Source: an optimization exercise on an open RTL-to-GDS flow (aim: small area and a short achievable clock period). Production flows keep margins and buffers that such runs may drop. At most, simulation tests tie the RTL to the original design; equivalence was not proved. Not every run is shown, and edits may drop behaviour that the tests do not exercise. The RTL of runs 3 and 4 was laid out without a check of its function. Power is estimated from default activity; no workload was simulated.

==> flow/run.sh <==
#!/bin/bash
# synth_recipe.tcl (not shown) runs the flow's synth.tcl, then flattens the netlist and writes it again
# the make line also repeats each setting of config.mk as NAME=value (left out here)
make -C /OpenROAD-flow-scripts/flow DESIGN_CONFIG=/design/flow/config.mk WORK_HOME=/design/flow/orfs CLKGATE_MAP_FILE= SYNTH_SCRIPT=/design/flow/synth_recipe.tcl finish
==> flow/constraint.sdc <==
create_clock -name core_clock -period 26.0 [get_ports {clk_i}]
set_input_delay 5.2000 -clock core_clock [delete_from_list [all_inputs] [get_ports {clk_i}]]
set_output_delay 5.2000 -clock core_clock [all_outputs]
set_load 0.01 [all_outputs]
==> flow/config.mk <==
export PLATFORM = sky130hd
export DESIGN_NAME = coast_cpu
export DESIGN_NICKNAME = coast_cpu
export VERILOG_FILES = /design/flow/design.v
export SDC_FILE = /design/flow/constraint.sdc
export NUM_CORES = 4
export LEC_CHECK = 0
export CAP_MARGIN = 20
export CORE_MARGIN = 2
export CORE_UTILIZATION = 40
export SLEW_MARGIN = 20
==> flow/design.v <==
module rom
(
     clk_i
    ,rst_i
    ,pc_i
    ,w_rom_data
    ,w_rom_addr
    ,en_w_rom
    ,inst_o
);
    input clk_i;
    input rst_i;
    input [15:0] pc_i;
    input [31:0] w_rom_data;
    input [15:0] w_rom_addr;
    input en_w_rom; 
    output reg [31:0] inst_o;
reg [31:0] ROM[63:0];
integer row;
always @(posedge clk_i) begin
    if (rst_i == 1'b1) begin
        inst_o <= 32'b00010001010000000000000000000000;
        for(row = 0; row <= 63; row = row + 1)
            ROM[row] <= 32'b00010001010000000000000000000000;
    end
    else if (en_w_rom == 1'b1) begin
        inst_o <= 32'b00010001000000000000000000000000;
        ROM[w_rom_addr[5:0]] <= w_rom_data;
    end
    else begin
        inst_o <= ROM[pc_i[5:0]];
    end
end
endmodule
module inst_mode
(
     clk_i
    ,rst_i
    ,mode_sel_i
    ,imm_inst_i
    ,rom_inst_i
    ,inst_o
);
    input clk_i;
    input rst_i;
    input mode_sel_i;
    input [31:0] imm_inst_i;
    input [31:0] rom_inst_i;
    output [31:0] inst_o;
reg [1:0] bubble_counter;
always @(posedge clk_i) begin
    if (rst_i == 1'b1) begin
        bubble_counter <= 0;
    end
    else if(mode_sel_i == 1'b1) begin
        if (bubble_counter == 3) begin
            bubble_counter <= 0;
        end
        else begin
            bubble_counter <= bubble_counter + 1;
        end
    end
    else begin
        bubble_counter <= 0;
    end
end
assign inst_o = (bubble_counter == 0)?((mode_sel_i)?rom_inst_i:imm_inst_i):32'b00010001000000000000000000000000;
endmodule
module decode
(
     inst_i
    ,alu_o
    ,pc_o
    ,reg_o
    ,imm_o
    ,mem_o
    ,reg_addr_1_o
    ,reg_addr_2_o
    ,reg_addr_3_o
    ,reg_addr_4_o
    ,ram_addr_o
    ,imm_data_1_o
    ,imm_data_2_o
    ,npu_ram_addr_o
    ,npu_w_reg_addr_o
);
    input [31:0] inst_i;
    output [7:0] alu_o;
    output [1:0] pc_o;
    output [1:0] reg_o;
    output imm_o;
    output mem_o;
    output [4:0] reg_addr_1_o;
    output [4:0] reg_addr_2_o;
    output [4:0] reg_addr_3_o;
    output [4:0] reg_addr_4_o;
    output [15:0] ram_addr_o;
    output [7:0] imm_data_1_o;
    output [7:0] imm_data_2_o;
    output [7:0] npu_ram_addr_o;
    output [4:0] npu_w_reg_addr_o;
function [4:0] reg_addr_1;
    input [31:0] inst_i;
    case(inst_i[19])
        1'b1: begin
            case(inst_i[31:24])
                8'b00000001: reg_addr_1 = inst_i[9:5];
                8'b00000010: reg_addr_1 = inst_i[9:5];
                8'b00000101: reg_addr_1 = inst_i[9:5];
                8'b00000110: reg_addr_1 = inst_i[9:5];
                8'b00000111: reg_addr_1 = inst_i[9:5];
                8'b00001000: reg_addr_1 = inst_i[9:5];
                8'b00001001: reg_addr_1 = inst_i[9:5];
                8'b00001010: reg_addr_1 = inst_i[9:5];
                default: reg_addr_1 = 8'b00000000;
            endcase
        end
        1'b0: begin
            case(inst_i[31:24])
                8'b00000001: reg_addr_1 = inst_i[17:13];
                8'b00000010: reg_addr_1 = inst_i[17:13];
                8'b00000011: reg_addr_1 = inst_i[17:13];
                8'b00000100: reg_addr_1 = inst_i[17:13];
                8'b00000101: reg_addr_1 = inst_i[17:13];
                8'b00000110: reg_addr_1 = inst_i[17:13];
                8'b00000111: reg_addr_1 = inst_i[17:13];
                8'b00001000: reg_addr_1 = inst_i[17:13];
                8'b00001001: reg_addr_1 = inst_i[17:13];
                8'b00001010: reg_addr_1 = inst_i[17:13];            
                8'b00001011: reg_addr_1 = inst_i[17:13];
                8'b00001101: reg_addr_1 = inst_i[17:13];
                8'b00001110: reg_addr_1 = inst_i[17:13];
                8'b00001111: reg_addr_1 = inst_i[17:13];
                8'b00010000: reg_addr_1 = inst_i[17:13];
                8'b00010001: reg_addr_1 = 8'b00000000;
                8'b00010010:  reg_addr_1 = 5'd27;
                default: reg_addr_1 = 8'b00000000;
            endcase
        end
        default: reg_addr_1 = 8'b00000000;
    endcase
endfunction
function [4:0] reg_addr_2;
    input [31:0] inst_i;
    case(inst_i[19])
        1'b1: begin
            case(inst_i[31:24])
                8'b00000001: reg_addr_2 = inst_i[4:0];
                8'b00000010: reg_addr_2 = inst_i[4:0];
                8'b00000101: reg_addr_2 = inst_i[4:0];
                8'b00000110: reg_addr_2 = inst_i[4:0];
                8'b00001000: reg_addr_2 = inst_i[4:0];
                8'b00001001: reg_addr_2 = inst_i[4:0];
                default: reg_addr_2 = 8'b00000000;
            endcase
        end
        1'b0: begin
            case(inst_i[31:24])
                8'b00000001: reg_addr_2 = inst_i[12:8];
                8'b00000010: reg_addr_2 = inst_i[12:8];
                8'b00000011: reg_addr_2 = inst_i[12:8];
                8'b00000100: reg_addr_2 = inst_i[12:8];
                8'b00000101: reg_addr_2 = inst_i[12:8];
                8'b00000110: reg_addr_2 = inst_i[12:8];
                8'b00000111: reg_addr_2 = inst_i[12:8];
                8'b00001000: reg_addr_2 = inst_i[12:8];
                8'b00001001: reg_addr_2 = inst_i[12:8];
                8'b00001010: reg_addr_2 = inst_i[12:8];            
                8'b00001011: reg_addr_2 = inst_i[12:8];
                8'b00001101: reg_addr_2 = inst_i[12:8];
                8'b00001110: reg_addr_2 = inst_i[12:8];
                8'b00001111: reg_addr_2 = inst_i[12:8];
                8'b00010000: reg_addr_2 = inst_i[12:8];
                8'b00010001: reg_addr_2 = 8'b00000000;
                default: reg_addr_2 = 8'b00000000;
            endcase
        end
        default: reg_addr_2 = 8'b00000000;
    endcase
endfunction
function [4:0] reg_addr_3;
    input [31:0] inst_i;
    case(inst_i[19])
        1'b1: begin
            case(inst_i[31:24])
                default: reg_addr_3 = 8'b00000000;
            endcase
        end
        1'b0: begin
            case(inst_i[31:24])
                8'b00000001: reg_addr_3 = inst_i[7:3];
                8'b00000010: reg_addr_3 = inst_i[7:3];
                8'b00000011: reg_addr_3 = inst_i[7:3];
                8'b00000100: reg_addr_3 = 5'd24;
                8'b00000101: reg_addr_3 = inst_i[7:3];
                8'b00000110: reg_addr_3 = inst_i[7:3];
                8'b00001000: reg_addr_3 = inst_i[7:3];
                8'b00001001: reg_addr_3 = inst_i[7:3];           
                8'b00001011: reg_addr_3 = inst_i[7:3];
                8'b00001110: reg_addr_3 = 5'd30;
                8'b00001111: reg_addr_3 = 5'd30;
                8'b00010000: reg_addr_3 = inst_i[7:3];
                8'b00010001: reg_addr_3 = 8'b00000000;
                default: reg_addr_3 = 8'b00000000;
            endcase
        end
        default: reg_addr_3 = 8'b00000000;
    endcase
endfunction
function [4:0] reg_addr_4;
    input [31:0] inst_i;
    case(inst_i[19])
        1'b1: begin
            case(inst_i[31:24])
                default: reg_addr_4 = 8'b00000000;
            endcase
        end
        1'b0: begin
            case(inst_i[31:24])
                8'b00000100: reg_addr_4 = 5'd23;
                8'b00001110: reg_addr_4 = 5'd29;
                8'b00001111: reg_addr_4 = 5'd29;
                8'b00010001: reg_addr_4 = 8'b00000000;
                default: reg_addr_4 = 8'b00000000;
            endcase
        end
        default: reg_addr_4 = 8'b00000000;
    endcase
endfunction
function [7:0] imm_data_1;
    input [31:0]inst_i;
    case(inst_i[19])
        1'b1: begin
            case(inst_i[31:24])
                8'b00000001: imm_data_1 = inst_i[17:10];
                8'b00000010: imm_data_1 = inst_i[17:10];
                8'b00000101: imm_data_1 = inst_i[17:10];
                8'b00000110: imm_data_1 = inst_i[17:10];
                8'b00000111: imm_data_1 = inst_i[17:10];
                8'b00001000: imm_data_1 = inst_i[17:10];
                8'b00001001: imm_data_1 = inst_i[17:10];
                8'b00001010: imm_data_1 = inst_i[17:10];
                8'b00001100: imm_data_1 = inst_i[17:10];
                default: imm_data_1 = 8'b00000000;
            endcase
        end
        1'b0: begin
            case(inst_i[31:24])
                default: imm_data_1 = 8'b00000000;
            endcase
        end
        default: imm_data_1 = 8'b00000000;
    endcase
endfunction
function [7:0] imm_data_2;
    input [31:0]inst_i;
    case(inst_i[19])
        1'b1: begin
            case(inst_i[31:24])
                8'b00001100: imm_data_2 = inst_i[9:2];
                default: imm_data_2 = 8'b00000000;
            endcase
        end
        1'b0: begin
            case(inst_i[31:24])
                default: imm_data_2 = 8'b00000000;
            endcase
        end
        default: imm_data_2 = 8'b00000000;
    endcase
endfunction
assign alu_o = inst_i[31:24];
assign pc_o = inst_i[23:22];
assign reg_o = inst_i[21:20];
assign imm_o = inst_i[19];
assign mem_o = inst_i[18];
assign reg_addr_1_o = reg_addr_1(inst_i);
assign reg_addr_2_o = reg_addr_2(inst_i);
assign reg_addr_3_o = reg_addr_3(inst_i);
assign reg_addr_4_o = reg_addr_4(inst_i);
assign ram_addr_o = (alu_o == 8'b00001100)?inst_i[17:2]:8'b00000000;
assign imm_data_1_o = imm_data_1(inst_i);
assign imm_data_2_o = imm_data_2(inst_i);
assign npu_ram_addr_o = inst_i[17:10];
assign npu_w_reg_addr_o = inst_i[9:5];
endmodule
module ram
(
     clk_i
    ,rst_i
    ,en_w_ram_i
    ,w_ram_data_i
    ,w_ram_addr_i
    ,r_ram_addr_i
    ,r_ram_data_o
);
    input clk_i;
    input rst_i;
    input en_w_ram_i;
    input [7:0] w_ram_data_i;
    input [15:0] w_ram_addr_i;
    input [15:0] r_ram_addr_i;
    output reg [7:0] r_ram_data_o;
reg [7:0] RAM[63:0];
integer row;
always @(posedge clk_i) begin
    if (rst_i == 1'b1) begin
        r_ram_data_o <= 0;
        for(row = 0; row <= 63; row = row + 1)
            RAM[row] <= 0;
    end
    else if (en_w_ram_i == 1'b1) begin
        r_ram_data_o <= 0;
        RAM[w_ram_addr_i[5:0]] <= w_ram_data_i;
    end
    else begin
        r_ram_data_o <= RAM[r_ram_addr_i[5:0]];
    end
end
endmodule
module register
(
     clk_i
    ,rst_i
    ,en_w_reg_i
    ,w_reg_data_1_i
    ,w_reg_data_2_i
    ,w_reg_addr_1_i
    ,w_reg_addr_2_i
    ,r_reg_addr_1_i
    ,r_reg_addr_2_i
    ,r_reg_addr_3_i
    ,r_reg_addr_4_i
    ,r_reg_data_1_o
    ,r_reg_data_2_o
    ,r_reg_data_3_o
    ,r_reg_data_4_o
);
    input clk_i;
    input rst_i;
    input en_w_reg_i;
    input [7:0] w_reg_data_1_i;
    input [7:0] w_reg_data_2_i;
    input [4:0] w_reg_addr_1_i;
    input [4:0] w_reg_addr_2_i;
    input [4:0] r_reg_addr_1_i;
    input [4:0] r_reg_addr_2_i;
    input [4:0] r_reg_addr_3_i;
    input [4:0] r_reg_addr_4_i;
    output reg [7:0] r_reg_data_1_o;
    output reg [7:0] r_reg_data_2_o;
    output reg [7:0] r_reg_data_3_o;
    output reg [7:0] r_reg_data_4_o;
reg [7:0] REG[31:0];  
integer row;
always @(posedge clk_i) begin
    if (rst_i == 1'b1) begin
        r_reg_data_1_o <= 0;
        r_reg_data_2_o <= 0;
        r_reg_data_3_o <= 0;
        r_reg_data_4_o <= 0;
        for(row = 0; row <= 31; row = row + 1)
            REG[row] <= 0;
    end
    else if (en_w_reg_i == 1'b1) begin
        r_reg_data_1_o <= 0;
        r_reg_data_2_o <= 0;
        r_reg_data_3_o <= 0;
        r_reg_data_4_o <= 0;
        REG[w_reg_addr_1_i] <= w_reg_data_1_i;
        REG[w_reg_addr_2_i] <= w_reg_data_2_i;
    end
    else begin
        r_reg_data_1_o <= REG[r_reg_addr_1_i];
        r_reg_data_2_o <= REG[r_reg_addr_2_i];
        r_reg_data_3_o <= REG[r_reg_addr_3_i];
        r_reg_data_4_o <= REG[r_reg_addr_4_i];
    end
end
endmodule
module inst_buffer
(
     clk_i
    ,rst_i
    ,alu_i
    ,pc_i
    ,reg_i
    ,imm_i
    ,mem_i
    ,reg_addr_1_i
    ,reg_addr_2_i
    ,reg_addr_3_i
    ,reg_addr_4_i
    ,ram_addr_i
    ,imm_data_1_i
    ,imm_data_2_i
    ,npu_ram_addr_i
    ,npu_w_reg_addr_i
    ,alu_o
    ,pc_o
    ,reg_o
    ,imm_o
    ,mem_o
    ,reg_addr_1_o
    ,reg_addr_2_o
    ,reg_addr_3_o
    ,reg_addr_4_o
    ,ram_addr_o
    ,imm_data_1_o
    ,imm_data_2_o
    ,npu_ram_addr_o
    ,npu_w_reg_addr_o
);
    input clk_i;
    input rst_i;
    input [7:0] alu_i;
    input [1:0] pc_i;
    input [1:0] reg_i;
    input imm_i;
    input mem_i;
    input [4:0] reg_addr_1_i;
    input [4:0] reg_addr_2_i;
    input [4:0] reg_addr_3_i;
    input [4:0] reg_addr_4_i;
    input [15:0] ram_addr_i;
    input [7:0] imm_data_1_i;
    input [7:0] imm_data_2_i;
    input [7:0] npu_ram_addr_i;
    input [4:0] npu_w_reg_addr_i;
    output reg [7:0] alu_o;
    output reg [1:0] pc_o;
    output reg [1:0] reg_o;
    output reg imm_o;
    output reg mem_o;
    output reg [4:0] reg_addr_1_o;
    output reg [4:0] reg_addr_2_o;
    output reg [4:0] reg_addr_3_o;
    output reg [4:0] reg_addr_4_o;
    output reg [15:0] ram_addr_o;
    output reg [7:0] imm_data_1_o;
    output reg [7:0] imm_data_2_o;
    output reg [7:0] npu_ram_addr_o;
    output reg [4:0] npu_w_reg_addr_o;
always @(posedge clk_i) begin
    if (rst_i == 1'b1) begin
        alu_o <= 0;
        pc_o <= 0;
        reg_o <= 0;
        imm_o <= 0;
        mem_o <= 0;
        reg_addr_1_o <= 0;
        reg_addr_2_o <= 0;
        reg_addr_3_o <= 0;
        reg_addr_4_o <= 0;
        ram_addr_o <= 0;
        npu_ram_addr_o <= 0;
        npu_w_reg_addr_o <= 0;
    end
    else begin
        alu_o <= alu_i;
        pc_o <= pc_i;
        reg_o <= reg_i;
        imm_o <= imm_i;
        mem_o <= mem_i;
        reg_addr_1_o <= reg_addr_1_i;
        reg_addr_2_o <= reg_addr_2_i;
        reg_addr_3_o <= reg_addr_3_i;
        reg_addr_4_o <= reg_addr_4_i;
        ram_addr_o <= ram_addr_i;
        imm_data_1_o <= imm_data_1_i;
        imm_data_2_o <= imm_data_2_i;
        npu_ram_addr_o <= npu_ram_addr_i;
        npu_w_reg_addr_o <= npu_w_reg_addr_i;
    end
end
endmodule
module alu
(
     clk_i
    ,rst_i
    ,mode_sel
    ,alu_i
    ,pc_i
    ,reg_i
    ,imm_i
    ,mem_i
    ,reg_addr_1_i
    ,reg_addr_2_i
    ,reg_addr_3_i
    ,reg_addr_4_i
    ,ram_addr_i
    ,imm_data_1_i
    ,imm_data_2_i
    ,r_ram_data_i
    ,r_reg_data_1_i
    ,r_reg_data_2_i
    ,r_reg_data_3_i
    ,r_reg_data_4_i
    ,r_pc_data_i
    ,en_w_reg_o
    ,en_w_ram_o
    ,w_ram_data_o
    ,w_ram_addr_o
    ,w_reg_data_1_o
    ,w_reg_data_2_o
    ,w_reg_addr_1_o
    ,w_reg_addr_2_o
    ,w_pc_data_o
);
    input clk_i;
    input rst_i;
    input mode_sel;
    input [7:0] alu_i;
    input [1:0] pc_i;
    input [1:0] reg_i;
    input imm_i;
    input mem_i;
    input [4:0] reg_addr_1_i;
    input [4:0] reg_addr_2_i;
    input [4:0] reg_addr_3_i;
    input [4:0] reg_addr_4_i;
    input [15:0] ram_addr_i;
    input [7:0] imm_data_1_i;
    input [7:0] imm_data_2_i;
    input [7:0] r_ram_data_i;
    input [7:0] r_reg_data_1_i;
    input [7:0] r_reg_data_2_i;
    input [7:0] r_reg_data_3_i;
    input [7:0] r_reg_data_4_i;
    input [15:0] r_pc_data_i;
    output reg en_w_reg_o;
    output reg en_w_ram_o;
    output reg [7:0] w_ram_data_o;
    output reg [15:0] w_ram_addr_o;
    output reg [7:0] w_reg_data_1_o;
    output reg [7:0] w_reg_data_2_o;
    output reg [4:0] w_reg_addr_1_o;
    output reg [4:0] w_reg_addr_2_o;
    output reg [15:0] w_pc_data_o;
reg [15:0] mul_div_rslt;
always @(posedge clk_i) begin
    if (rst_i == 1'b1) begin
        en_w_reg_o <= 0;
        en_w_ram_o <= 0;
        w_ram_data_o <= 0;
        w_ram_addr_o <= 0;
        w_reg_data_1_o <= 0;
        w_reg_data_2_o <= 0;
        w_reg_addr_1_o <= 0;
        w_reg_addr_2_o <= 0;
        mul_div_rslt = 0;
        w_pc_data_o <= 0;
    end
    else begin
        case(alu_i)
            8'b00000001: begin
                if (imm_i == 1'b1) begin
                    if (imm_data_1_i[7] == 1 && r_reg_data_1_i[7] == 1) begin
                        w_reg_addr_1_o <= reg_addr_2_i;
                        w_reg_addr_2_o <= 5'd26;
                        w_reg_data_1_o <= imm_data_1_i + r_reg_data_1_i;
                        w_reg_data_2_o <= 8'b11111111;
                    end
                    else begin
                        w_reg_addr_1_o <= reg_addr_2_i;
                        w_reg_addr_2_o <= 5'd26;
                        w_reg_data_1_o <= imm_data_1_i + r_reg_data_1_i;
                        w_reg_data_2_o <= 8'b00000000;
                    end
                end
                else begin
                    if (r_reg_data_2_i[7] == 1 && r_reg_data_1_i[7] == 1) begin
                        w_reg_addr_1_o <= reg_addr_3_i;
                        w_reg_addr_2_o <= 5'd26;
                        w_reg_data_1_o <= r_reg_data_2_i + r_reg_data_1_i;
                        w_reg_data_2_o <= 8'b11111111;
                    end
                    else begin
                        w_reg_addr_1_o <= reg_addr_3_i;
                        w_reg_addr_2_o <= 5'd26;
                        w_reg_data_1_o <= r_reg_data_2_i + r_reg_data_1_i;
                        w_reg_data_2_o <= 8'b00000000;
                    end
                end
                en_w_reg_o <= 1;
                en_w_ram_o <= 0;
                w_ram_data_o <= 0;
                w_ram_addr_o <= 0;
                if (mode_sel == 1'b0) begin
                    w_pc_data_o <= r_pc_data_i;
                end
                else begin
                    if (r_pc_data_i >= 63) begin
                        w_pc_data_o <= 0;
                    end
                    else begin
                        w_pc_data_o <= r_pc_data_i + 1;
                    end
                end
            end
            8'b00000010: begin
                if (imm_i == 1'b1) begin
                    w_reg_addr_1_o <= reg_addr_2_i;
                    w_reg_addr_2_o <= 5'd25;
                    w_reg_data_1_o <= r_reg_data_1_i - imm_data_1_i;
                    if (imm_data_1_i <= r_reg_data_1_i) begin
                        w_reg_data_2_o <= 8'b00000000;
                    end
                    else begin
                        w_reg_data_2_o <= 8'b11111111;
                    end
                end
                else begin
                    w_reg_addr_1_o <= reg_addr_3_i;
                    w_reg_addr_2_o <= 5'd25;
                    w_reg_data_1_o <= r_reg_data_1_i - r_reg_data_2_i;
                    if (r_reg_data_2_i <= r_reg_data_1_i) begin
                        w_reg_data_2_o <= 8'b00000000;
                    end
                    else begin
                        w_reg_data_2_o <= 8'b11111111;
                    end
                end
                en_w_reg_o <= 1;
                en_w_ram_o <= 0;
                w_ram_data_o <= 0;
                w_ram_addr_o <= 0;
                if (mode_sel == 1'b0) begin
                    w_pc_data_o <= r_pc_data_i;
                end
                else begin
                    if (r_pc_data_i >= 63) begin
                        w_pc_data_o <= 0;
                    end
                    else begin
                        w_pc_data_o <= r_pc_data_i + 1;
                    end
                end
            end
            8'b00000011: begin
                if (imm_i == 1'b1) begin
                    w_reg_addr_1_o <= 5'd24;
                    w_reg_addr_2_o <= 5'd23;
                    mul_div_rslt = r_reg_data_1_i * imm_data_1_i;
                    w_reg_data_1_o <= mul_div_rslt[15:8];
                    w_reg_data_2_o <= mul_div_rslt[7:0];
                end
                else begin
                    w_reg_addr_1_o <= 5'd24;
                    w_reg_addr_2_o <= 5'd23;
                    mul_div_rslt = r_reg_data_1_i * r_reg_data_2_i;
                    w_reg_data_1_o <= mul_div_rslt[15:8];
                    w_reg_data_2_o <= mul_div_rslt[7:0];
                end
                en_w_reg_o <= 1;
                en_w_ram_o <= 0;
                w_ram_data_o <= 0;
                w_ram_addr_o <= 0;
                if (mode_sel == 1'b0) begin
                    w_pc_data_o <= r_pc_data_i;
                end
                else begin
                    if (r_pc_data_i >= 63) begin
                        w_pc_data_o <= 0;
                    end
                    else begin
                        w_pc_data_o <= r_pc_data_i + 1;
                    end
                end
            end
            8'b00000100: begin
                if (imm_i == 1'b1) begin
                    en_w_reg_o <= 0;
                    en_w_ram_o <= 0;
                    w_ram_data_o <= 0;
                    w_ram_addr_o <= 0;
                    w_reg_data_1_o <= 0;
                    w_reg_data_2_o <= 0;
                    w_reg_addr_1_o <= 0;
                    w_reg_addr_2_o <= 0;
                end
                else begin
                    w_reg_addr_1_o <= 5'd24;
                    w_reg_addr_2_o <= 5'd23;
                    mul_div_rslt = ({r_reg_data_1_i, r_reg_data_2_i} == 16'd0) ? 16'hFFFF : {r_reg_data_3_i, r_reg_data_4_i}/{r_reg_data_1_i, r_reg_data_2_i};
                    w_reg_data_1_o <= mul_div_rslt[15:8];
                    w_reg_data_2_o <= mul_div_rslt[7:0];
                end
                en_w_reg_o <= 1;
                en_w_ram_o <= 0;
                w_ram_data_o <= 0;
                w_ram_addr_o <= 0;
                if (mode_sel == 1'b0) begin
                    w_pc_data_o <= r_pc_data_i;
                end
                else begin
                    if (r_pc_data_i >= 63) begin
                        w_pc_data_o <= 0;
                    end
                    else begin
                        w_pc_data_o <= r_pc_data_i + 1;
                    end
                end
            end
            8'b00000101: begin
                if (imm_i == 1'b1) begin
                    w_reg_addr_1_o <= reg_addr_2_i;
                    w_reg_data_1_o <= imm_data_1_i & r_reg_data_1_i;
                end
                else begin
                    w_reg_addr_1_o <= reg_addr_3_i;
                    w_reg_data_1_o <= r_reg_data_2_i & r_reg_data_1_i;
                end
                w_reg_addr_2_o <= 5'd0;
                w_reg_data_2_o <= 8'b00000000;
                en_w_reg_o <= 1;
                en_w_ram_o <= 0;
                w_ram_data_o <= 0;
                w_ram_addr_o <= 0;
                if (mode_sel == 1'b0) begin
                    w_pc_data_o <= r_pc_data_i;
                end
                else begin
                    if (r_pc_data_i >= 63) begin
                        w_pc_data_o <= 0;
                    end
                    else begin
                        w_pc_data_o <= r_pc_data_i + 1;
                    end
                end
            end
            8'b00000110: begin
                if (imm_i == 1'b1) begin
                    w_reg_addr_1_o <= reg_addr_2_i;
                    w_reg_data_1_o <= imm_data_1_i | r_reg_data_1_i;
                end
                else begin
                    w_reg_addr_1_o <= reg_addr_3_i;
                    w_reg_data_1_o <= r_reg_data_2_i | r_reg_data_1_i;
                end
                w_reg_addr_2_o <= 5'd0;
                w_reg_data_2_o <= 8'b00000000;
                en_w_reg_o <= 1;
                en_w_ram_o <= 0;
                w_ram_data_o <= 0;
                w_ram_addr_o <= 0;
                if (mode_sel == 1'b0) begin
                    w_pc_data_o <= r_pc_data_i;
                end
                else begin
                    if (r_pc_data_i >= 63) begin
                        w_pc_data_o <= 0;
                    end
                    else begin
                        w_pc_data_o <= r_pc_data_i + 1;
                    end
                end
            end
            8'b00000111: begin
                if (imm_i == 1'b1) begin
                    w_reg_addr_1_o <= reg_addr_1_i;
                    w_reg_data_1_o <= ~ imm_data_1_i;
                end
                else begin
                    w_reg_addr_1_o <= reg_addr_2_i;
                    w_reg_data_1_o <= ~ r_reg_data_1_i;
                end
                w_reg_addr_2_o <= 5'd0;
                w_reg_data_2_o <= 8'b00000000;
                en_w_reg_o <= 1;
                en_w_ram_o <= 0;
                w_ram_data_o <= 0;
                w_ram_addr_o <= 0;
                if (mode_sel == 1'b0) begin
                    w_pc_data_o <= r_pc_data_i;
                end
                else begin
                    if (r_pc_data_i >= 63) begin
                        w_pc_data_o <= 0;
                    end
                    else begin
                        w_pc_data_o <= r_pc_data_i + 1;
                    end
                end
            end
            8'b00001000: begin
                if (imm_i == 1'b1) begin
                    w_reg_addr_1_o <= reg_addr_2_i;
                    w_reg_data_1_o <= r_reg_data_1_i >> imm_data_1_i;
                end
                else begin
                    w_reg_addr_1_o <= reg_addr_3_i;
                    w_reg_data_1_o <= r_reg_data_1_i >> r_reg_data_2_i;
                end
                w_reg_addr_2_o <= 5'd0;
                w_reg_data_2_o <= 8'b00000000;
                en_w_reg_o <= 1;
                en_w_ram_o <= 0;
                w_ram_data_o <= 0;
                w_ram_addr_o <= 0;
                if (mode_sel == 1'b0) begin
                    w_pc_data_o <= r_pc_data_i;
                end
                else begin
                    if (r_pc_data_i >= 63) begin
                        w_pc_data_o <= 0;
                    end
                    else begin
                        w_pc_data_o <= r_pc_data_i + 1;
                    end
                end
            end
            8'b00001001: begin
                if (imm_i == 1'b1) begin
                    w_reg_addr_1_o <= reg_addr_2_i;
                    w_reg_data_1_o <= r_reg_data_1_i << imm_data_1_i;
                end
                else begin
                    w_reg_addr_1_o <= reg_addr_3_i;
                    w_reg_data_1_o <= r_reg_data_1_i << r_reg_data_2_i;
                end
                w_reg_addr_2_o <= 5'd0;
                w_reg_data_2_o <= 8'b00000000;
                en_w_reg_o <= 1;
                en_w_ram_o <= 0;
                w_ram_data_o <= 0;
                w_ram_addr_o <= 0;
                if (mode_sel == 1'b0) begin
                    w_pc_data_o <= r_pc_data_i;
                end
                else begin
                    if (r_pc_data_i >= 63) begin
                        w_pc_data_o <= 0;
                    end
                    else begin
                        w_pc_data_o <= r_pc_data_i + 1;
                    end
                end
            end
            8'b00001010: begin
                if (imm_i == 1'b1) begin
                    w_reg_addr_1_o <= reg_addr_1_i;
                    w_reg_data_1_o <= imm_data_1_i;
                end
                else begin
                    w_reg_addr_1_o <= reg_addr_2_i;
                    w_reg_data_1_o <= r_reg_data_1_i;
                end
                w_reg_addr_2_o <= 5'd0;
                w_reg_data_2_o <= 8'b00000000;
                en_w_reg_o <= 1;
                en_w_ram_o <= 0;
                w_ram_data_o <= 0;
                w_ram_addr_o <= 0;
                if (mode_sel == 1'b0) begin
                    w_pc_data_o <= r_pc_data_i;
                end
                else begin
                    if (r_pc_data_i >= 63) begin
                        w_pc_data_o <= 0;
                    end
                    else begin
                        w_pc_data_o <= r_pc_data_i + 1;
                    end
                end
            end
            8'b00001011: begin
                if (imm_i == 1'b1) begin
                    en_w_reg_o <= 0;
                    en_w_ram_o <= 0;
                    w_ram_data_o <= 0;
                    w_ram_addr_o <= 0;
                    w_reg_data_1_o <= 0;
                    w_reg_data_2_o <= 0;
                    w_reg_addr_1_o <= 0;
                    w_reg_addr_2_o <= 0;
                end
                else begin
                    w_reg_addr_1_o <= 5'd0;
                    w_reg_data_1_o <= 8'b00000000;
                    w_reg_addr_2_o <= 5'd0;
                    w_reg_data_2_o <= 8'b00000000;
                    en_w_reg_o <= 0;
                    en_w_ram_o <= 1;
                    w_ram_data_o <= r_reg_data_1_i;
                    w_ram_addr_o <= {r_reg_data_2_i,r_reg_data_3_i};
                end
                if (mode_sel == 1'b0) begin
                    w_pc_data_o <= r_pc_data_i;
                end
                else begin
                    if (r_pc_data_i >= 63) begin
                        w_pc_data_o <= 0;
                    end
                    else begin
                        w_pc_data_o <= r_pc_data_i + 1;
                    end
                end
            end
            8'b00001100: begin
                if (imm_i == 1'b1) begin
                    en_w_reg_o <= 1;
                    en_w_ram_o <= 0;
                    w_ram_data_o <= 0;
                    w_ram_addr_o <= 0;
                    w_reg_data_1_o <= r_ram_data_i;
                    w_reg_data_2_o <= 5'd0;
                    w_reg_addr_1_o <= 5'd28;
                    w_reg_addr_2_o <= 8'b00000000;
                end
                else begin
                    en_w_reg_o <= 0;
                    en_w_ram_o <= 0;
                    w_ram_data_o <= 0;
                    w_ram_addr_o <= 0;
                    w_reg_data_1_o <= 0;
                    w_reg_data_2_o <= 0;
                    w_reg_addr_1_o <= 0;
                    w_reg_addr_2_o <= 0;
                end
                if (mode_sel == 1'b0) begin
                    w_pc_data_o <= r_pc_data_i;
                end
                else begin
                    if (r_pc_data_i >= 63) begin
                        w_pc_data_o <= 0;
                    end
                    else begin
                        w_pc_data_o <= r_pc_data_i + 1;
                    end
                end
            end
            8'b00001101: begin
                if (imm_i == 1'b1) begin
                    en_w_reg_o <= 0;
                    en_w_ram_o <= 0;
                    w_ram_data_o <= 0;
                    w_ram_addr_o <= 0;
                    w_reg_data_1_o <= 0;
                    w_reg_data_2_o <= 0;
                    w_reg_addr_1_o <= 0;
                    w_reg_addr_2_o <= 0;
                    w_pc_data_o <= r_pc_data_i + 1;
                end
                else begin
                    w_pc_data_o <= {r_reg_data_1_i,r_reg_data_2_i};
                end
            end
            8'b00001110: begin
                if (imm_i == 1'b1) begin
                    en_w_reg_o <= 0;
                    en_w_ram_o <= 0;
                    w_ram_data_o <= 0;
                    w_ram_addr_o <= 0;
                    w_reg_data_1_o <= 0;
                    w_reg_data_2_o <= 0;
                    w_reg_addr_1_o <= 0;
                    w_reg_addr_2_o <= 0;
                    w_pc_data_o <= r_pc_data_i + 1;
                end
                else begin
                    if (r_reg_data_1_i == r_reg_data_2_i) begin
                        w_pc_data_o <= {r_reg_data_3_i,r_reg_data_4_i};
                    end
                    else begin
                        w_pc_data_o <= r_pc_data_i + 1;
                    end
                end
            end
            8'b00001111: begin
                if (imm_i == 1'b1) begin
                    en_w_reg_o <= 0;
                    en_w_ram_o <= 0;
                    w_ram_data_o <= 0;
                    w_ram_addr_o <= 0;
                    w_reg_data_1_o <= 0;
                    w_reg_data_2_o <= 0;
                    w_reg_addr_1_o <= 0;
                    w_reg_addr_2_o <= 0;
                    w_pc_data_o <= r_pc_data_i + 1;
                end
                else begin
                    if (r_reg_data_1_i != r_reg_data_2_i) begin
                        w_pc_data_o <= {r_reg_data_3_i,r_reg_data_4_i};
                    end
                    else begin
                        w_pc_data_o <= r_pc_data_i + 1;
                    end
                end
            end
            8'b00010000: begin
                if (imm_i == 1'b1) begin
                    en_w_reg_o <= 0;
                    w_reg_data_1_o <= 0;
                    w_reg_data_2_o <= 0;
                    w_reg_addr_1_o <= 0;
                    w_reg_addr_2_o <= 0;
                end
                else begin
                    en_w_reg_o <= 1;
                    w_reg_data_1_o <= (r_reg_data_1_i > r_reg_data_2_i)?r_reg_data_1_i:r_reg_data_2_i;
                    w_reg_data_2_o <= (r_reg_data_1_i > r_reg_data_2_i)?8'b11111111:8'b00000000;
                    w_reg_addr_1_o <= r_reg_data_3_i;
                    w_reg_addr_2_o <= 5'd31;
                end
                en_w_ram_o <= 0;
                w_ram_data_o <= 0;
                w_ram_addr_o <= 0;
                if (mode_sel == 1'b0) begin
                    w_pc_data_o <= r_pc_data_i;
                end
                else begin
                    if (r_pc_data_i >= 63) begin
                        w_pc_data_o <= 0;
                    end
                    else begin
                        w_pc_data_o <= r_pc_data_i + 1;
                    end
                end
            end
            8'b00010001: begin
                en_w_ram_o <= 0;
                en_w_reg_o <= 0;
                w_ram_data_o <= 0;
                w_ram_addr_o <= 0;
                w_reg_data_1_o <= 0;
                w_reg_data_2_o <= 0;
                w_reg_addr_1_o <= 0;
                w_reg_addr_2_o <= 0;
                if (pc_i == 2'b00 || pc_i == 2'b11 || mode_sel == 1'b0) begin
                    w_pc_data_o <= r_pc_data_i;
                end
                else begin
                    if (r_pc_data_i >= 63) begin
                        w_pc_data_o <= 0;
                    end
                    else begin
                        w_pc_data_o <= r_pc_data_i + 1;
                    end
                end
            end
            8'b00010010: begin  
                if (imm_i == 1'b1) begin
                    en_w_reg_o <= 0;
                    en_w_ram_o <= 0;
                    w_ram_data_o <= 0;
                    w_ram_addr_o <= 0;
                    w_reg_data_1_o <= 0;
                    w_reg_data_2_o <= 0;
                    w_reg_addr_1_o <= 0;
                    w_reg_addr_2_o <= 0;
                    if (mode_sel == 1'b0) begin
                        w_pc_data_o <= r_pc_data_i;
                    end
                    else begin
                        if (r_pc_data_i >= 63) begin
                            w_pc_data_o <= 0;
                        end
                        else begin
                            w_pc_data_o <= r_pc_data_i + 1;
                        end
                    end
                end
                else begin
                    en_w_reg_o <= 0;
                    en_w_ram_o <= 0;
                    w_ram_data_o <= 0;
                    w_ram_addr_o <= 0;
                    w_reg_data_1_o <= 0;
                    w_reg_data_2_o <= 0;
                    w_reg_addr_1_o <= 0;
                    w_reg_addr_2_o <= 0;
                    if (mode_sel == 1'b0) begin
                        w_pc_data_o <= r_pc_data_i;
                    end
                    else begin
                        if (r_pc_data_i >= 63) begin
                            w_pc_data_o <= 0;
                        end
                        else begin
                            w_pc_data_o <= r_pc_data_i + 1;
                        end
                    end
                end
            end
            default: begin
                en_w_ram_o <= 0;
                en_w_reg_o <= 0;
                w_ram_data_o <= 0;
                w_ram_addr_o <= 0;
                w_reg_data_1_o <= 0;
                w_reg_data_2_o <= 0;
                w_reg_addr_1_o <= 0;
                w_reg_addr_2_o <= 0;
                if (mode_sel == 1'b0) begin
                    w_pc_data_o <= r_pc_data_i;
                end
                else begin
                    if (r_pc_data_i >= 63) begin
                        w_pc_data_o <= 0;
                    end
                    else begin
                        w_pc_data_o <= r_pc_data_i + 1;
                    end
                end
            end
        endcase
    end
end
endmodule
module coast_cpu
(
     clk_i
    ,rst_i
    ,rst_rom_i
    ,mode_sel_i
    ,en_w_rom_i
    ,w_rom_addr_i
    ,w_rom_data_i
    ,instruction_i
    ,WB_RAM_data_o
    ,WB_reg_data_1_o
    ,WB_reg_data_2_o
);
    input clk_i;
    input rst_i;
    input rst_rom_i;
    input mode_sel_i;
    input en_w_rom_i;
    input [15:0] w_rom_addr_i;
    input [31:0] w_rom_data_i;
    input [31:0] instruction_i;
    output [7:0] WB_RAM_data_o;
    output [7:0] WB_reg_data_1_o;
    output [7:0] WB_reg_data_2_o;
wire [15:0] pc_s30;
wire [1:0] pc_sgin_s12;
wire [1:0] pc_sgin_s23;
wire [31:0] rom_inst_s12;
wire [31:0] inst_s12;
wire [7:0] alu_s12;
wire [1:0] reg_s12;
wire imm_s12;
wire mem_s12;
wire [4:0] r_reg_addr_1_s12;
wire [4:0] r_reg_addr_2_s12;
wire [4:0] r_reg_addr_3_s12;
wire [4:0] r_reg_addr_4_s12;
wire [15:0] r_ram_addr_s12;
wire [7:0] imm_data_1_s12;
wire [7:0] imm_data_2_s12;
wire [7:0] npu_ram_addr_s12;
wire [4:0] npu_w_reg_addr_s12;
wire [7:0] alu_s23;
wire [1:0] reg_s23;
wire imm_s23;
wire mem_s23;
wire [4:0] r_reg_addr_1_s23;
wire [4:0] r_reg_addr_2_s23;
wire [4:0] r_reg_addr_3_s23;
wire [4:0] r_reg_addr_4_s23;
wire [15:0] r_ram_addr_s23;
wire [7:0] imm_data_1_s23;
wire [7:0] imm_data_2_s23;
wire [7:0] npu_ram_addr_s23;
wire [4:0] npu_w_reg_addr_s23;
wire [7:0] r_reg_data_1;
wire [7:0] r_reg_data_2;
wire [7:0] r_reg_data_3;
wire [7:0] r_reg_data_4;
wire [7:0] r_ram_data;
wire en_w_reg;
wire en_w_ram;
wire [7:0] w_ram_data;
wire [15:0] w_ram_addr;
wire [7:0] w_reg_data_1;
wire [7:0] w_reg_data_2;
wire [4:0] w_reg_addr_1;
wire [4:0] w_reg_addr_2;
rom rom(
     .clk_i(clk_i)
    ,.rst_i(rst_rom_i)
    ,.pc_i(pc_s30)
    ,.w_rom_data(w_rom_data_i)
    ,.w_rom_addr(w_rom_addr_i)
    ,.en_w_rom(en_w_rom_i)
    ,.inst_o(rom_inst_s12)
);
inst_mode inst_mode(
     .clk_i(clk_i)
    ,.rst_i(rst_i)
    ,.mode_sel_i(mode_sel_i)
    ,.imm_inst_i(instruction_i)
    ,.rom_inst_i(rom_inst_s12)
    ,.inst_o(inst_s12)
);
decode decode(
     .inst_i(inst_s12)
    ,.alu_o(alu_s12)
    ,.pc_o(pc_sgin_s12)
    ,.reg_o(reg_s12)
    ,.imm_o(imm_s12)
    ,.mem_o(mem_s12)
    ,.reg_addr_1_o(r_reg_addr_1_s12)
    ,.reg_addr_2_o(r_reg_addr_2_s12)
    ,.reg_addr_3_o(r_reg_addr_3_s12)
    ,.reg_addr_4_o(r_reg_addr_4_s12)
    ,.ram_addr_o(r_ram_addr_s12)
    ,.imm_data_1_o(imm_data_1_s12)
    ,.imm_data_2_o(imm_data_2_s12)
    ,.npu_ram_addr_o(npu_ram_addr_s12)
    ,.npu_w_reg_addr_o(npu_w_reg_addr_s12)
);
ram ram(
     .clk_i(clk_i)
    ,.rst_i(rst_i)
    ,.en_w_ram_i(en_w_ram)
    ,.w_ram_data_i(w_ram_data)
    ,.w_ram_addr_i(w_ram_addr)
    ,.r_ram_addr_i(r_ram_addr_s12)
    ,.r_ram_data_o(r_ram_data)
);
register register(
     .clk_i(clk_i)
    ,.rst_i(rst_i)
    ,.en_w_reg_i(en_w_reg)
    ,.w_reg_data_1_i(w_reg_data_1)
    ,.w_reg_data_2_i(w_reg_data_2)
    ,.w_reg_addr_1_i(w_reg_addr_1)
    ,.w_reg_addr_2_i(w_reg_addr_2)
    ,.r_reg_addr_1_i(r_reg_addr_1_s12)
    ,.r_reg_addr_2_i(r_reg_addr_2_s12)
    ,.r_reg_addr_3_i(r_reg_addr_3_s12)
    ,.r_reg_addr_4_i(r_reg_addr_4_s12)
    ,.r_reg_data_1_o(r_reg_data_1)
    ,.r_reg_data_2_o(r_reg_data_2)
    ,.r_reg_data_3_o(r_reg_data_3)
    ,.r_reg_data_4_o(r_reg_data_4)
);
inst_buffer inst_buffer(
     .clk_i(clk_i)
    ,.rst_i(rst_i)
    ,.alu_i(alu_s12)
    ,.pc_i(pc_sgin_s12)
    ,.reg_i(reg_s12)
    ,.imm_i(imm_s12)
    ,.mem_i(mem_s12)
    ,.reg_addr_1_i(r_reg_addr_1_s12)
    ,.reg_addr_2_i(r_reg_addr_2_s12)
    ,.reg_addr_3_i(r_reg_addr_3_s12)
    ,.reg_addr_4_i(r_reg_addr_4_s12)
    ,.ram_addr_i(r_ram_addr_s12)
    ,.imm_data_1_i(imm_data_1_s12)
    ,.imm_data_2_i(imm_data_2_s12)
    ,.npu_ram_addr_i(npu_ram_addr_s12)
    ,.npu_w_reg_addr_i(npu_w_reg_addr_s12)
    ,.alu_o(alu_s23)
    ,.pc_o(pc_sgin_s23)
    ,.reg_o(reg_s23)
    ,.imm_o(imm_s23)
    ,.mem_o(mem_s23)
    ,.reg_addr_1_o(r_reg_addr_1_s23)
    ,.reg_addr_2_o(r_reg_addr_2_s23)
    ,.reg_addr_3_o(r_reg_addr_3_s23)
    ,.reg_addr_4_o(r_reg_addr_4_s23)
    ,.ram_addr_o(r_ram_addr_s23)
    ,.imm_data_1_o(imm_data_1_s23)
    ,.imm_data_2_o(imm_data_2_s23)
    ,.npu_ram_addr_o(npu_ram_addr_s23)
    ,.npu_w_reg_addr_o(npu_w_reg_addr_s23)
);
alu alu(
     .clk_i(clk_i)
    ,.rst_i(rst_i)
    ,.mode_sel(mode_sel_i)
    ,.alu_i(alu_s23)
    ,.pc_i(pc_sgin_s23)
    ,.reg_i(reg_s23)
    ,.imm_i(imm_s23)
    ,.mem_i(mem_s23)
    ,.reg_addr_1_i(r_reg_addr_1_s23)
    ,.reg_addr_2_i(r_reg_addr_2_s23)
    ,.reg_addr_3_i(r_reg_addr_3_s23)
    ,.reg_addr_4_i(r_reg_addr_4_s23)
    ,.ram_addr_i(r_ram_addr_s23)
    ,.imm_data_1_i(imm_data_1_s23)
    ,.imm_data_2_i(imm_data_2_s23)
    ,.r_ram_data_i(r_ram_data)
    ,.r_reg_data_1_i(r_reg_data_1)
    ,.r_reg_data_2_i(r_reg_data_2)
    ,.r_reg_data_3_i(r_reg_data_3)
    ,.r_reg_data_4_i(r_reg_data_4)
    ,.r_pc_data_i(pc_s30)
    ,.en_w_reg_o(en_w_reg)
    ,.en_w_ram_o(en_w_ram)
    ,.w_ram_data_o(w_ram_data)
    ,.w_ram_addr_o(w_ram_addr)
    ,.w_reg_data_1_o(w_reg_data_1)
    ,.w_reg_data_2_o(w_reg_data_2)
    ,.w_reg_addr_1_o(w_reg_addr_1)
    ,.w_reg_addr_2_o(w_reg_addr_2)
    ,.w_pc_data_o(pc_s30)
);
assign WB_RAM_data_o = w_ram_data;
assign WB_reg_data_1_o = w_reg_data_1;
assign WB_reg_data_2_o = w_reg_data_2;
endmodule
**Run 1: wires at chosen ports, followed through buffers**

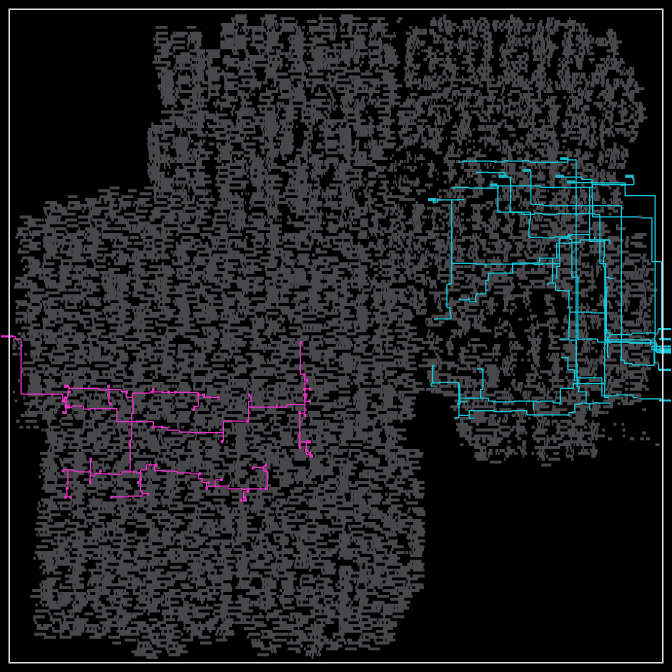
- magenta: rst_rom_i (bits 1; direction input; end cells 70; buffers 2; wire 1,320 um)
- cyan: WB_reg_data_1_o (bits 8; direction output; end cells 8; buffers 10; wire 3,840 um)
PortBufs: 92
I/O pin total: 109

**Run 1: the whole layout, all layers**

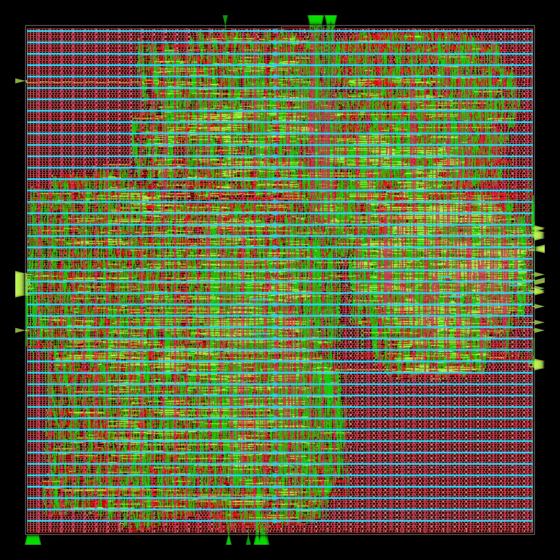
Core Rows: 221
die width: 608 um
die area: 369,000 um2

**Run 1: routed metal, one color a layer**

Scale bar: 200 um.
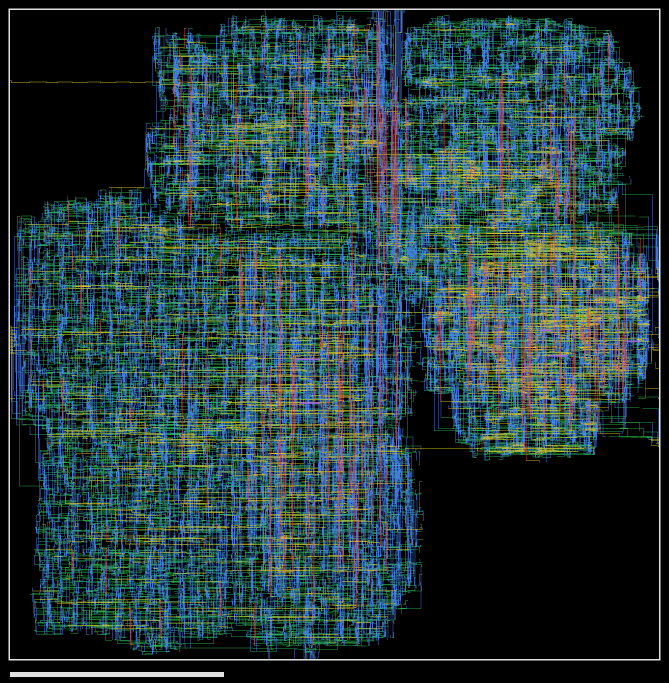
- green: metal 1 (wire length 196 mm)
- yellow: metal 3 (wire length 45.8 mm)
- purple: metal 5 (wire length 71.8 um)
- red: metal 4 (wire length 22.6 mm)
- blue: metal 2 (wire length 219 mm)

**Run 1: the metal 2 layer**

Scale bar: 200 um.
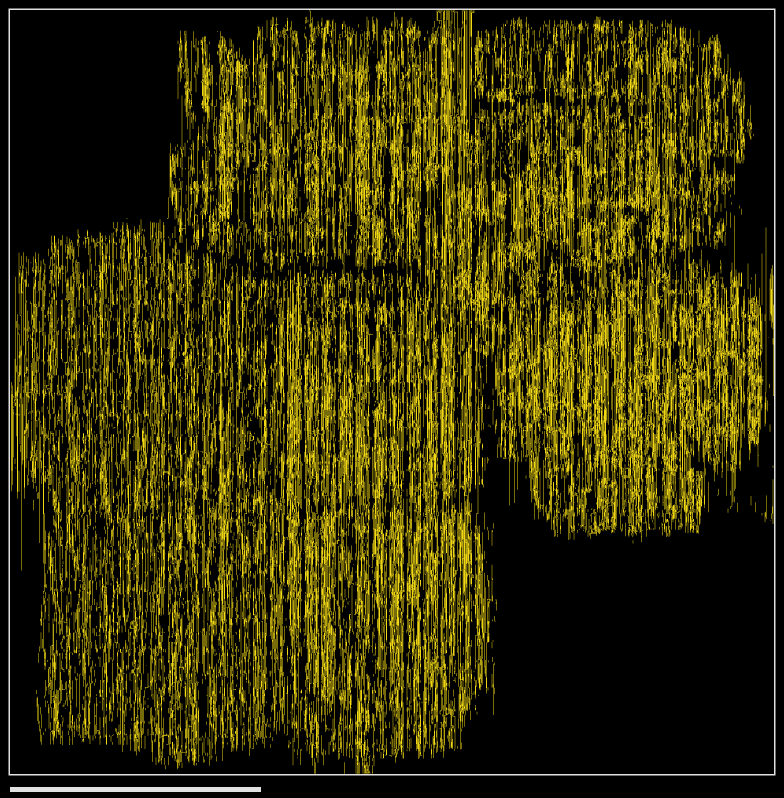
- wire length on this layer: 219 mm
- main direction: vertical
- share of all routed wire: 45%
- nets with wire on the layer: 10,303

==> qor.txt, run 1 <==
WP depth: 123
Final GP Congestion: 0.981
Largest register FFs: 1,856
R2R setup slack: 1050 ps
Largest regs: rom.ROM (1856), ram.RAM (512), register.REG (256)
Starting DRT DRC Count: 12,426
Post-DP HPWL: 306,000 um
dominant cell type by area after synthesis: edfxtp_1
status: complete, no violations
XOR/XNOR share of the synthesized area: 0.703%
TritonCTS buffer count: 309
postcts setup bufs: 7
YS warnings: 7
worst r2r dst: alu.w_reg_data_2_o[0]
Crit Path Class: reg -> reg
Global Route met1 Usage: 34.9%
Worst Clk Skew: 81.4 ps
Cells after Synth: 11,600
pin count of the biggest net entering global routing: 129
core area: 363,000 um2
met1 WL: 196,000 um
Crit. Startpoint: register.r_reg_data_2_o[4]
clk buf depth: 4
global-route wire length before repair: 693,000 um
P_comb: 17,200 uW
Comb power frac: 64.2%
antenna viol nets, final: 0
Resized cells post-CTS: 34
Pwr Total: 26,900 uW
max-cap violations: 0
most common cell after layout, fill and taps aside: edfxtp_1
Pwr top: combinational cells
P_int: 16,500 uW
Slew @ Worst Pin: 1200 ps
via count: 100,102
grt peak-use layer: met2
grt met3 use: 5.11%
Hold EP: inst_buffer.pc_o[0]
DP Cell Count: 16,131
H-tree levels: 5
Synth top area share: 54.2%
met3 WL: 45,800 um
Buffers excl. clock: 787
Setup Viol. Count Final: 0
Synth Cell Area: 146,000 um2
Critical R2R Launch: register.r_reg_data_2_o[4]
switching share of power: 38.5%
count of pins over their slew limit: 0
critical path peak fanout: 8
Yosys cell types: 95
Seq/total area: 49.9%
fraction of area in multi-input gates: 36.4%
met2 usage: 39.2%
Post-Synth Adder-Cell Area: 3.27%
Critical Path Sink: alu.w_reg_data_2_o[0]
Slew HR: 20.1%
clock transition time at the flip-flop clock pins of the worst setup and hold paths: 60 ps
WHS: 472 ps
final hold vios: 0
flops & latches, synth: 2,793
count leader, synth: edfxtp_1
PwrDens: 163 nW/um2
Total Wirelength: 484,000 um
largest family of logic cells by synthesized area: simple AND/OR/NAND/NOR gates
Final Util: 45.5%
syn_area_per_cell: 12.6 um2
CP required: 26,750 ps
syn_nets: 12,021
post-synthesis simple-gate area fraction: 17.3%
Top reg by flops: rom.ROM
most common library cells after synthesis: edfxtp_1, and2_1, nand2_1
gr ovfl total: 0
Nets: 12,105
final setup TNS: 0 ps
Clk power: 4380 uW
fillers: 32,196
ratio of final minimum period to clock period: 96.0%
Seq power: 5230 uW
Placed Area: 154,000 um2
vias per inst: 5.98
pre-CTS setup slack: -1280 ps
worst path arrival time: 25,700 ps
sequential share of the synthesized area: 56.4%
worst min path class: reg -> reg
Post-synth EDFFs: 2,632
Hold Path Stages: 2
hold_sp: rom.inst_o[22]
slowest stage cell, crit path: or4_4
Tapcells: 4,794
Seq Cell Count: 2,793
top_reg_cell synth: edfxtp_1
crit path buf inv count: 19
layout cell share with drive strength beyond 1: 18.0%
hold buffers post-CTS: 0
Worst-Skew Late Latency: 960 ps
cell mode on critical path: buf_4
number of global-route vias before repair: 98,120
Tot GR Track Use: 25.5%
top cells by area, synth: edfxtp_1, mux4_2, and2_1, nand2_1, ha_1
Area Growth Syn to Fin: 13.2%
R2R cell count: 123
CP top delay family: compound AO/OA/AOI/OAI gates
Design Area, Final: 165,000 um2
CP peak stage delay: 570 ps
post-synthesis compound-gate area fraction: 7.98%
FMAX: 40.1 MHz
sequential share of power: 19.5%
Initial Utilization: 40.2%
diode count: 26
asr flop ratio synth: 0%
post-route minimum period: 24,950 ps
mux cell area share after synthesis: 11.1%
routed len/inst: 28.9 um
multi-input gates: 7,599
Worst VDD drop: 0.00100 V
Startpoint Class: flip-flop
Sw Pwr: 10,300 uW
fin cells: 16,743
Non-clock inverters: 194
Detailed Routing Iterations Pass 1: 10
Top Metal Used: met5
Pleak: 0.0580 uW
Residual DRC: 0
Root Driver: clkbuf_16
area taken by multi-input logic gates: 60,000 um2
register area: 82,300 um2
clock buffer count: 393
Clk network pwr share: 16.3%
ClkCell Share: 5.99%
clock sink count: 2,793
commonest cells after routing, fill and taps aside: edfxtp_1, and2_1, nand2_1
antenna violations before repair: 50
Worst Setup End Kind: flip-flop
CTS tree: built
metal2 WL: 219,000 um
Largest cell class: sequential cells
Final non-clock buffer share: 3.68%
Final WS setup: 1050 ps
## Run 2: files that changed since run 1, shown whole
==> flow/design.v <==
module divrow #(parameter J = 0) (
    input  [15:0] r,
    input  [15:0] d,
    input  [17:0] d3,
    output [15:0] ro,
    output [1:0]  q
);
    localparam W = 16 - 2*J;
    wire [W-1:0] w = r[15:2*J];
    wire f1 = (d >> W) == 16'd0;                        
    wire f2 = (d >> (W-1)) == 16'd0;                    
    wire f3 = (d <= ((17'd1 << W) - 17'd1) / 17'd3);    
    wire [W-1:0] d2 = d << 1;
    wire [W:0] t1 = {1'b0, w} - {1'b0, d[W-1:0]};
    wire [W:0] t2 = {1'b0, w} - {1'b0, d2};
    wire [W:0] t3 = {1'b0, w} - {1'b0, d3[W-1:0]};
    wire g1 = f1 & ~t1[W];
    wire g2 = f2 & ~t2[W];
    wire g3 = f3 & ~t3[W];
    wire [W-1:0] ws = g3 ? t3[W-1:0] : g2 ? t2[W-1:0] : g1 ? t1[W-1:0] : w;
    if (J > 0) begin : lo
        assign ro = {ws, r[2*J-1:0]};
    end else begin : nolo
        assign ro = ws;
    end
    assign q  = {g2, g3 | (g1 & ~g2)};
endmodule
module coast_cpu (
     clk_i
    ,rst_i
    ,rst_rom_i
    ,mode_sel_i
    ,en_w_rom_i
    ,w_rom_addr_i
    ,w_rom_data_i
    ,instruction_i
    ,WB_RAM_data_o
    ,WB_reg_data_1_o
    ,WB_reg_data_2_o
);
    input clk_i;
    input rst_i;
    input rst_rom_i;
    input mode_sel_i;
    input en_w_rom_i;
    input [15:0] w_rom_addr_i;
    input [31:0] w_rom_data_i;
    input [31:0] instruction_i;
    output [7:0] WB_RAM_data_o;
    output [7:0] WB_reg_data_1_o;
    output [7:0] WB_reg_data_2_o;
localparam [4:0] C_NOP  = 5'h00, C_ADDR = 5'h01, C_SUBR = 5'h02, C_MULR = 5'h03,
                 C_DIVR = 5'h04, C_ANDR = 5'h05, C_ORR  = 5'h06, C_NOTR = 5'h07,
                 C_RSHR = 5'h08, C_LSHR = 5'h09, C_MOVR = 5'h0A, C_MOUT = 5'h0B,
                 C_MTH  = 5'h0C, C_JMPR = 5'h0D, C_EJR  = 5'h0E, C_NEJR = 5'h0F,
                 C_ADDI = 5'h11, C_SUBI = 5'h12, C_MULI = 5'h13, C_DIVI = 5'h14,
                 C_ANDI = 5'h15, C_ORI  = 5'h16, C_NOTI = 5'h17, C_RSHI = 5'h18,
                 C_LSHI = 5'h19, C_MOVI = 5'h1A, C_MIN  = 5'h1C, C_JIMM = 5'h1D,
                 C_HOLD = 5'h1E;
function [4:0] enc;
    input [31:0] i;
    begin
        case (i[31:24])
            8'h01, 8'h02, 8'h03, 8'h04, 8'h05, 8'h06, 8'h07, 8'h08, 8'h09, 8'h0A:
                enc = {i[19], i[27:24]};
            8'h0B: enc = i[19] ? C_NOP : C_MOUT;
            8'h0C: enc = i[19] ? C_MIN : C_NOP;
            8'h0D, 8'h0E, 8'h0F: enc = i[19] ? C_JIMM : {1'b0, i[27:24]};
            8'h10: enc = i[19] ? C_NOP : C_MTH;
            8'h11: enc = (i[23] == i[22]) ? C_HOLD : C_NOP;
            default: enc = C_NOP;
        endcase
    end
endfunction
reg [22:0] rom_q;           
reg [1:0]  bubble;
reg [15:0] pc;
reg        en_w_reg;
reg        en_w_ram;
reg [7:0]  w_ram_data;
reg [5:0]  w_ram_addr;
reg [7:0]  w_reg_data_1;
reg [7:0]  w_reg_data_2;
reg [4:0]  w_reg_addr_1;
reg [4:0]  w_reg_addr_2;    
reg        dv_tail;
reg [15:0] dv_r;
reg [15:0] dv_d;
reg [15:0] dv_d3;
reg [4:0]  p_cls;
reg [7:0]  p_a;
reg [7:0]  p_x;
reg [7:0]  p_c;
reg [7:0]  p_d;
reg [7:0]  p_rm;
reg [4:0]  p_dest;
reg [15:0] p_r;             
reg [3:0]  p_q;             
reg [15:0] p_d3;            
localparam [20:0] W_NOP = {2'b11, 4'h0, 1'b1, 3'd0, 11'd0};
function [20:0] pack;
    input [31:0] i;
    reg [7:0] op;
    begin
        op = i[31:24];
        pack = W_NOP;
        if (i[19]) begin
            case (op)
                8'h01: pack = {3'd0, i[17:0]};
                8'h02: pack = {3'd1, i[17:0]};
                8'h05: pack = {3'd2, i[17:0]};
                8'h06: pack = {3'd3, i[17:0]};
                8'h08: pack = {3'd4, i[17:0]};
                8'h09: pack = {3'd5, i[17:0]};
                8'h07: pack = {2'b11, 4'h0, 1'b0, 1'b0, i[17:5]};
                8'h0A: pack = {2'b11, 4'h0, 1'b0, 1'b1, i[17:5]};
                8'h04: pack = {2'b11, 4'h0, 1'b1, 3'd3, 11'd0};
                8'h03: pack = {2'b11, 4'h0, 1'b1, 3'd4, 11'd0};
                8'h0C: pack = {2'b11, 4'h0, 1'b1, 3'd5, 5'd0, i[7:2]};
                8'h0D, 8'h0E, 8'h0F: pack = {2'b11, 4'h0, 1'b1, 3'd2, 11'd0};
                8'h11: pack = {2'b11, 4'h0, 1'b1, (i[23] == i[22]) ? 3'd1 : 3'd0, 11'd0};
                default: pack = W_NOP;
            endcase
        end
        else begin
            case (op)
                8'h01, 8'h02, 8'h03, 8'h04, 8'h05, 8'h06, 8'h07, 8'h08, 8'h09,
                8'h0A, 8'h0B, 8'h0D, 8'h0E, 8'h0F:
                    pack = {2'b11, op[3:0], i[17:3]};
                8'h10: pack = {2'b11, 4'hC, i[17:3]};
                8'h11: pack = {2'b11, 4'h0, 1'b1, (i[23] == i[22]) ? 3'd1 : 3'd0, 11'd0};
                default: pack = W_NOP;
            endcase
        end
    end
endfunction
function [22:0] unpack;
    input [20:0] w;
    begin
        if (w[20:19] != 2'b11) begin
            case (w[20:18])
                3'd0: unpack = {C_ADDI, w[17:0]};
                3'd1: unpack = {C_SUBI, w[17:0]};
                3'd2: unpack = {C_ANDI, w[17:0]};
                3'd3: unpack = {C_ORI,  w[17:0]};
                3'd4: unpack = {C_RSHI, w[17:0]};
                default: unpack = {C_LSHI, w[17:0]};
            endcase
        end
        else if (w[18:15] != 4'h0)
            unpack = {1'b0, w[18:15], w[14:0], 3'd0};
        else if (!w[14])
            unpack = {w[13] ? C_MOVI : C_NOTI, w[12:0], 5'd0};
        else begin
            case (w[13:11])
                3'd1: unpack = {C_HOLD, 18'd0};
                3'd2: unpack = {C_JIMM, 18'd0};
                3'd3: unpack = {C_DIVI, 18'd0};
                3'd4: unpack = {C_MULI, 18'd0};
                3'd5: unpack = {C_MIN, 10'd0, w[5:0], 2'd0};
                default: unpack = {C_NOP, 18'd0};
            endcase
        end
    end
endfunction
wire [20:0] rom_wd = rst_rom_i ? W_NOP : pack(w_rom_data_i);
wire [20:0] rom_rd;
wire [20:0] rom_arr [0:63];
genvar gw;
generate
    for (gw = 0; gw < 64; gw = gw + 1) begin : romw
        reg [20:0] word;
        always @(posedge clk_i)
            if (rst_rom_i | (en_w_rom_i & (w_rom_addr_i[5:0] == gw)))
                word <= rom_wd;
        assign rom_arr[gw] = word;
    end
endgenerate
assign rom_rd = rom_arr[pc[5:0]];
always @(posedge clk_i) begin
    if (rst_rom_i)
        rom_q <= {C_NOP, 18'd0};
    else if (en_w_rom_i)
        rom_q <= {C_HOLD, 18'd0};
    else
        rom_q <= unpack(rom_rd);
end
wire [7:0] wb1 = WB_reg_data_1_o;
wire [7:0] wb2 = WB_reg_data_2_o;
wire [7:0] reg_arr [0:31];
generate
    for (gw = 0; gw < 32; gw = gw + 1) begin : regw
        reg [7:0] r;
        wire h1 = en_w_reg & (w_reg_addr_1 == gw);
        wire h2 = en_w_reg & (w_reg_addr_2 == gw) &
                  ((gw == 0) || (gw == 23) || (gw == 25) || (gw == 26) || (gw == 31));
        always @(posedge clk_i)
            if (rst_i | h1 | h2)
                r <= rst_i ? 8'd0 : (h2 ? wb2 : wb1);
        assign reg_arr[gw] = r;
    end
endgenerate
wire [7:0] ram_arr [0:63];
wire [7:0] ram_wd = rst_i ? 8'd0 : w_ram_data;
generate
    for (gw = 0; gw < 64; gw = gw + 1) begin : ramw
        reg [7:0] m;
        always @(posedge clk_i)
            if (rst_i | (en_w_ram & (w_ram_addr == gw)))
                m <= ram_wd;
        assign ram_arr[gw] = m;
    end
endgenerate
wire        use_rom = mode_sel_i;
wire [4:0]  i_cls = enc(instruction_i);
wire [4:0]  cls = (bubble != 2'd0) ? C_HOLD : (use_rom ? rom_q[22:18] : i_cls);
wire [17:0] fld = use_rom ? rom_q[17:0] : instruction_i[17:0];
wire [4:0] a_addr_i = instruction_i[19] ? instruction_i[9:5] : instruction_i[17:13];
wire [4:0] a_addr_r = rom_q[22] ? rom_q[9:5] : rom_q[17:13];
wire [4:0] a_addr = use_rom ? a_addr_r : a_addr_i;
wire [7:0] a_val = en_w_reg ? 8'd0 : reg_arr[a_addr];
wire [7:0] b_val = en_w_reg ? 8'd0 : reg_arr[fld[12:8]];
wire [7:0] c_raw = (cls == C_DIVR) ? reg_arr[24] :
                   (cls == C_EJR || cls == C_NEJR) ? reg_arr[30] : reg_arr[fld[7:3]];
wire [7:0] d_raw = (cls == C_DIVR) ? reg_arr[23] : reg_arr[29];
wire [7:0] c_val = en_w_reg ? 8'd0 : c_raw;
wire [7:0] d_val = en_w_reg ? 8'd0 : d_raw;
wire [7:0] rm_val = en_w_ram ? 8'd0 : ram_arr[fld[7:2]];
reg [4:0] dest;
always @(*) begin
    case (cls)
        C_ADDR, C_SUBR, C_ANDR, C_ORR, C_RSHR, C_LSHR: dest = fld[7:3];
        C_NOTR, C_MOVR:                               dest = fld[12:8];
        C_ADDI, C_SUBI, C_ANDI, C_ORI, C_RSHI, C_LSHI: dest = fld[4:0];
        C_NOTI, C_MOVI:                               dest = fld[9:5];
        C_MULR, C_MULI, C_DIVR:                       dest = 5'd24;
        C_MIN:                                        dest = 5'd28;
        default:                                      dest = 5'd0;
    endcase
end
wire [15:0] s1_d  = {a_val, b_val};
wire [17:0] s1_d3 = {2'b0, s1_d} + {1'b0, s1_d, 1'b0};
wire [15:0] r7, r6;
wire [1:0]  q7, q6;
divrow #(7) u_r7 (.r({c_val, d_val}), .d(s1_d), .d3(s1_d3), .ro(r7), .q(q7));
divrow #(6) u_r6 (.r(r7), .d(s1_d), .d3(s1_d3), .ro(r6), .q(q6));
always @(posedge clk_i) begin
    if (rst_i)
        bubble <= 2'd0;
    else if (mode_sel_i)
        bubble <= bubble + 2'd1;
    else
        bubble <= 2'd0;
end
always @(posedge clk_i) begin
    if (rst_i)
        p_cls <= C_NOP;
    else
        p_cls <= cls;
    p_a    <= a_val;
    p_x    <= cls[4] ? fld[17:10] : b_val;
    p_c    <= c_val;
    p_d    <= d_val;
    p_rm   <= rm_val;
    p_dest <= dest;
    p_r    <= r6;
    p_q    <= {q7, q6};
    p_d3   <= s1_d3[15:0];
end
wire [15:0] pc_inc  = pc + 16'd1;
wire        pc_wrap = (pc[15:6] != 10'd0) || (pc[5:0] == 6'd63);
wire [15:0] pc_norm = mode_sel_i ? (pc_wrap ? 16'd0 : pc_inc) : pc;
wire [15:0] mul = p_a * p_x;
wire [8:0]  sub = {1'b0, p_a} - {1'b0, p_x};
wire [15:0] dvd = {p_a, p_x};
wire [17:0] dvd3 = {2'b0, p_d3};
wire [15:0] r5, r4, r3, r2;
wire [1:0]  q5, q4, q3, q2;
divrow #(5) u_r5 (.r(p_r), .d(dvd), .d3(dvd3), .ro(r5), .q(q5));
divrow #(4) u_r4 (.r(r5), .d(dvd), .d3(dvd3), .ro(r4), .q(q4));
divrow #(3) u_r3 (.r(r4), .d(dvd), .d3(dvd3), .ro(r3), .q(q3));
divrow #(2) u_r2 (.r(r3), .d(dvd), .d3(dvd3), .ro(r2), .q(q2));
wire hold = (p_cls == C_JMPR) || (p_cls == C_EJR) || (p_cls == C_NEJR);
always @(posedge clk_i) begin
    if (rst_i) begin
        en_w_reg     <= 1'b0;
        en_w_ram     <= 1'b0;
        w_ram_data   <= 8'd0;
        w_ram_addr   <= 6'd0;
        w_reg_data_1 <= 8'd0;
        w_reg_data_2 <= 8'd0;
        w_reg_addr_1 <= 5'd0;
        w_reg_addr_2 <= 5'd0;
        dv_tail      <= 1'b0;
    end
    else if (!hold) begin
        en_w_reg     <= 1'b0;
        en_w_ram     <= 1'b0;
        w_ram_data   <= 8'd0;
        w_ram_addr   <= p_c[5:0];
        w_reg_data_1 <= 8'd0;
        w_reg_data_2 <= 8'd0;
        w_reg_addr_1 <= p_dest;
        w_reg_addr_2 <= 5'd0;
        dv_tail      <= 1'b0;
        case (p_cls)
            C_ADDR, C_ADDI: begin
                en_w_reg     <= 1'b1;
                w_reg_data_1 <= p_a + p_x;
                w_reg_data_2 <= {8{p_a[7] & p_x[7]}};
                w_reg_addr_2 <= 5'd26;
            end
            C_SUBR, C_SUBI: begin
                en_w_reg     <= 1'b1;
                w_reg_data_1 <= sub[7:0];
                w_reg_data_2 <= {8{sub[8]}};
                w_reg_addr_2 <= 5'd25;
            end
            C_MULR: begin
                en_w_reg     <= 1'b1;
                w_reg_data_1 <= mul[15:8];
                w_reg_data_2 <= mul[7:0];
                w_reg_addr_2 <= 5'd23;
            end
            C_MULI: begin
                en_w_reg     <= 1'b1;
                w_reg_addr_2 <= 5'd23;
            end
            C_DIVR: begin
                en_w_reg     <= 1'b1;
                w_reg_data_1 <= {p_q, q5, q4};
                w_reg_data_2 <= {q3, q2, 4'd0};
                w_reg_addr_2 <= 5'd23;
                dv_tail      <= 1'b1;
            end
            C_DIVI: begin
                en_w_reg     <= 1'b1;
            end
            C_ANDR, C_ANDI: begin
                en_w_reg     <= 1'b1;
                w_reg_data_1 <= p_a & p_x;
            end
            C_ORR, C_ORI: begin
                en_w_reg     <= 1'b1;
                w_reg_data_1 <= p_a | p_x;
            end
            C_NOTR: begin
                en_w_reg     <= 1'b1;
                w_reg_data_1 <= ~p_a;
            end
            C_NOTI: begin
                en_w_reg     <= 1'b1;
                w_reg_data_1 <= ~p_x;
            end
            C_RSHR, C_RSHI: begin
                en_w_reg     <= 1'b1;
                w_reg_data_1 <= p_a >> p_x;
            end
            C_LSHR, C_LSHI: begin
                en_w_reg     <= 1'b1;
                w_reg_data_1 <= p_a << p_x;
            end
            C_MOVR: begin
                en_w_reg     <= 1'b1;
                w_reg_data_1 <= p_a;
            end
            C_MOVI: begin
                en_w_reg     <= 1'b1;
                w_reg_data_1 <= p_x;
            end
            C_MOUT: begin
                en_w_ram     <= 1'b1;
                w_ram_data   <= p_a;
            end
            C_MIN: begin
                en_w_reg     <= 1'b1;
                w_reg_data_1 <= p_rm;
            end
            C_MTH: begin
                en_w_reg     <= 1'b1;
                w_reg_data_1 <= (p_a > p_x) ? p_a : p_x;
                w_reg_data_2 <= {8{p_a > p_x}};
                w_reg_addr_1 <= p_c[4:0];
                w_reg_addr_2 <= 5'd31;
            end
            default: ;
        endcase
    end
end
always @(posedge clk_i) begin
    if (!hold) begin
        dv_r  <= r2;
        dv_d  <= dvd;
        dv_d3 <= p_d3;
    end
end
always @(posedge clk_i) begin
    if (rst_i)
        pc <= 16'd0;
    else begin
        case (p_cls)
            C_JMPR: pc <= {p_a, p_x};
            C_EJR:  pc <= (p_a == p_x) ? {p_c, p_d} : pc_inc;
            C_NEJR: pc <= (p_a != p_x) ? {p_c, p_d} : pc_inc;
            C_JIMM: pc <= pc_inc;
            C_HOLD: pc <= pc;
            default: pc <= pc_norm;
        endcase
    end
end
wire [15:0] r1, r0;
wire [1:0]  q1, q0;
divrow #(1) u_r1 (.r(dv_r), .d(dv_d), .d3({2'b0, dv_d3}), .ro(r1), .q(q1));
divrow #(0) u_r0 (.r(r1), .d(dv_d), .d3({2'b0, dv_d3}), .ro(r0), .q(q0));
assign WB_RAM_data_o   = w_ram_data;
assign WB_reg_data_1_o = w_reg_data_1;
assign WB_reg_data_2_o = dv_tail ? {w_reg_data_2[7:4], q1, q0} : w_reg_data_2;
endmodule
**Run 2: the metal 2 layer**

Scale bar: 200 um.
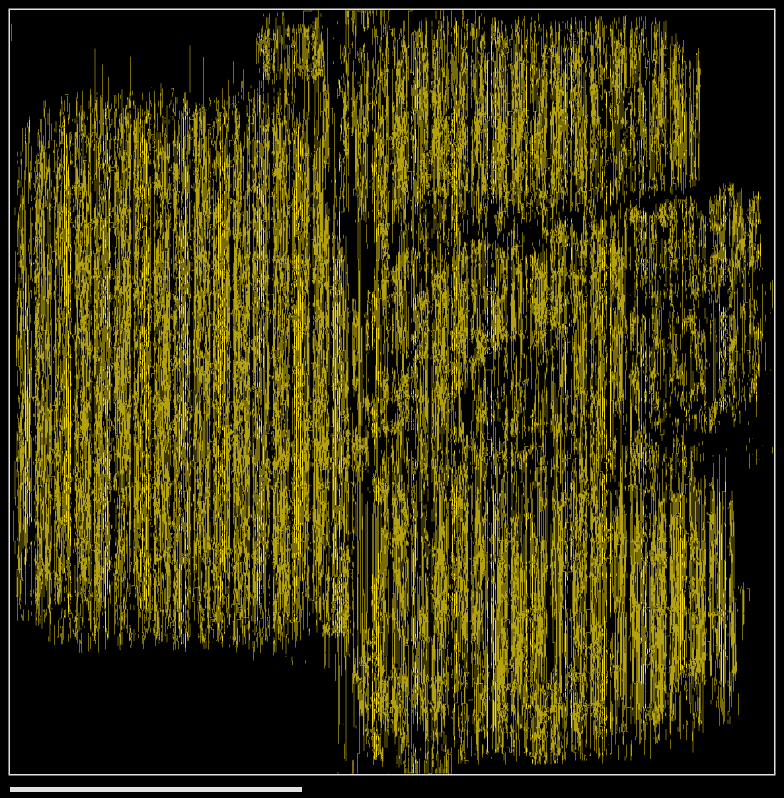
- nets with wire on the layer: 7,462
- share of all routed wire: 42%
- main direction: vertical
- wire length on this layer: 215 mm

**Run 2: a small window of the routed layout**

Window x 116 to 146, y 377 to 407 um. Cells in gray, sequential cells in the stronger gray; small squares are vias.
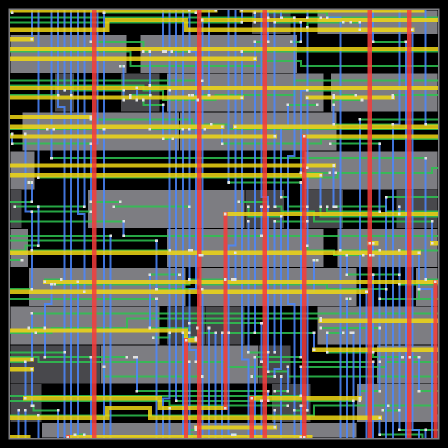
- green: metal 1
- blue: metal 2
- red: metal 4
- yellow: metal 3
- netlist names of flops here include: romw.word (17)
- sequential cells in the window: 17
- cells with their middle in the window: 28
- most frequent: edfxtp_1 (17), a22oi_1 (7)

**Run 2: routed metal, one color a layer**

Scale bar: 200 um.
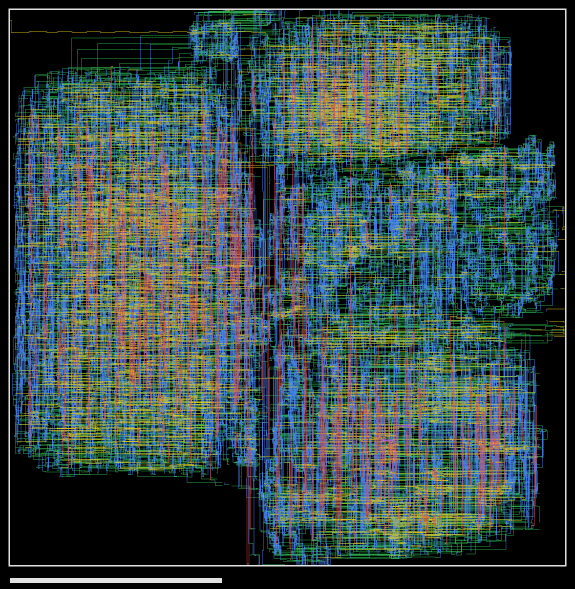
- purple: metal 5 (wire length 36.8 um)
- blue: metal 2 (wire length 215 mm)
- yellow: metal 3 (wire length 67.6 mm)
- green: metal 1 (wire length 184 mm)
- red: metal 4 (wire length 39.6 mm)
via count: 85,127
routed len/inst: 40.8 um
Total Wirelength: 506,000 um
Tot GR Track Use: 36.0%

==> qor.txt, run 2 <==
gr ovfl total: 0
WHS: 411 ps
Worst Clk Skew: 99.2 ps
count of pins over their slew limit: 0
mux cell area share after synthesis: 1.28%
TritonCTS buffer count: 245
PortBufs: 92
antenna viol nets, final: 0
layout cell share with drive strength beyond 1: 12.8%
pin count of the biggest net entering global routing: 65
Largest register FFs: 1,344
critical path peak fanout: 15
Startpoint Class: flip-flop
ratio of final minimum period to clock period: 49.9%
Hold Path Stages: 0
slowest stage cell, crit path: clkdlybuf4s50_1
Buffers excl. clock: 542
CP peak stage delay: 630 ps
Residual DRC: 0
CP required: 20,800 ps
Tapcells: 3,552
count leader, synth: edfxtp_1
Design Area, Final: 124,000 um2
multi-input gates: 5,265
R2R cell count: 34
met3 WL: 67,600 um
die area: 273,000 um2
Seq Cell Count: 2,318
sequential share of the synthesized area: 63.2%
grt met3 use: 10.3%
pre-CTS setup slack: 12,610 ps
ClkCell Share: 6.41%
fin cells: 12,406
status: complete, no violations
largest family of logic cells by synthesized area: compound AO/OA/AOI/OAI gates
met1 WL: 184,000 um
Comb power frac: 34.6%
commonest cells after routing, fill and taps aside: edfxtp_1, a22oi_1, nand2_1
die width: 523 um
Area Growth Syn to Fin: 15.1%
grt peak-use layer: met2
Seq/total area: 55.0%
Seq power: 4700 uW
Core Rows: 190
Largest cell class: sequential cells
Post-DP HPWL: 325,000 um
Slew HR: 15.4%
antenna violations before repair: 28
fillers: 23,778
Clk network pwr share: 28.1%
sequential share of power: 37.3%
hold buffers post-CTS: 0
clock transition time at the flip-flop clock pins of the worst setup and hold paths: 60 ps
Starting DRT DRC Count: 14,634
PwrDens: 102 nW/um2
Crit Path Class: reg -> out
H-tree levels: 4
FMAX: 77.1 MHz
Crit. Startpoint: dv_d[0]
Pwr top: registers
flops & latches, synth: 2,318
Placed Area: 116,000 um2
Final WS setup: 13,020 ps
Initial Utilization: 40.2%
hold_sp: p_d3[15]
Worst Setup End Kind: output pin
top cells by area, synth: edfxtp_1, a22oi_1, ha_1, dfxtp_1, nand2_1
Cells after Synth: 8,241
Hold EP: dv_d3[15]
max-cap violations: 0
clk buf depth: 4
fraction of area in multi-input gates: 30.7%
vias per inst: 6.86
Synth Cell Area: 108,000 um2
postcts setup bufs: 0
area taken by multi-input logic gates: 38,000 um2
Setup Viol. Count Final: 0
post-synthesis simple-gate area fraction: 10.6%
Slew @ Worst Pin: 1270 ps
CTS tree: built
Sw Pwr: 4530 uW
worst r2r dst: dv_r[8]
Top reg by flops: romw.word
Synth top area share: 60.3%
number of global-route vias before repair: 78,949
CP top delay family: compound AO/OA/AOI/OAI gates
Root Driver: clkbuf_16
diode count: 20
worst path arrival time: 7780 ps
core area: 268,000 um2
register area: 68,000 um2
Worst-Skew Late Latency: 980 ps
met2 usage: 52.7%
Top Metal Used: met5
final setup TNS: 0 ps
Clk power: 3540 uW
Detailed Routing Iterations Pass 1: 9
P_comb: 4360 uW
Largest regs: romw.word (1344), ramw.m (512), regw.r (256)
global-route wire length before repair: 674,000 um
YS warnings: 1
clock sink count: 2,318
R2R setup slack: 13,680 ps
post-synthesis compound-gate area fraction: 16.7%
Non-clock inverters: 258
XOR/XNOR share of the synthesized area: 1.07%
dominant cell type by area after synthesis: edfxtp_1
Resized cells post-CTS: 0
post-route minimum period: 12,980 ps
top_reg_cell synth: edfxtp_1
Worst VDD drop: 0.0000775 V
asr flop ratio synth: 0%
Critical R2R Launch: p_a[5]
Post-Synth Adder-Cell Area: 4.62%
## Run 3: large edit since run 2, in outline
flow/design.v: 418 -> 695 lines; modules unchanged: 1
  coast_cpu: edited, 391 -> 668 lines
==> flow/flow/run.sh (new file) <==
#!/bin/bash
# The standard layout (standard.sh); the only change is that timing repair
# aims at a larger setup margin, so that positive-slack paths are sized up too.
set -e
export SETUP_SLACK_MARGIN=18
bash standard.sh finish > flow_standard.log 2>&1
==> flow/standard.sh (new file) <==
#!/bin/bash
# synth_recipe.tcl (not shown) runs the flow's synth.tcl, then flattens the netlist and writes it again
# the make line also repeats each setting of config.mk as NAME=value (left out here)
make -C /OpenROAD-flow-scripts/flow DESIGN_CONFIG=/design/flow/config.mk WORK_HOME=/design/flow/orfs CLKGATE_MAP_FILE= SYNTH_SCRIPT=/design/flow/synth_recipe.tcl "${@:-finish}"
removed: flow/run.sh
**Run 3: the whole layout, all layers**

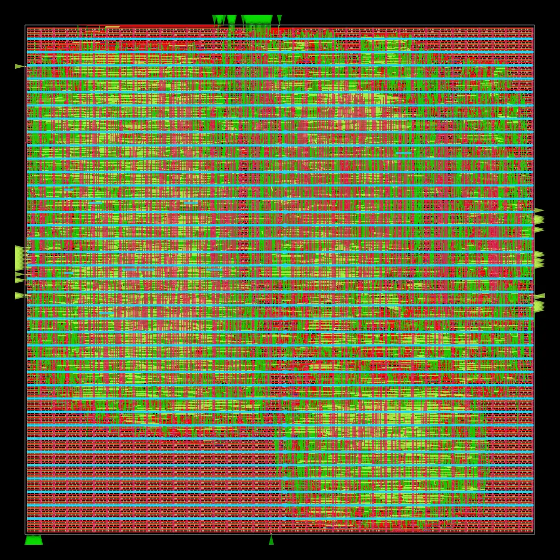
Die Y: 520 um
Total Wirelength: 501,000 um

**Run 3: the metal 2 layer**

Scale bar: 200 um.
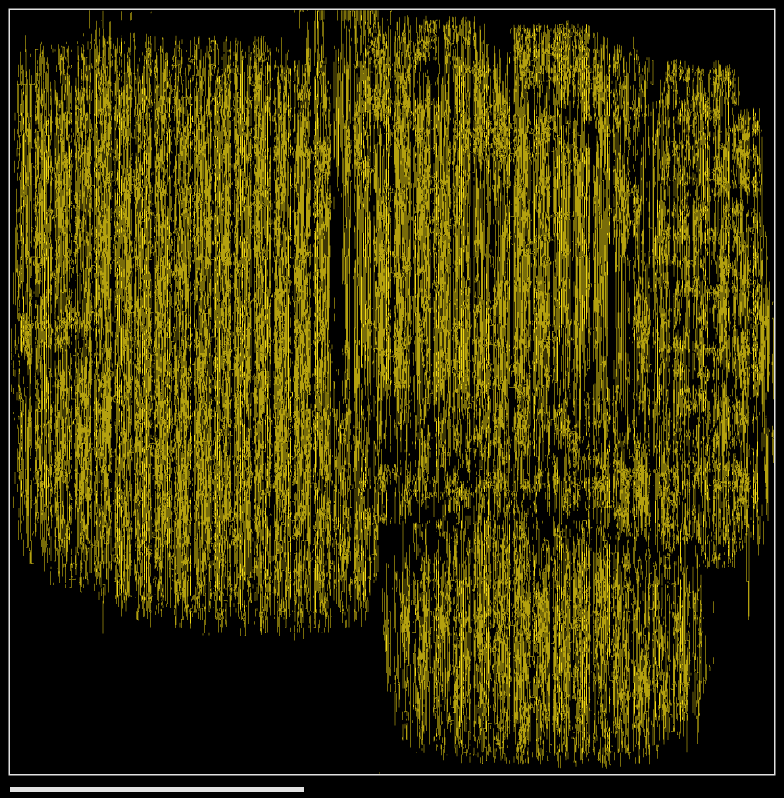
- longest straight run: 161 um
- main direction: vertical
- wire length on this layer: 221 mm
- nets with wire on the layer: 7,767
via count: 85,512
met2 usage: 54.7%

**Run 3: a small window of the routed layout**

Window x 115 to 145, y 375 to 405 um. Cells in gray, sequential cells in the stronger gray; small squares are vias.
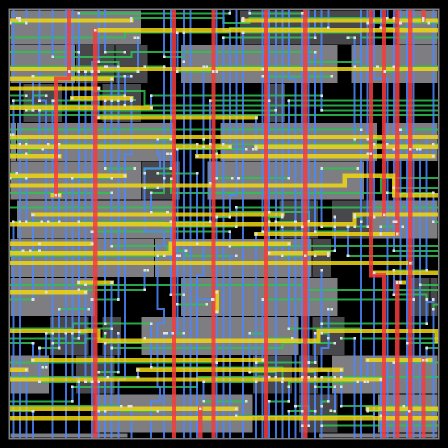
- yellow: metal 3
- blue: metal 2
- green: metal 1
- red: metal 4
- cells with their middle in the window: 33
- most frequent: edfxtp_1 (15), a22oi_1 (10), nand2_1 (4)
- sequential cells in the window: 15
- netlist names of flops here include: romw.word (15)

==> qor.txt, run 3 <==
status: complete, no violations
Seq Cell Count: 2,316
antenna viol nets, final: 0
Residual DRC: 0
Top reg by flops: romw.word
P_int: 8770 uW
core area: 265,000 um2
Post-DP HPWL: 314,000 um
worst path arrival time: 10,660 ps
CP peak stage delay: 870 ps
final setup TNS: 0 ps
routed len/inst: 39.8 um
Synth Cell Area: 106,000 um2
Largest regs: romw.word (1344), ramw.m (512), regw.r (256)
Clk power: 3470 uW
Slew HR: 18.4%
crit path buf inv count: 4
Synth top area share: 59.6%
Detailed Routing Iterations Pass 1: 27
ratio of final minimum period to clock period: 38.2%
sequential share of the synthesized area: 63.4%
Final GP Congestion: 1.02
clk buf depth: 4
CP top delay family: simple AND/OR/NAND/NOR gates
Hold EP: dv_r[1]
mux cell area share after synthesis: 1.40%
Seq power: 4630 uW
Tapcells: 3,533
Post-Synth Adder-Cell Area: 4.57%
Final non-clock buffer share: 4.93%
CP required: 26,730 ps
dominant cell type by area after synthesis: edfxtp_1
worst min path class: reg -> reg
TritonCTS buffer count: 244
Resized cells post-CTS: 433
most common library cells after synthesis: edfxtp_1, a22oi_1, nor2_1
clock transition time at the flip-flop clock pins of the worst setup and hold paths: 60 ps
sequential share of power: 33.0%
fraction of area in multi-input gates: 31.5%
grt peak-use layer: met2
DP Cell Count: 11,881
count of pins over their slew limit: 0
Non-clock inverters: 243
clock sink count: 2,316
P_comb: 5960 uW
met3 WL: 61,500 um
Worst Clk Skew: 108 ps
R2R setup slack: 16,410 ps
Worst VDD drop: 0.000166 V
max-cap violations: 0
H-tree levels: 4
Starting DRT DRC Count: 13,994
Worst-Skew Late Latency: 1010 ps
Largest register FFs: 1,344
Buffers excl. clock: 722
Crit. Startpoint: instruction_i[15]
fin cells: 12,595
grt met3 use: 9.06%
count leader, synth: edfxtp_1
I/O pin total: 109
Crit Path Class: in -> reg
Tot GR Track Use: 35.8%
largest family of logic cells by synthesized area: compound AO/OA/AOI/OAI gates
pin count of the biggest net entering global routing: 88
diode count: 20
top_reg_cell synth: edfxtp_1
clock buffer count: 293
Startpoint Class: primary input
antenna violations before repair: 26
Cells after Synth: 8,250
Comb power frac: 42.4%
flops & latches, synth: 2,316
slowest stage cell, crit path: nor2_2
PortBufs: 92
Yosys cell types: 100
Design Area, Final: 127,000 um2
ClkCell Share: 6.12%
worst r2r dst: dv_r[6]
Initial Utilization: 40.2%
fillers: 23,179
critical path peak fanout: 7
Nets: 9,286
Slew @ Worst Pin: 1190 ps
Critical R2R Launch: p_d3[1]
Largest cell class: sequential cells
XOR/XNOR share of the synthesized area: 1.05%
hold_sp: p_r[1]
Post-synth EDFFs: 2,112
Setup Viol. Count Final: 0
Clk network pwr share: 24.7%
Pleak: 0.0457 uW
most common cell after layout, fill and taps aside: edfxtp_1
CTS tree: built
postcts setup bufs: 191
WP depth: 26
pre-CTS setup slack: 12,980 ps
Pwr Total: 14,100 uW
YS warnings: 2
--- run 4 (diff from run 3) ---
--- a/flow/design.v
+++ b/flow/design.v
@@ -26,4 +26,39 @@
     assign q  = {g2, g3 | (g1 & ~g2)};
 endmodule
+module divcmp #(parameter J = 0, parameter W = 16 - 2*J) (
+    input  [15:0]  r,
+    input  [15:0]  d,
+    input  [17:0]  d3,
+    output [W-1:0] w,
+    output [W-1:0] t1,
+    output [W-1:0] t2,
+    output [W-1:0] t3,
+    output [2:0]   g
+);
+    assign w = r[15:2*J];
+    wire f1 = (d >> W) == 16'd0;
+    wire f2 = (d >> (W-1)) == 16'd0;
+    wire f3 = (d <= ((17'd1 << W) - 17'd1) / 17'd3);
+    wire [W-1:0] d2 = d << 1;
+    wire [W:0] u1 = {1'b0, w} - {1'b0, d[W-1:0]};
+    wire [W:0] u2 = {1'b0, w} - {1'b0, d2};
+    wire [W:0] u3 = {1'b0, w} - {1'b0, d3[W-1:0]};
+    assign t1 = u1[W-1:0];
+    assign t2 = u2[W-1:0];
+    assign t3 = u3[W-1:0];
+    assign g = {f3 & ~u3[W], f2 & ~u2[W], f1 & ~u1[W]};
+endmodule
+module divsel #(parameter W = 16) (
+    input  [W-1:0] w,
+    input  [W-1:0] t1,
+    input  [W-1:0] t2,
+    input  [W-1:0] t3,
+    input  [2:0]   g,
+    output [W-1:0] ws,
+    output [1:0]   q
+);
+    assign ws = g[2] ? t3 : g[1] ? t2 : g[0] ? t1 : w;
+    assign q  = {g[1], g[2] | (g[0] & ~g[1])};
+endmodule
 module coast_cpu (
      clk_i
@@ -85,5 +120,10 @@
 reg [4:0]  w_reg_addr_2;    
 reg        dv_tail;
-reg [15:0] dv_r;
+reg [13:0] dv_w;            
+reg [13:0] dv_t1;
+reg [13:0] dv_t2;
+reg [13:0] dv_t3;
+reg [2:0]  dv_g;
+reg [1:0]  dv_rlo;
 reg [15:0] dv_d;
 reg [15:0] dv_d3;
@@ -95,6 +135,11 @@
 reg [5:0]  p_maddr;         
 reg [4:0]  p_dest;
-reg [15:0] p_r;             
-reg [5:0]  p_q;             
+reg [5:0]  p_w5;            
+reg [5:0]  p_t1;
+reg [5:0]  p_t2;
+reg [5:0]  p_t3;
+reg [2:0]  p_g5;
+reg [9:0]  p_nlo;           
+reg [3:0]  p_q;             
 reg [15:0] p_d3;            
 localparam [20:0] W_NOP = {2'b11, 4'h0, 1'b1, 3'd0, 11'd0};
@@ -515,7 +560,7 @@
 wire [3:0]  q76 = d_small ? qr76[7:4] : 4'd0;
 wire [3:0]  r76 = d_small ? qr76[3:0] : n4;
-wire [15:0] r5s;
-wire [1:0]  q5s;
-divrow #(5) u_r5 (.r({r76, s1_n[11:0]}), .d(s1_d), .d3(s1_d3), .ro(r5s), .q(q5s));
+wire [5:0]  w5s, t15s, t25s, t35s;
+wire [2:0]  g5s;
+divcmp #(5) u_c5 (.r({r76, s1_n[11:0]}), .d(s1_d), .d3(s1_d3), .w(w5s), .t1(t15s), .t2(t25s), .t3(t35s), .g(g5s));
 always @(posedge clk_i) begin
     if (rst_i)
@@ -537,6 +582,11 @@
     p_maddr <= fld[7:2];
     p_dest <= dest;
-    p_r    <= r5s;
-    p_q    <= {q76, q5s};
+    p_w5   <= w5s;
+    p_t1   <= t15s;
+    p_t2   <= t25s;
+    p_t3   <= t35s;
+    p_g5   <= g5s;
+    p_nlo  <= s1_n[9:0];
+    p_q    <= q76;
     p_d3   <= s1_d3[15:0];
 end
@@ -551,10 +601,15 @@
 wire [15:0] dvd = {p_a, p_x};
 wire [17:0] dvd3 = {2'b0, p_d3};
-wire [15:0] r4, r3, r2, r1;
-wire [1:0]  q4, q3, q2, q1;
-divrow #(4) u_r4 (.r(p_r), .d(dvd), .d3(dvd3), .ro(r4), .q(q4));
+wire [5:0]  ws5;
+wire [1:0]  q5;
+divsel #(6) u_s5 (.w(p_w5), .t1(p_t1), .t2(p_t2), .t3(p_t3), .g(p_g5), .ws(ws5), .q(q5));
+wire [15:0] r4, r3, r2;
+wire [1:0]  q4, q3, q2;
+divrow #(4) u_r4 (.r({ws5, p_nlo}), .d(dvd), .d3(dvd3), .ro(r4), .q(q4));
 divrow #(3) u_r3 (.r(r4), .d(dvd), .d3(dvd3), .ro(r3), .q(q3));
 divrow #(2) u_r2 (.r(r3), .d(dvd), .d3(dvd3), .ro(r2), .q(q2));
-divrow #(1) u_r1 (.r(r2), .d(dvd), .d3(dvd3), .ro(r1), .q(q1));
+wire [13:0] w1s, t11s, t21s, t31s;
+wire [2:0]  g1s;
+divcmp #(1) u_c1 (.r(r2), .d(dvd), .d3(dvd3), .w(w1s), .t1(t11s), .t2(t21s), .t3(t31s), .g(g1s));
 wire hold = (p_cls == C_JMPR) || (p_cls == C_EJR) || (p_cls == C_NEJR);
 always @(posedge clk_i) begin
@@ -609,6 +664,6 @@
             C_DIVR: begin
                 en_w_reg     <= 1'b1;
-                w_reg_data_1 <= {p_q, q4};
-                w_reg_data_2 <= {q3, q2, q1, 2'd0};
+                w_reg_data_1 <= {p_q, q5, q4};
+                w_reg_data_2 <= {q3, q2, 4'd0};
                 w_reg_addr_2 <= 5'd23;
                 dv_tail      <= 1'b1;
@@ -669,5 +724,10 @@
 end
 always @(posedge clk_i) begin
-    dv_r  <= r1;
+    dv_w   <= w1s;
+    dv_t1  <= t11s;
+    dv_t2  <= t21s;
+    dv_t3  <= t31s;
+    dv_g   <= g1s;
+    dv_rlo <= r2[1:0];
     dv_d  <= dvd;
     dv_d3 <= p_d3;
@@ -687,9 +747,12 @@
     end
 end
+wire [13:0] ws1;
+wire [1:0]  q1;
+divsel #(14) u_s1 (.w(dv_w), .t1(dv_t1), .t2(dv_t2), .t3(dv_t3), .g(dv_g), .ws(ws1), .q(q1));
 wire [15:0] r0;
 wire [1:0]  q0;
-divrow #(0) u_r0 (.r(dv_r), .d(dv_d), .d3({2'b0, dv_d3}), .ro(r0), .q(q0));
+divrow #(0) u_r0 (.r({ws1, dv_rlo}), .d(dv_d), .d3({2'b0, dv_d3}), .ro(r0), .q(q0));
 assign WB_RAM_data_o   = w_ram_data;
 assign WB_reg_data_1_o = w_reg_data_1;
-assign WB_reg_data_2_o = dv_tail ? {w_reg_data_2[7:2], q0} : w_reg_data_2;
+assign WB_reg_data_2_o = dv_tail ? {w_reg_data_2[7:4], q1, q0} : w_reg_data_2;
 endmodule
--- a/flow/config.mk
+++ b/flow/config.mk
@@ -8,4 +8,6 @@
 export CAP_MARGIN = 20
 export CORE_MARGIN = 2
-export CORE_UTILIZATION = 40
+export CORE_UTILIZATION = 55
+export CTS_CLUSTER_DIAMETER = 100
+export CTS_CLUSTER_SIZE = 30
 export SLEW_MARGIN = 20
**Run 4: the metal 2 layer**

Scale bar: 100 um.
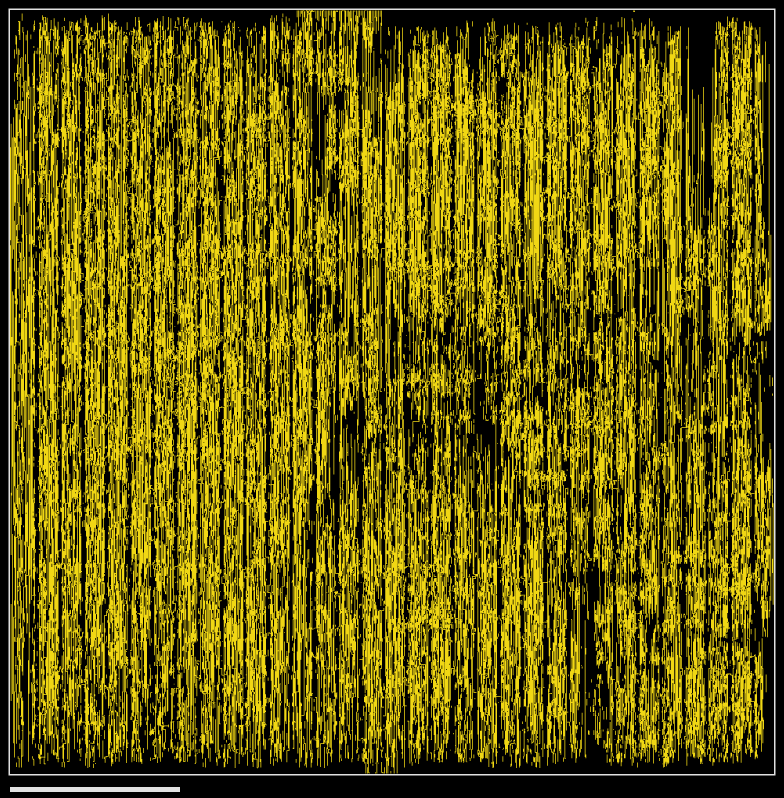
- nets with wire on the layer: 8,001
- share of all routed wire: 43%
- wire length on this layer: 211 mm
- longest straight run: 242 um
Total Wirelength: 492,000 um
met2 usage: 70.2%
via count: 88,229

**Run 4: wires at chosen ports, followed through buffers**

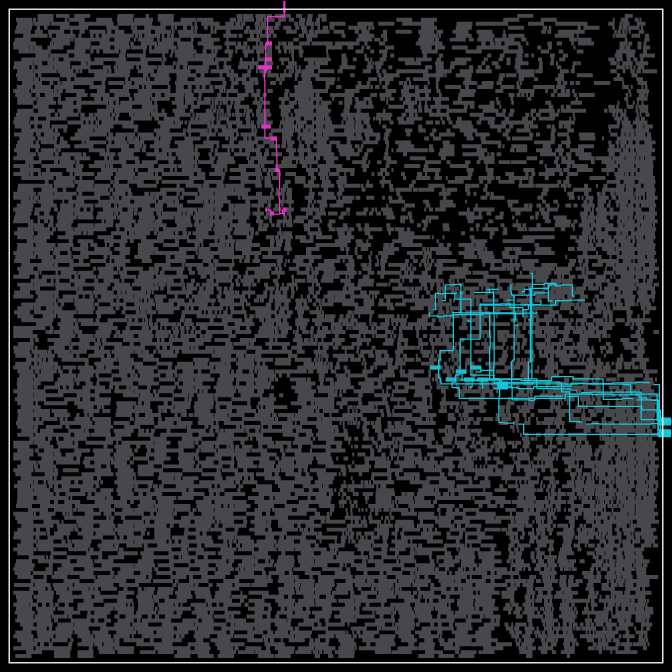
- magenta: rst_rom_i (bits 1; direction input; end cells 12; buffers 1; wire 192 um)
- cyan: WB_reg_data_1_o (bits 8; direction output; end cells 8; buffers 8; wire 2,370 um)

**Run 4: the whole layout, all layers**

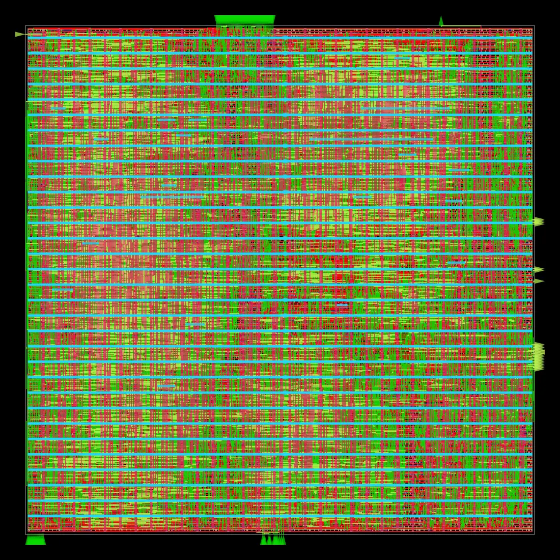
Design Area, Final: 126,000 um2
Core Rows: 163
die width: 449 um
Final Util: 63.8%
Die Y: 449 um

==> qor.txt, run 4 <==
H-tree levels: 3
Startpoint Class: primary input
Area Growth Syn to Fin: 15.5%
Sw Pwr: 6810 uW
Seq Cell Count: 2,377
Critical R2R Launch: p_g5[0]
CP top delay family: compound AO/OA/AOI/OAI gates
Largest cell class: sequential cells
I/O pin total: 109
gr ovfl total: 0
WHS: 340 ps
met1 WL: 159,000 um
clk buf depth: 3
dominant cell type by area after synthesis: edfxtp_1
Critical Path Sink: p_g5[1]
DP Cell Count: 11,294
most common cell after layout, fill and taps aside: edfxtp_1
mux cell area share after synthesis: 1.44%
most common library cells after synthesis: edfxtp_1, a22oi_1, nand2_1
Clk network pwr share: 12.3%
slowest stage cell, crit path: nor3_4
largest family of logic cells by synthesized area: compound AO/OA/AOI/OAI gates
Clk power: 2010 uW
Resized cells post-CTS: 635
area taken by multi-input logic gates: 41,400 um2
TritonCTS buffer count: 96
Nets: 9,579
Pleak: 0.0457 uW
P_comb: 9440 uW
Synth Cell Area: 109,000 um2
Pwr Total: 16,300 uW
CP required: 26,730 ps
Non-clock inverters: 248
vias per inst: 7.45
fin cells: 11,843
fillers: 14,759
R2R setup slack: 17,120 ps
Crit Path Class: in -> reg
worst path arrival time: 10,060 ps
Seq/total area: 54.7%
XOR/XNOR share of the synthesized area: 0.958%
core area: 197,000 um2
YS warnings: 2
Worst Clk Skew: 77.4 ps
clock sink count: 2,377
syn_nets: 9,083
Starting DRT DRC Count: 16,680
worst min path class: reg -> reg
Largest regs: romw.word (1344), ramw.m (512), regw.r (256)
grt met3 use: 14.9%
ratio of final minimum period to clock period: 35.9%
Top reg by flops: romw.word
antenna violations before repair: 51
Residual DRC: 0
Tapcells: 2,640
worst r2r dst: dv_t1[12]
pre-CTS setup slack: 13,780 ps
Root Driver: clkbuf_16
Cells after Synth: 8,639
Tot GR Track Use: 47.2%
PortBufs: 92
diode count: 23
Slew HR: 10.1%
antenna viol nets, final: 0
sequential share of power: 29.8%
Final WS setup: 16,670 ps
status: complete, no violations
Seq power: 4870 uW
count leader, synth: edfxtp_1
asr flop ratio synth: 0%
flops & latches, synth: 2,377
Worst Setup End Kind: flip-flop
sequential share of the synthesized area: 63.2%
syn_area_per_cell: 12.6 um2
Hold Path Stages: 0
clock buffer count: 114
Detailed Routing Iterations Pass 1: 12
Yosys cell types: 107
Post-synth EDFFs: 2,112
Top Metal Used: met5
die area: 201,000 um2
Crit. Startpoint: mode_sel_i
--- run 5 (diff from run 4) ---
--- a/flow/design.v
+++ b/flow/design.v
@@ -140,5 +140,4 @@
 reg [5:0]  p_t3;
 reg [2:0]  p_g5;
-reg [9:0]  p_nlo;           
 reg [3:0]  p_q;             
 reg [15:0] p_d3;            
@@ -587,5 +586,4 @@
     p_t3   <= t35s;
     p_g5   <= g5s;
-    p_nlo  <= s1_n[9:0];
     p_q    <= q76;
     p_d3   <= s1_d3[15:0];
@@ -606,5 +604,6 @@
 wire [15:0] r4, r3, r2;
 wire [1:0]  q4, q3, q2;
-divrow #(4) u_r4 (.r({ws5, p_nlo}), .d(dvd), .d3(dvd3), .ro(r4), .q(q4));
+wire [9:0]  s2_nlo = p_zr ? 10'd0 : {reg_arr[24][1:0], reg_arr[23]};
+divrow #(4) u_r4 (.r({ws5, s2_nlo}), .d(dvd), .d3(dvd3), .ro(r4), .q(q4));
 divrow #(3) u_r3 (.r(r4), .d(dvd), .d3(dvd3), .ro(r3), .q(q3));
 divrow #(2) u_r2 (.r(r3), .d(dvd), .d3(dvd3), .ro(r2), .q(q2));
==> flow/flow/run.sh (replaced) <==
#!/bin/bash
# The standard layout (standard.sh); the only change is that timing repair
# aims at a larger setup margin, so that positive-slack paths are sized up too
# (gate cloning is left off so that every register keeps its name).
set -e
export SETUP_SLACK_MARGIN=18
export SKIP_GATE_CLONING=1
bash standard.sh finish > flow_standard.log 2>&1
--- a/flow/config.mk
+++ b/flow/config.mk
@@ -9,5 +9,5 @@
 export CORE_MARGIN = 2
 export CORE_UTILIZATION = 55
-export CTS_CLUSTER_DIAMETER = 100
-export CTS_CLUSTER_SIZE = 30
+export CTS_CLUSTER_DIAMETER = 70
+export CTS_CLUSTER_SIZE = 22
 export SLEW_MARGIN = 20
**Run 5: wires at chosen ports, followed through buffers**

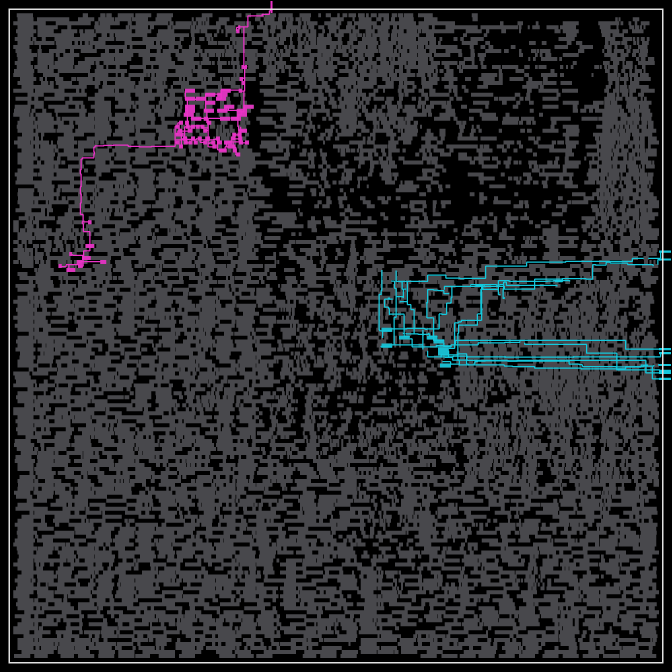
- cyan: WB_reg_data_1_o (bits 8; direction output; end cells 8; buffers 8; wire 2,130 um)
- magenta: rst_rom_i (bits 1; direction input; end cells 80; buffers 2; wire 708 um)

**Run 5: the metal 2 layer**

Scale bar: 100 um.
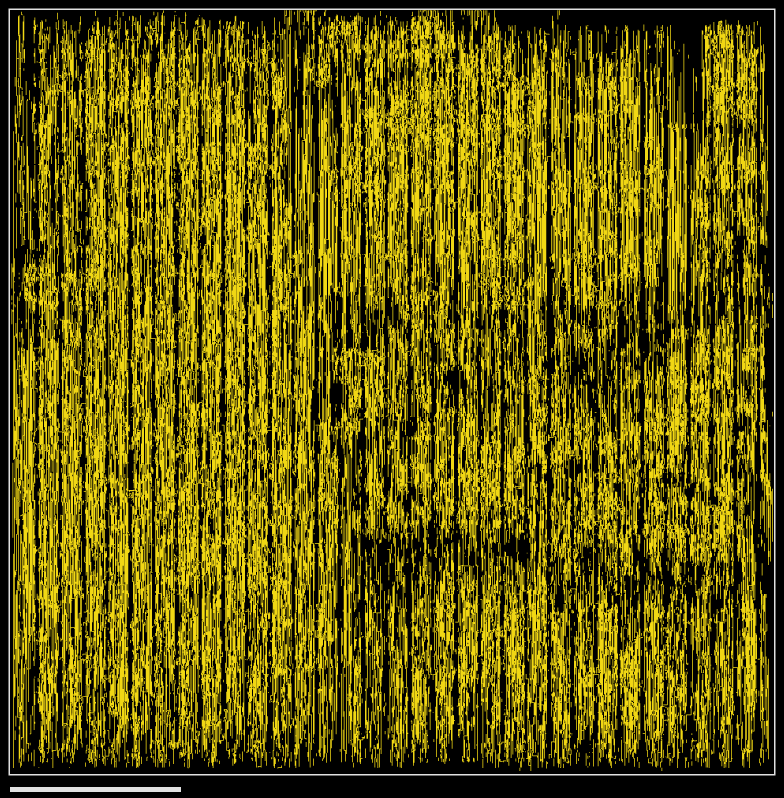
- longest straight run: 192 um
- wire length on this layer: 204 mm
- nets with wire on the layer: 7,791
- share of all routed wire: 42%
- main direction: vertical
Total Wirelength: 487,000 um
met2 usage: 68.8%

**Run 5: the whole layout, all layers**

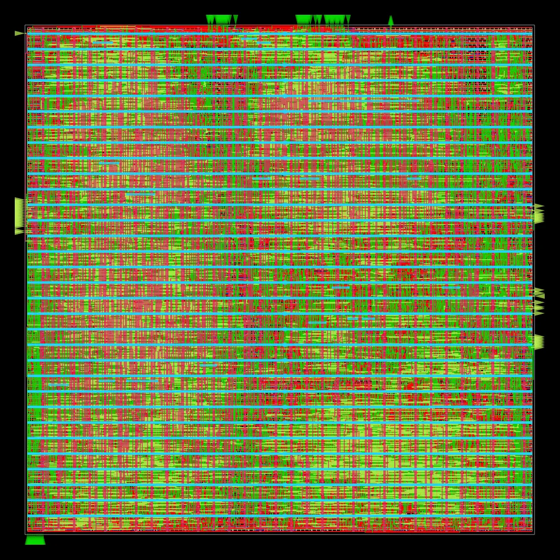
die area: 199,000 um2
fin cells: 11,467
Core Rows: 162
Design Area, Final: 126,000 um2

==> qor.txt, run 5 <==
Setup Viol. Count Final: 0
Seq/total area: 54.5%
WHS: 337 ps
Worst Clk Skew: 60.9 ps
Hold Path Stages: 0
count leader, synth: edfxtp_1
area taken by multi-input logic gates: 40,200 um2
Clk power: 2600 uW
Non-clock inverters: 254
syn_nets: 8,682
Residual DRC: 0
most common cell after layout, fill and taps aside: edfxtp_1
number of global-route vias before repair: 78,963
max-cap violations: 0
Starting DRT DRC Count: 16,634
Final non-clock buffer share: 6.13%
cell mode on critical path: buf_4
Pleak: 0.0457 uW
met3 WL: 76,100 um
Comb power frac: 54.5%
post-route minimum period: 9450 ps
Global Route met1 Usage: 60.1%
Final Util: 64.7%
antenna viol nets, final: 1
flops & latches, synth: 2,367
Largest regs: romw.word (1344), ramw.m (512), regw.r (256)
most common library cells after synthesis: edfxtp_1, a22oi_1, nor2_1
syn_area_per_cell: 13.0 um2
Seq power: 4790 uW
diode count: 15
XOR/XNOR share of the synthesized area: 0.923%
sequential share of the synthesized area: 63.9%
antenna violations before repair: 27
Worst-Skew Late Latency: 870 ps
Yosys cell types: 98
count of pins over their slew limit: 0
P_comb: 8840 uW
dominant cell type by area after synthesis: edfxtp_1
worst min path class: reg -> reg
Placed Area: 114,000 um2
critical path peak fanout: 10
Post-Synth Adder-Cell Area: 4.58%
R2R cell count: 43
CP top delay family: compound AO/OA/AOI/OAI gates
FMAX: 106 MHz
Worst Setup End Kind: flip-flop
Hold EP: dv_d3[15]
commonest cells after routing, fill and taps aside: edfxtp_1, a22oi_1, buf_4
Tot GR Track Use: 47.9%
Final WS setup: 16,550 ps
Top Metal Used: met5
clock sink count: 2,367
ClkCell Share: 3.98%
Buffers excl. clock: 863
Post-DP HPWL: 305,000 um
Pwr Total: 16,200 uW
Crit. Startpoint: mode_sel_i
Critical R2R Launch: p_g5[0]
PortBufs: 92
clock buffer count: 172
pre-CTS setup slack: 13,400 ps
Seq Cell Count: 2,367
Final GP Congestion: 1.07
Worst VDD drop: 0.000278 V
top cells by area, synth: edfxtp_1, a22oi_1, dfxtp_1, ha_1, nor2_1
hold_sp: p_d3[15]
largest family of logic cells by synthesized area: compound AO/OA/AOI/OAI gates
register area: 68,600 um2
Root Driver: clkbuf_16
post-synthesis compound-gate area fraction: 16.0%
Cells after Synth: 8,238
crit path buf inv count: 8
layout cell share with drive strength beyond 1: 19.8%
final hold vios: 0
core area: 194,000 um2
R2R setup slack: 16,990 ps
Sw Pwr: 6450 uW
Largest register FFs: 1,344
Slew HR: 10.5%
Area Growth Syn to Fin: 17.2%
Synth Cell Area: 107,000 um2
slowest stage cell, crit path: nor2_4
metal2 WL: 204,000 um
pin count of the biggest net entering global routing: 114
Initial Utilization: 55.2%
Crit Path Class: in -> reg
fraction of area in multi-input gates: 32.0%
vias per inst: 7.51
Top reg by flops: romw.word
met1 WL: 164,000 um
multi-input gates: 5,190
worst path arrival time: 10,170 ps
clock transition time at the flip-flop clock pins of the worst setup and hold paths: 80 ps
Layout Check Fails: antenna rules
I/O pin total: 109
YS warnings: 2
asr flop ratio synth: 0%
CTS tree: built
Tapcells: 2,542
fillers: 14,174
top_reg_cell synth: edfxtp_1
Nets: 9,272
CP required: 26,720 ps
worst r2r dst: dv_t3[13]
post-synthesis simple-gate area fraction: 10.2%
PwrDens: 129 nW/um2
Slew @ Worst Pin: 1330 ps
via count: 86,064
unrepaired setup endpoints after global routing: true
H-tree levels: 4
switching share of power: 39.7%
Detailed Routing Iterations Pass 1: 11
postcts setup bufs: 285
hold buffers post-CTS: 0
ratio of final minimum period to clock period: 36.3%
P_int: 9790 uW
grt peak-use layer: met2
Die Y: 446 um
die width: 446 um
final setup TNS: 0 ps
Startpoint Class: primary input
mux cell area share after synthesis: 1.82%
Post-synth EDFFs: 2,112
TritonCTS buffer count: 152
status: finished with violations
Largest cell class: sequential cells
Critical Path Sink: p_g5[1]
global-route wire length before repair: 647,000 um
grt met3 use: 17.9%
Pwr top: combinational cells
DP Cell Count: 10,818
Synth top area share: 59.1%
sequential share of power: 29.5%
routed len/inst: 42.5 um
Resized cells post-CTS: 543
clk buf depth: 3
gr ovfl total: 0
Clk network pwr share: 16.0%
CP peak stage delay: 510 ps
WP depth: 30

==> screenshots <==
Routed metal, one color a layer.
(a)
Scale bar: 100 um.
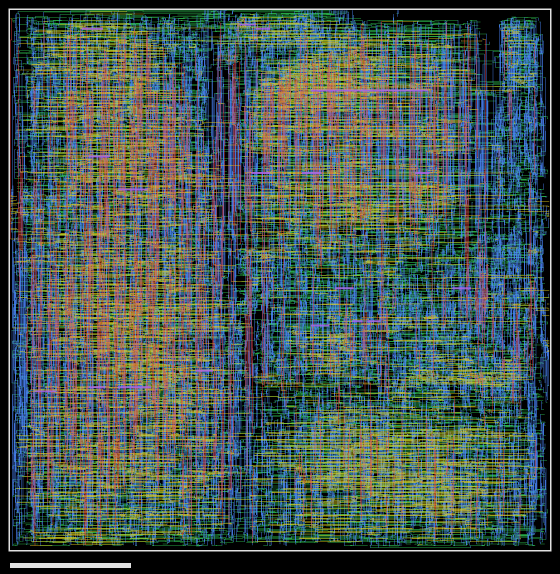
(b)
Scale bar: 200 um.
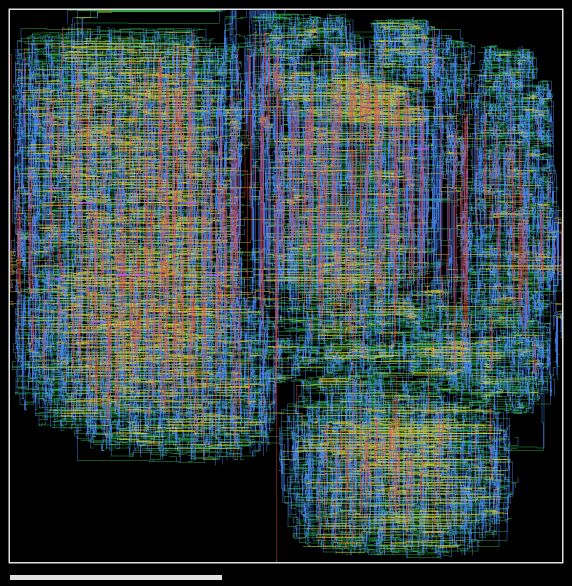
| picture | from |
|---|---|
| (a) | run 5 |
| (b) | run 3 |

-- re-timing with driven ports --
In the flow no input, the clock included, has a driving cell. The finished layouts below were timed again as built, in two steps.
Step 1 sets driving cells, clkbuf_16 on the clock port and buf_2 on the other inputs (assumed; they add their load-dependent delay and slew).
Step 2 times the ports against the registers' clock, not the clock port: input delays grow and output delays shrink by t, the midpoint of the rising clock arrivals with the driver on.
a / b / c = ideal / step 1 / step 2; a / b = the first two.
run | t (ns) | setup WS [ns] | worst setup path after step 2 | worst register clock-pin slew, ns
run 1 | 1.022 | 1.045 / 1.045 / 1.045 | register to register | 0.07 / 0.07
run 2 | 1.008 | 13.024 / 12.926 / 12.350 | input to register | 0.07 / 0.07
run 3 | 1.024 | 16.069 / 16.021 / 14.996 | input to register | 0.07 / 0.07
run 4 | 0.929 | 16.666 / 16.450 / 15.521 | input to register | 0.12 / 0.12
run 5 | 0.939 | 16.554 / 16.584 / 15.645 | input to register | 0.09 / 0.09
The setup slack of run 4, which loses most, moves by -0.216 ns with the drivers and by -1.145 ns with both steps.
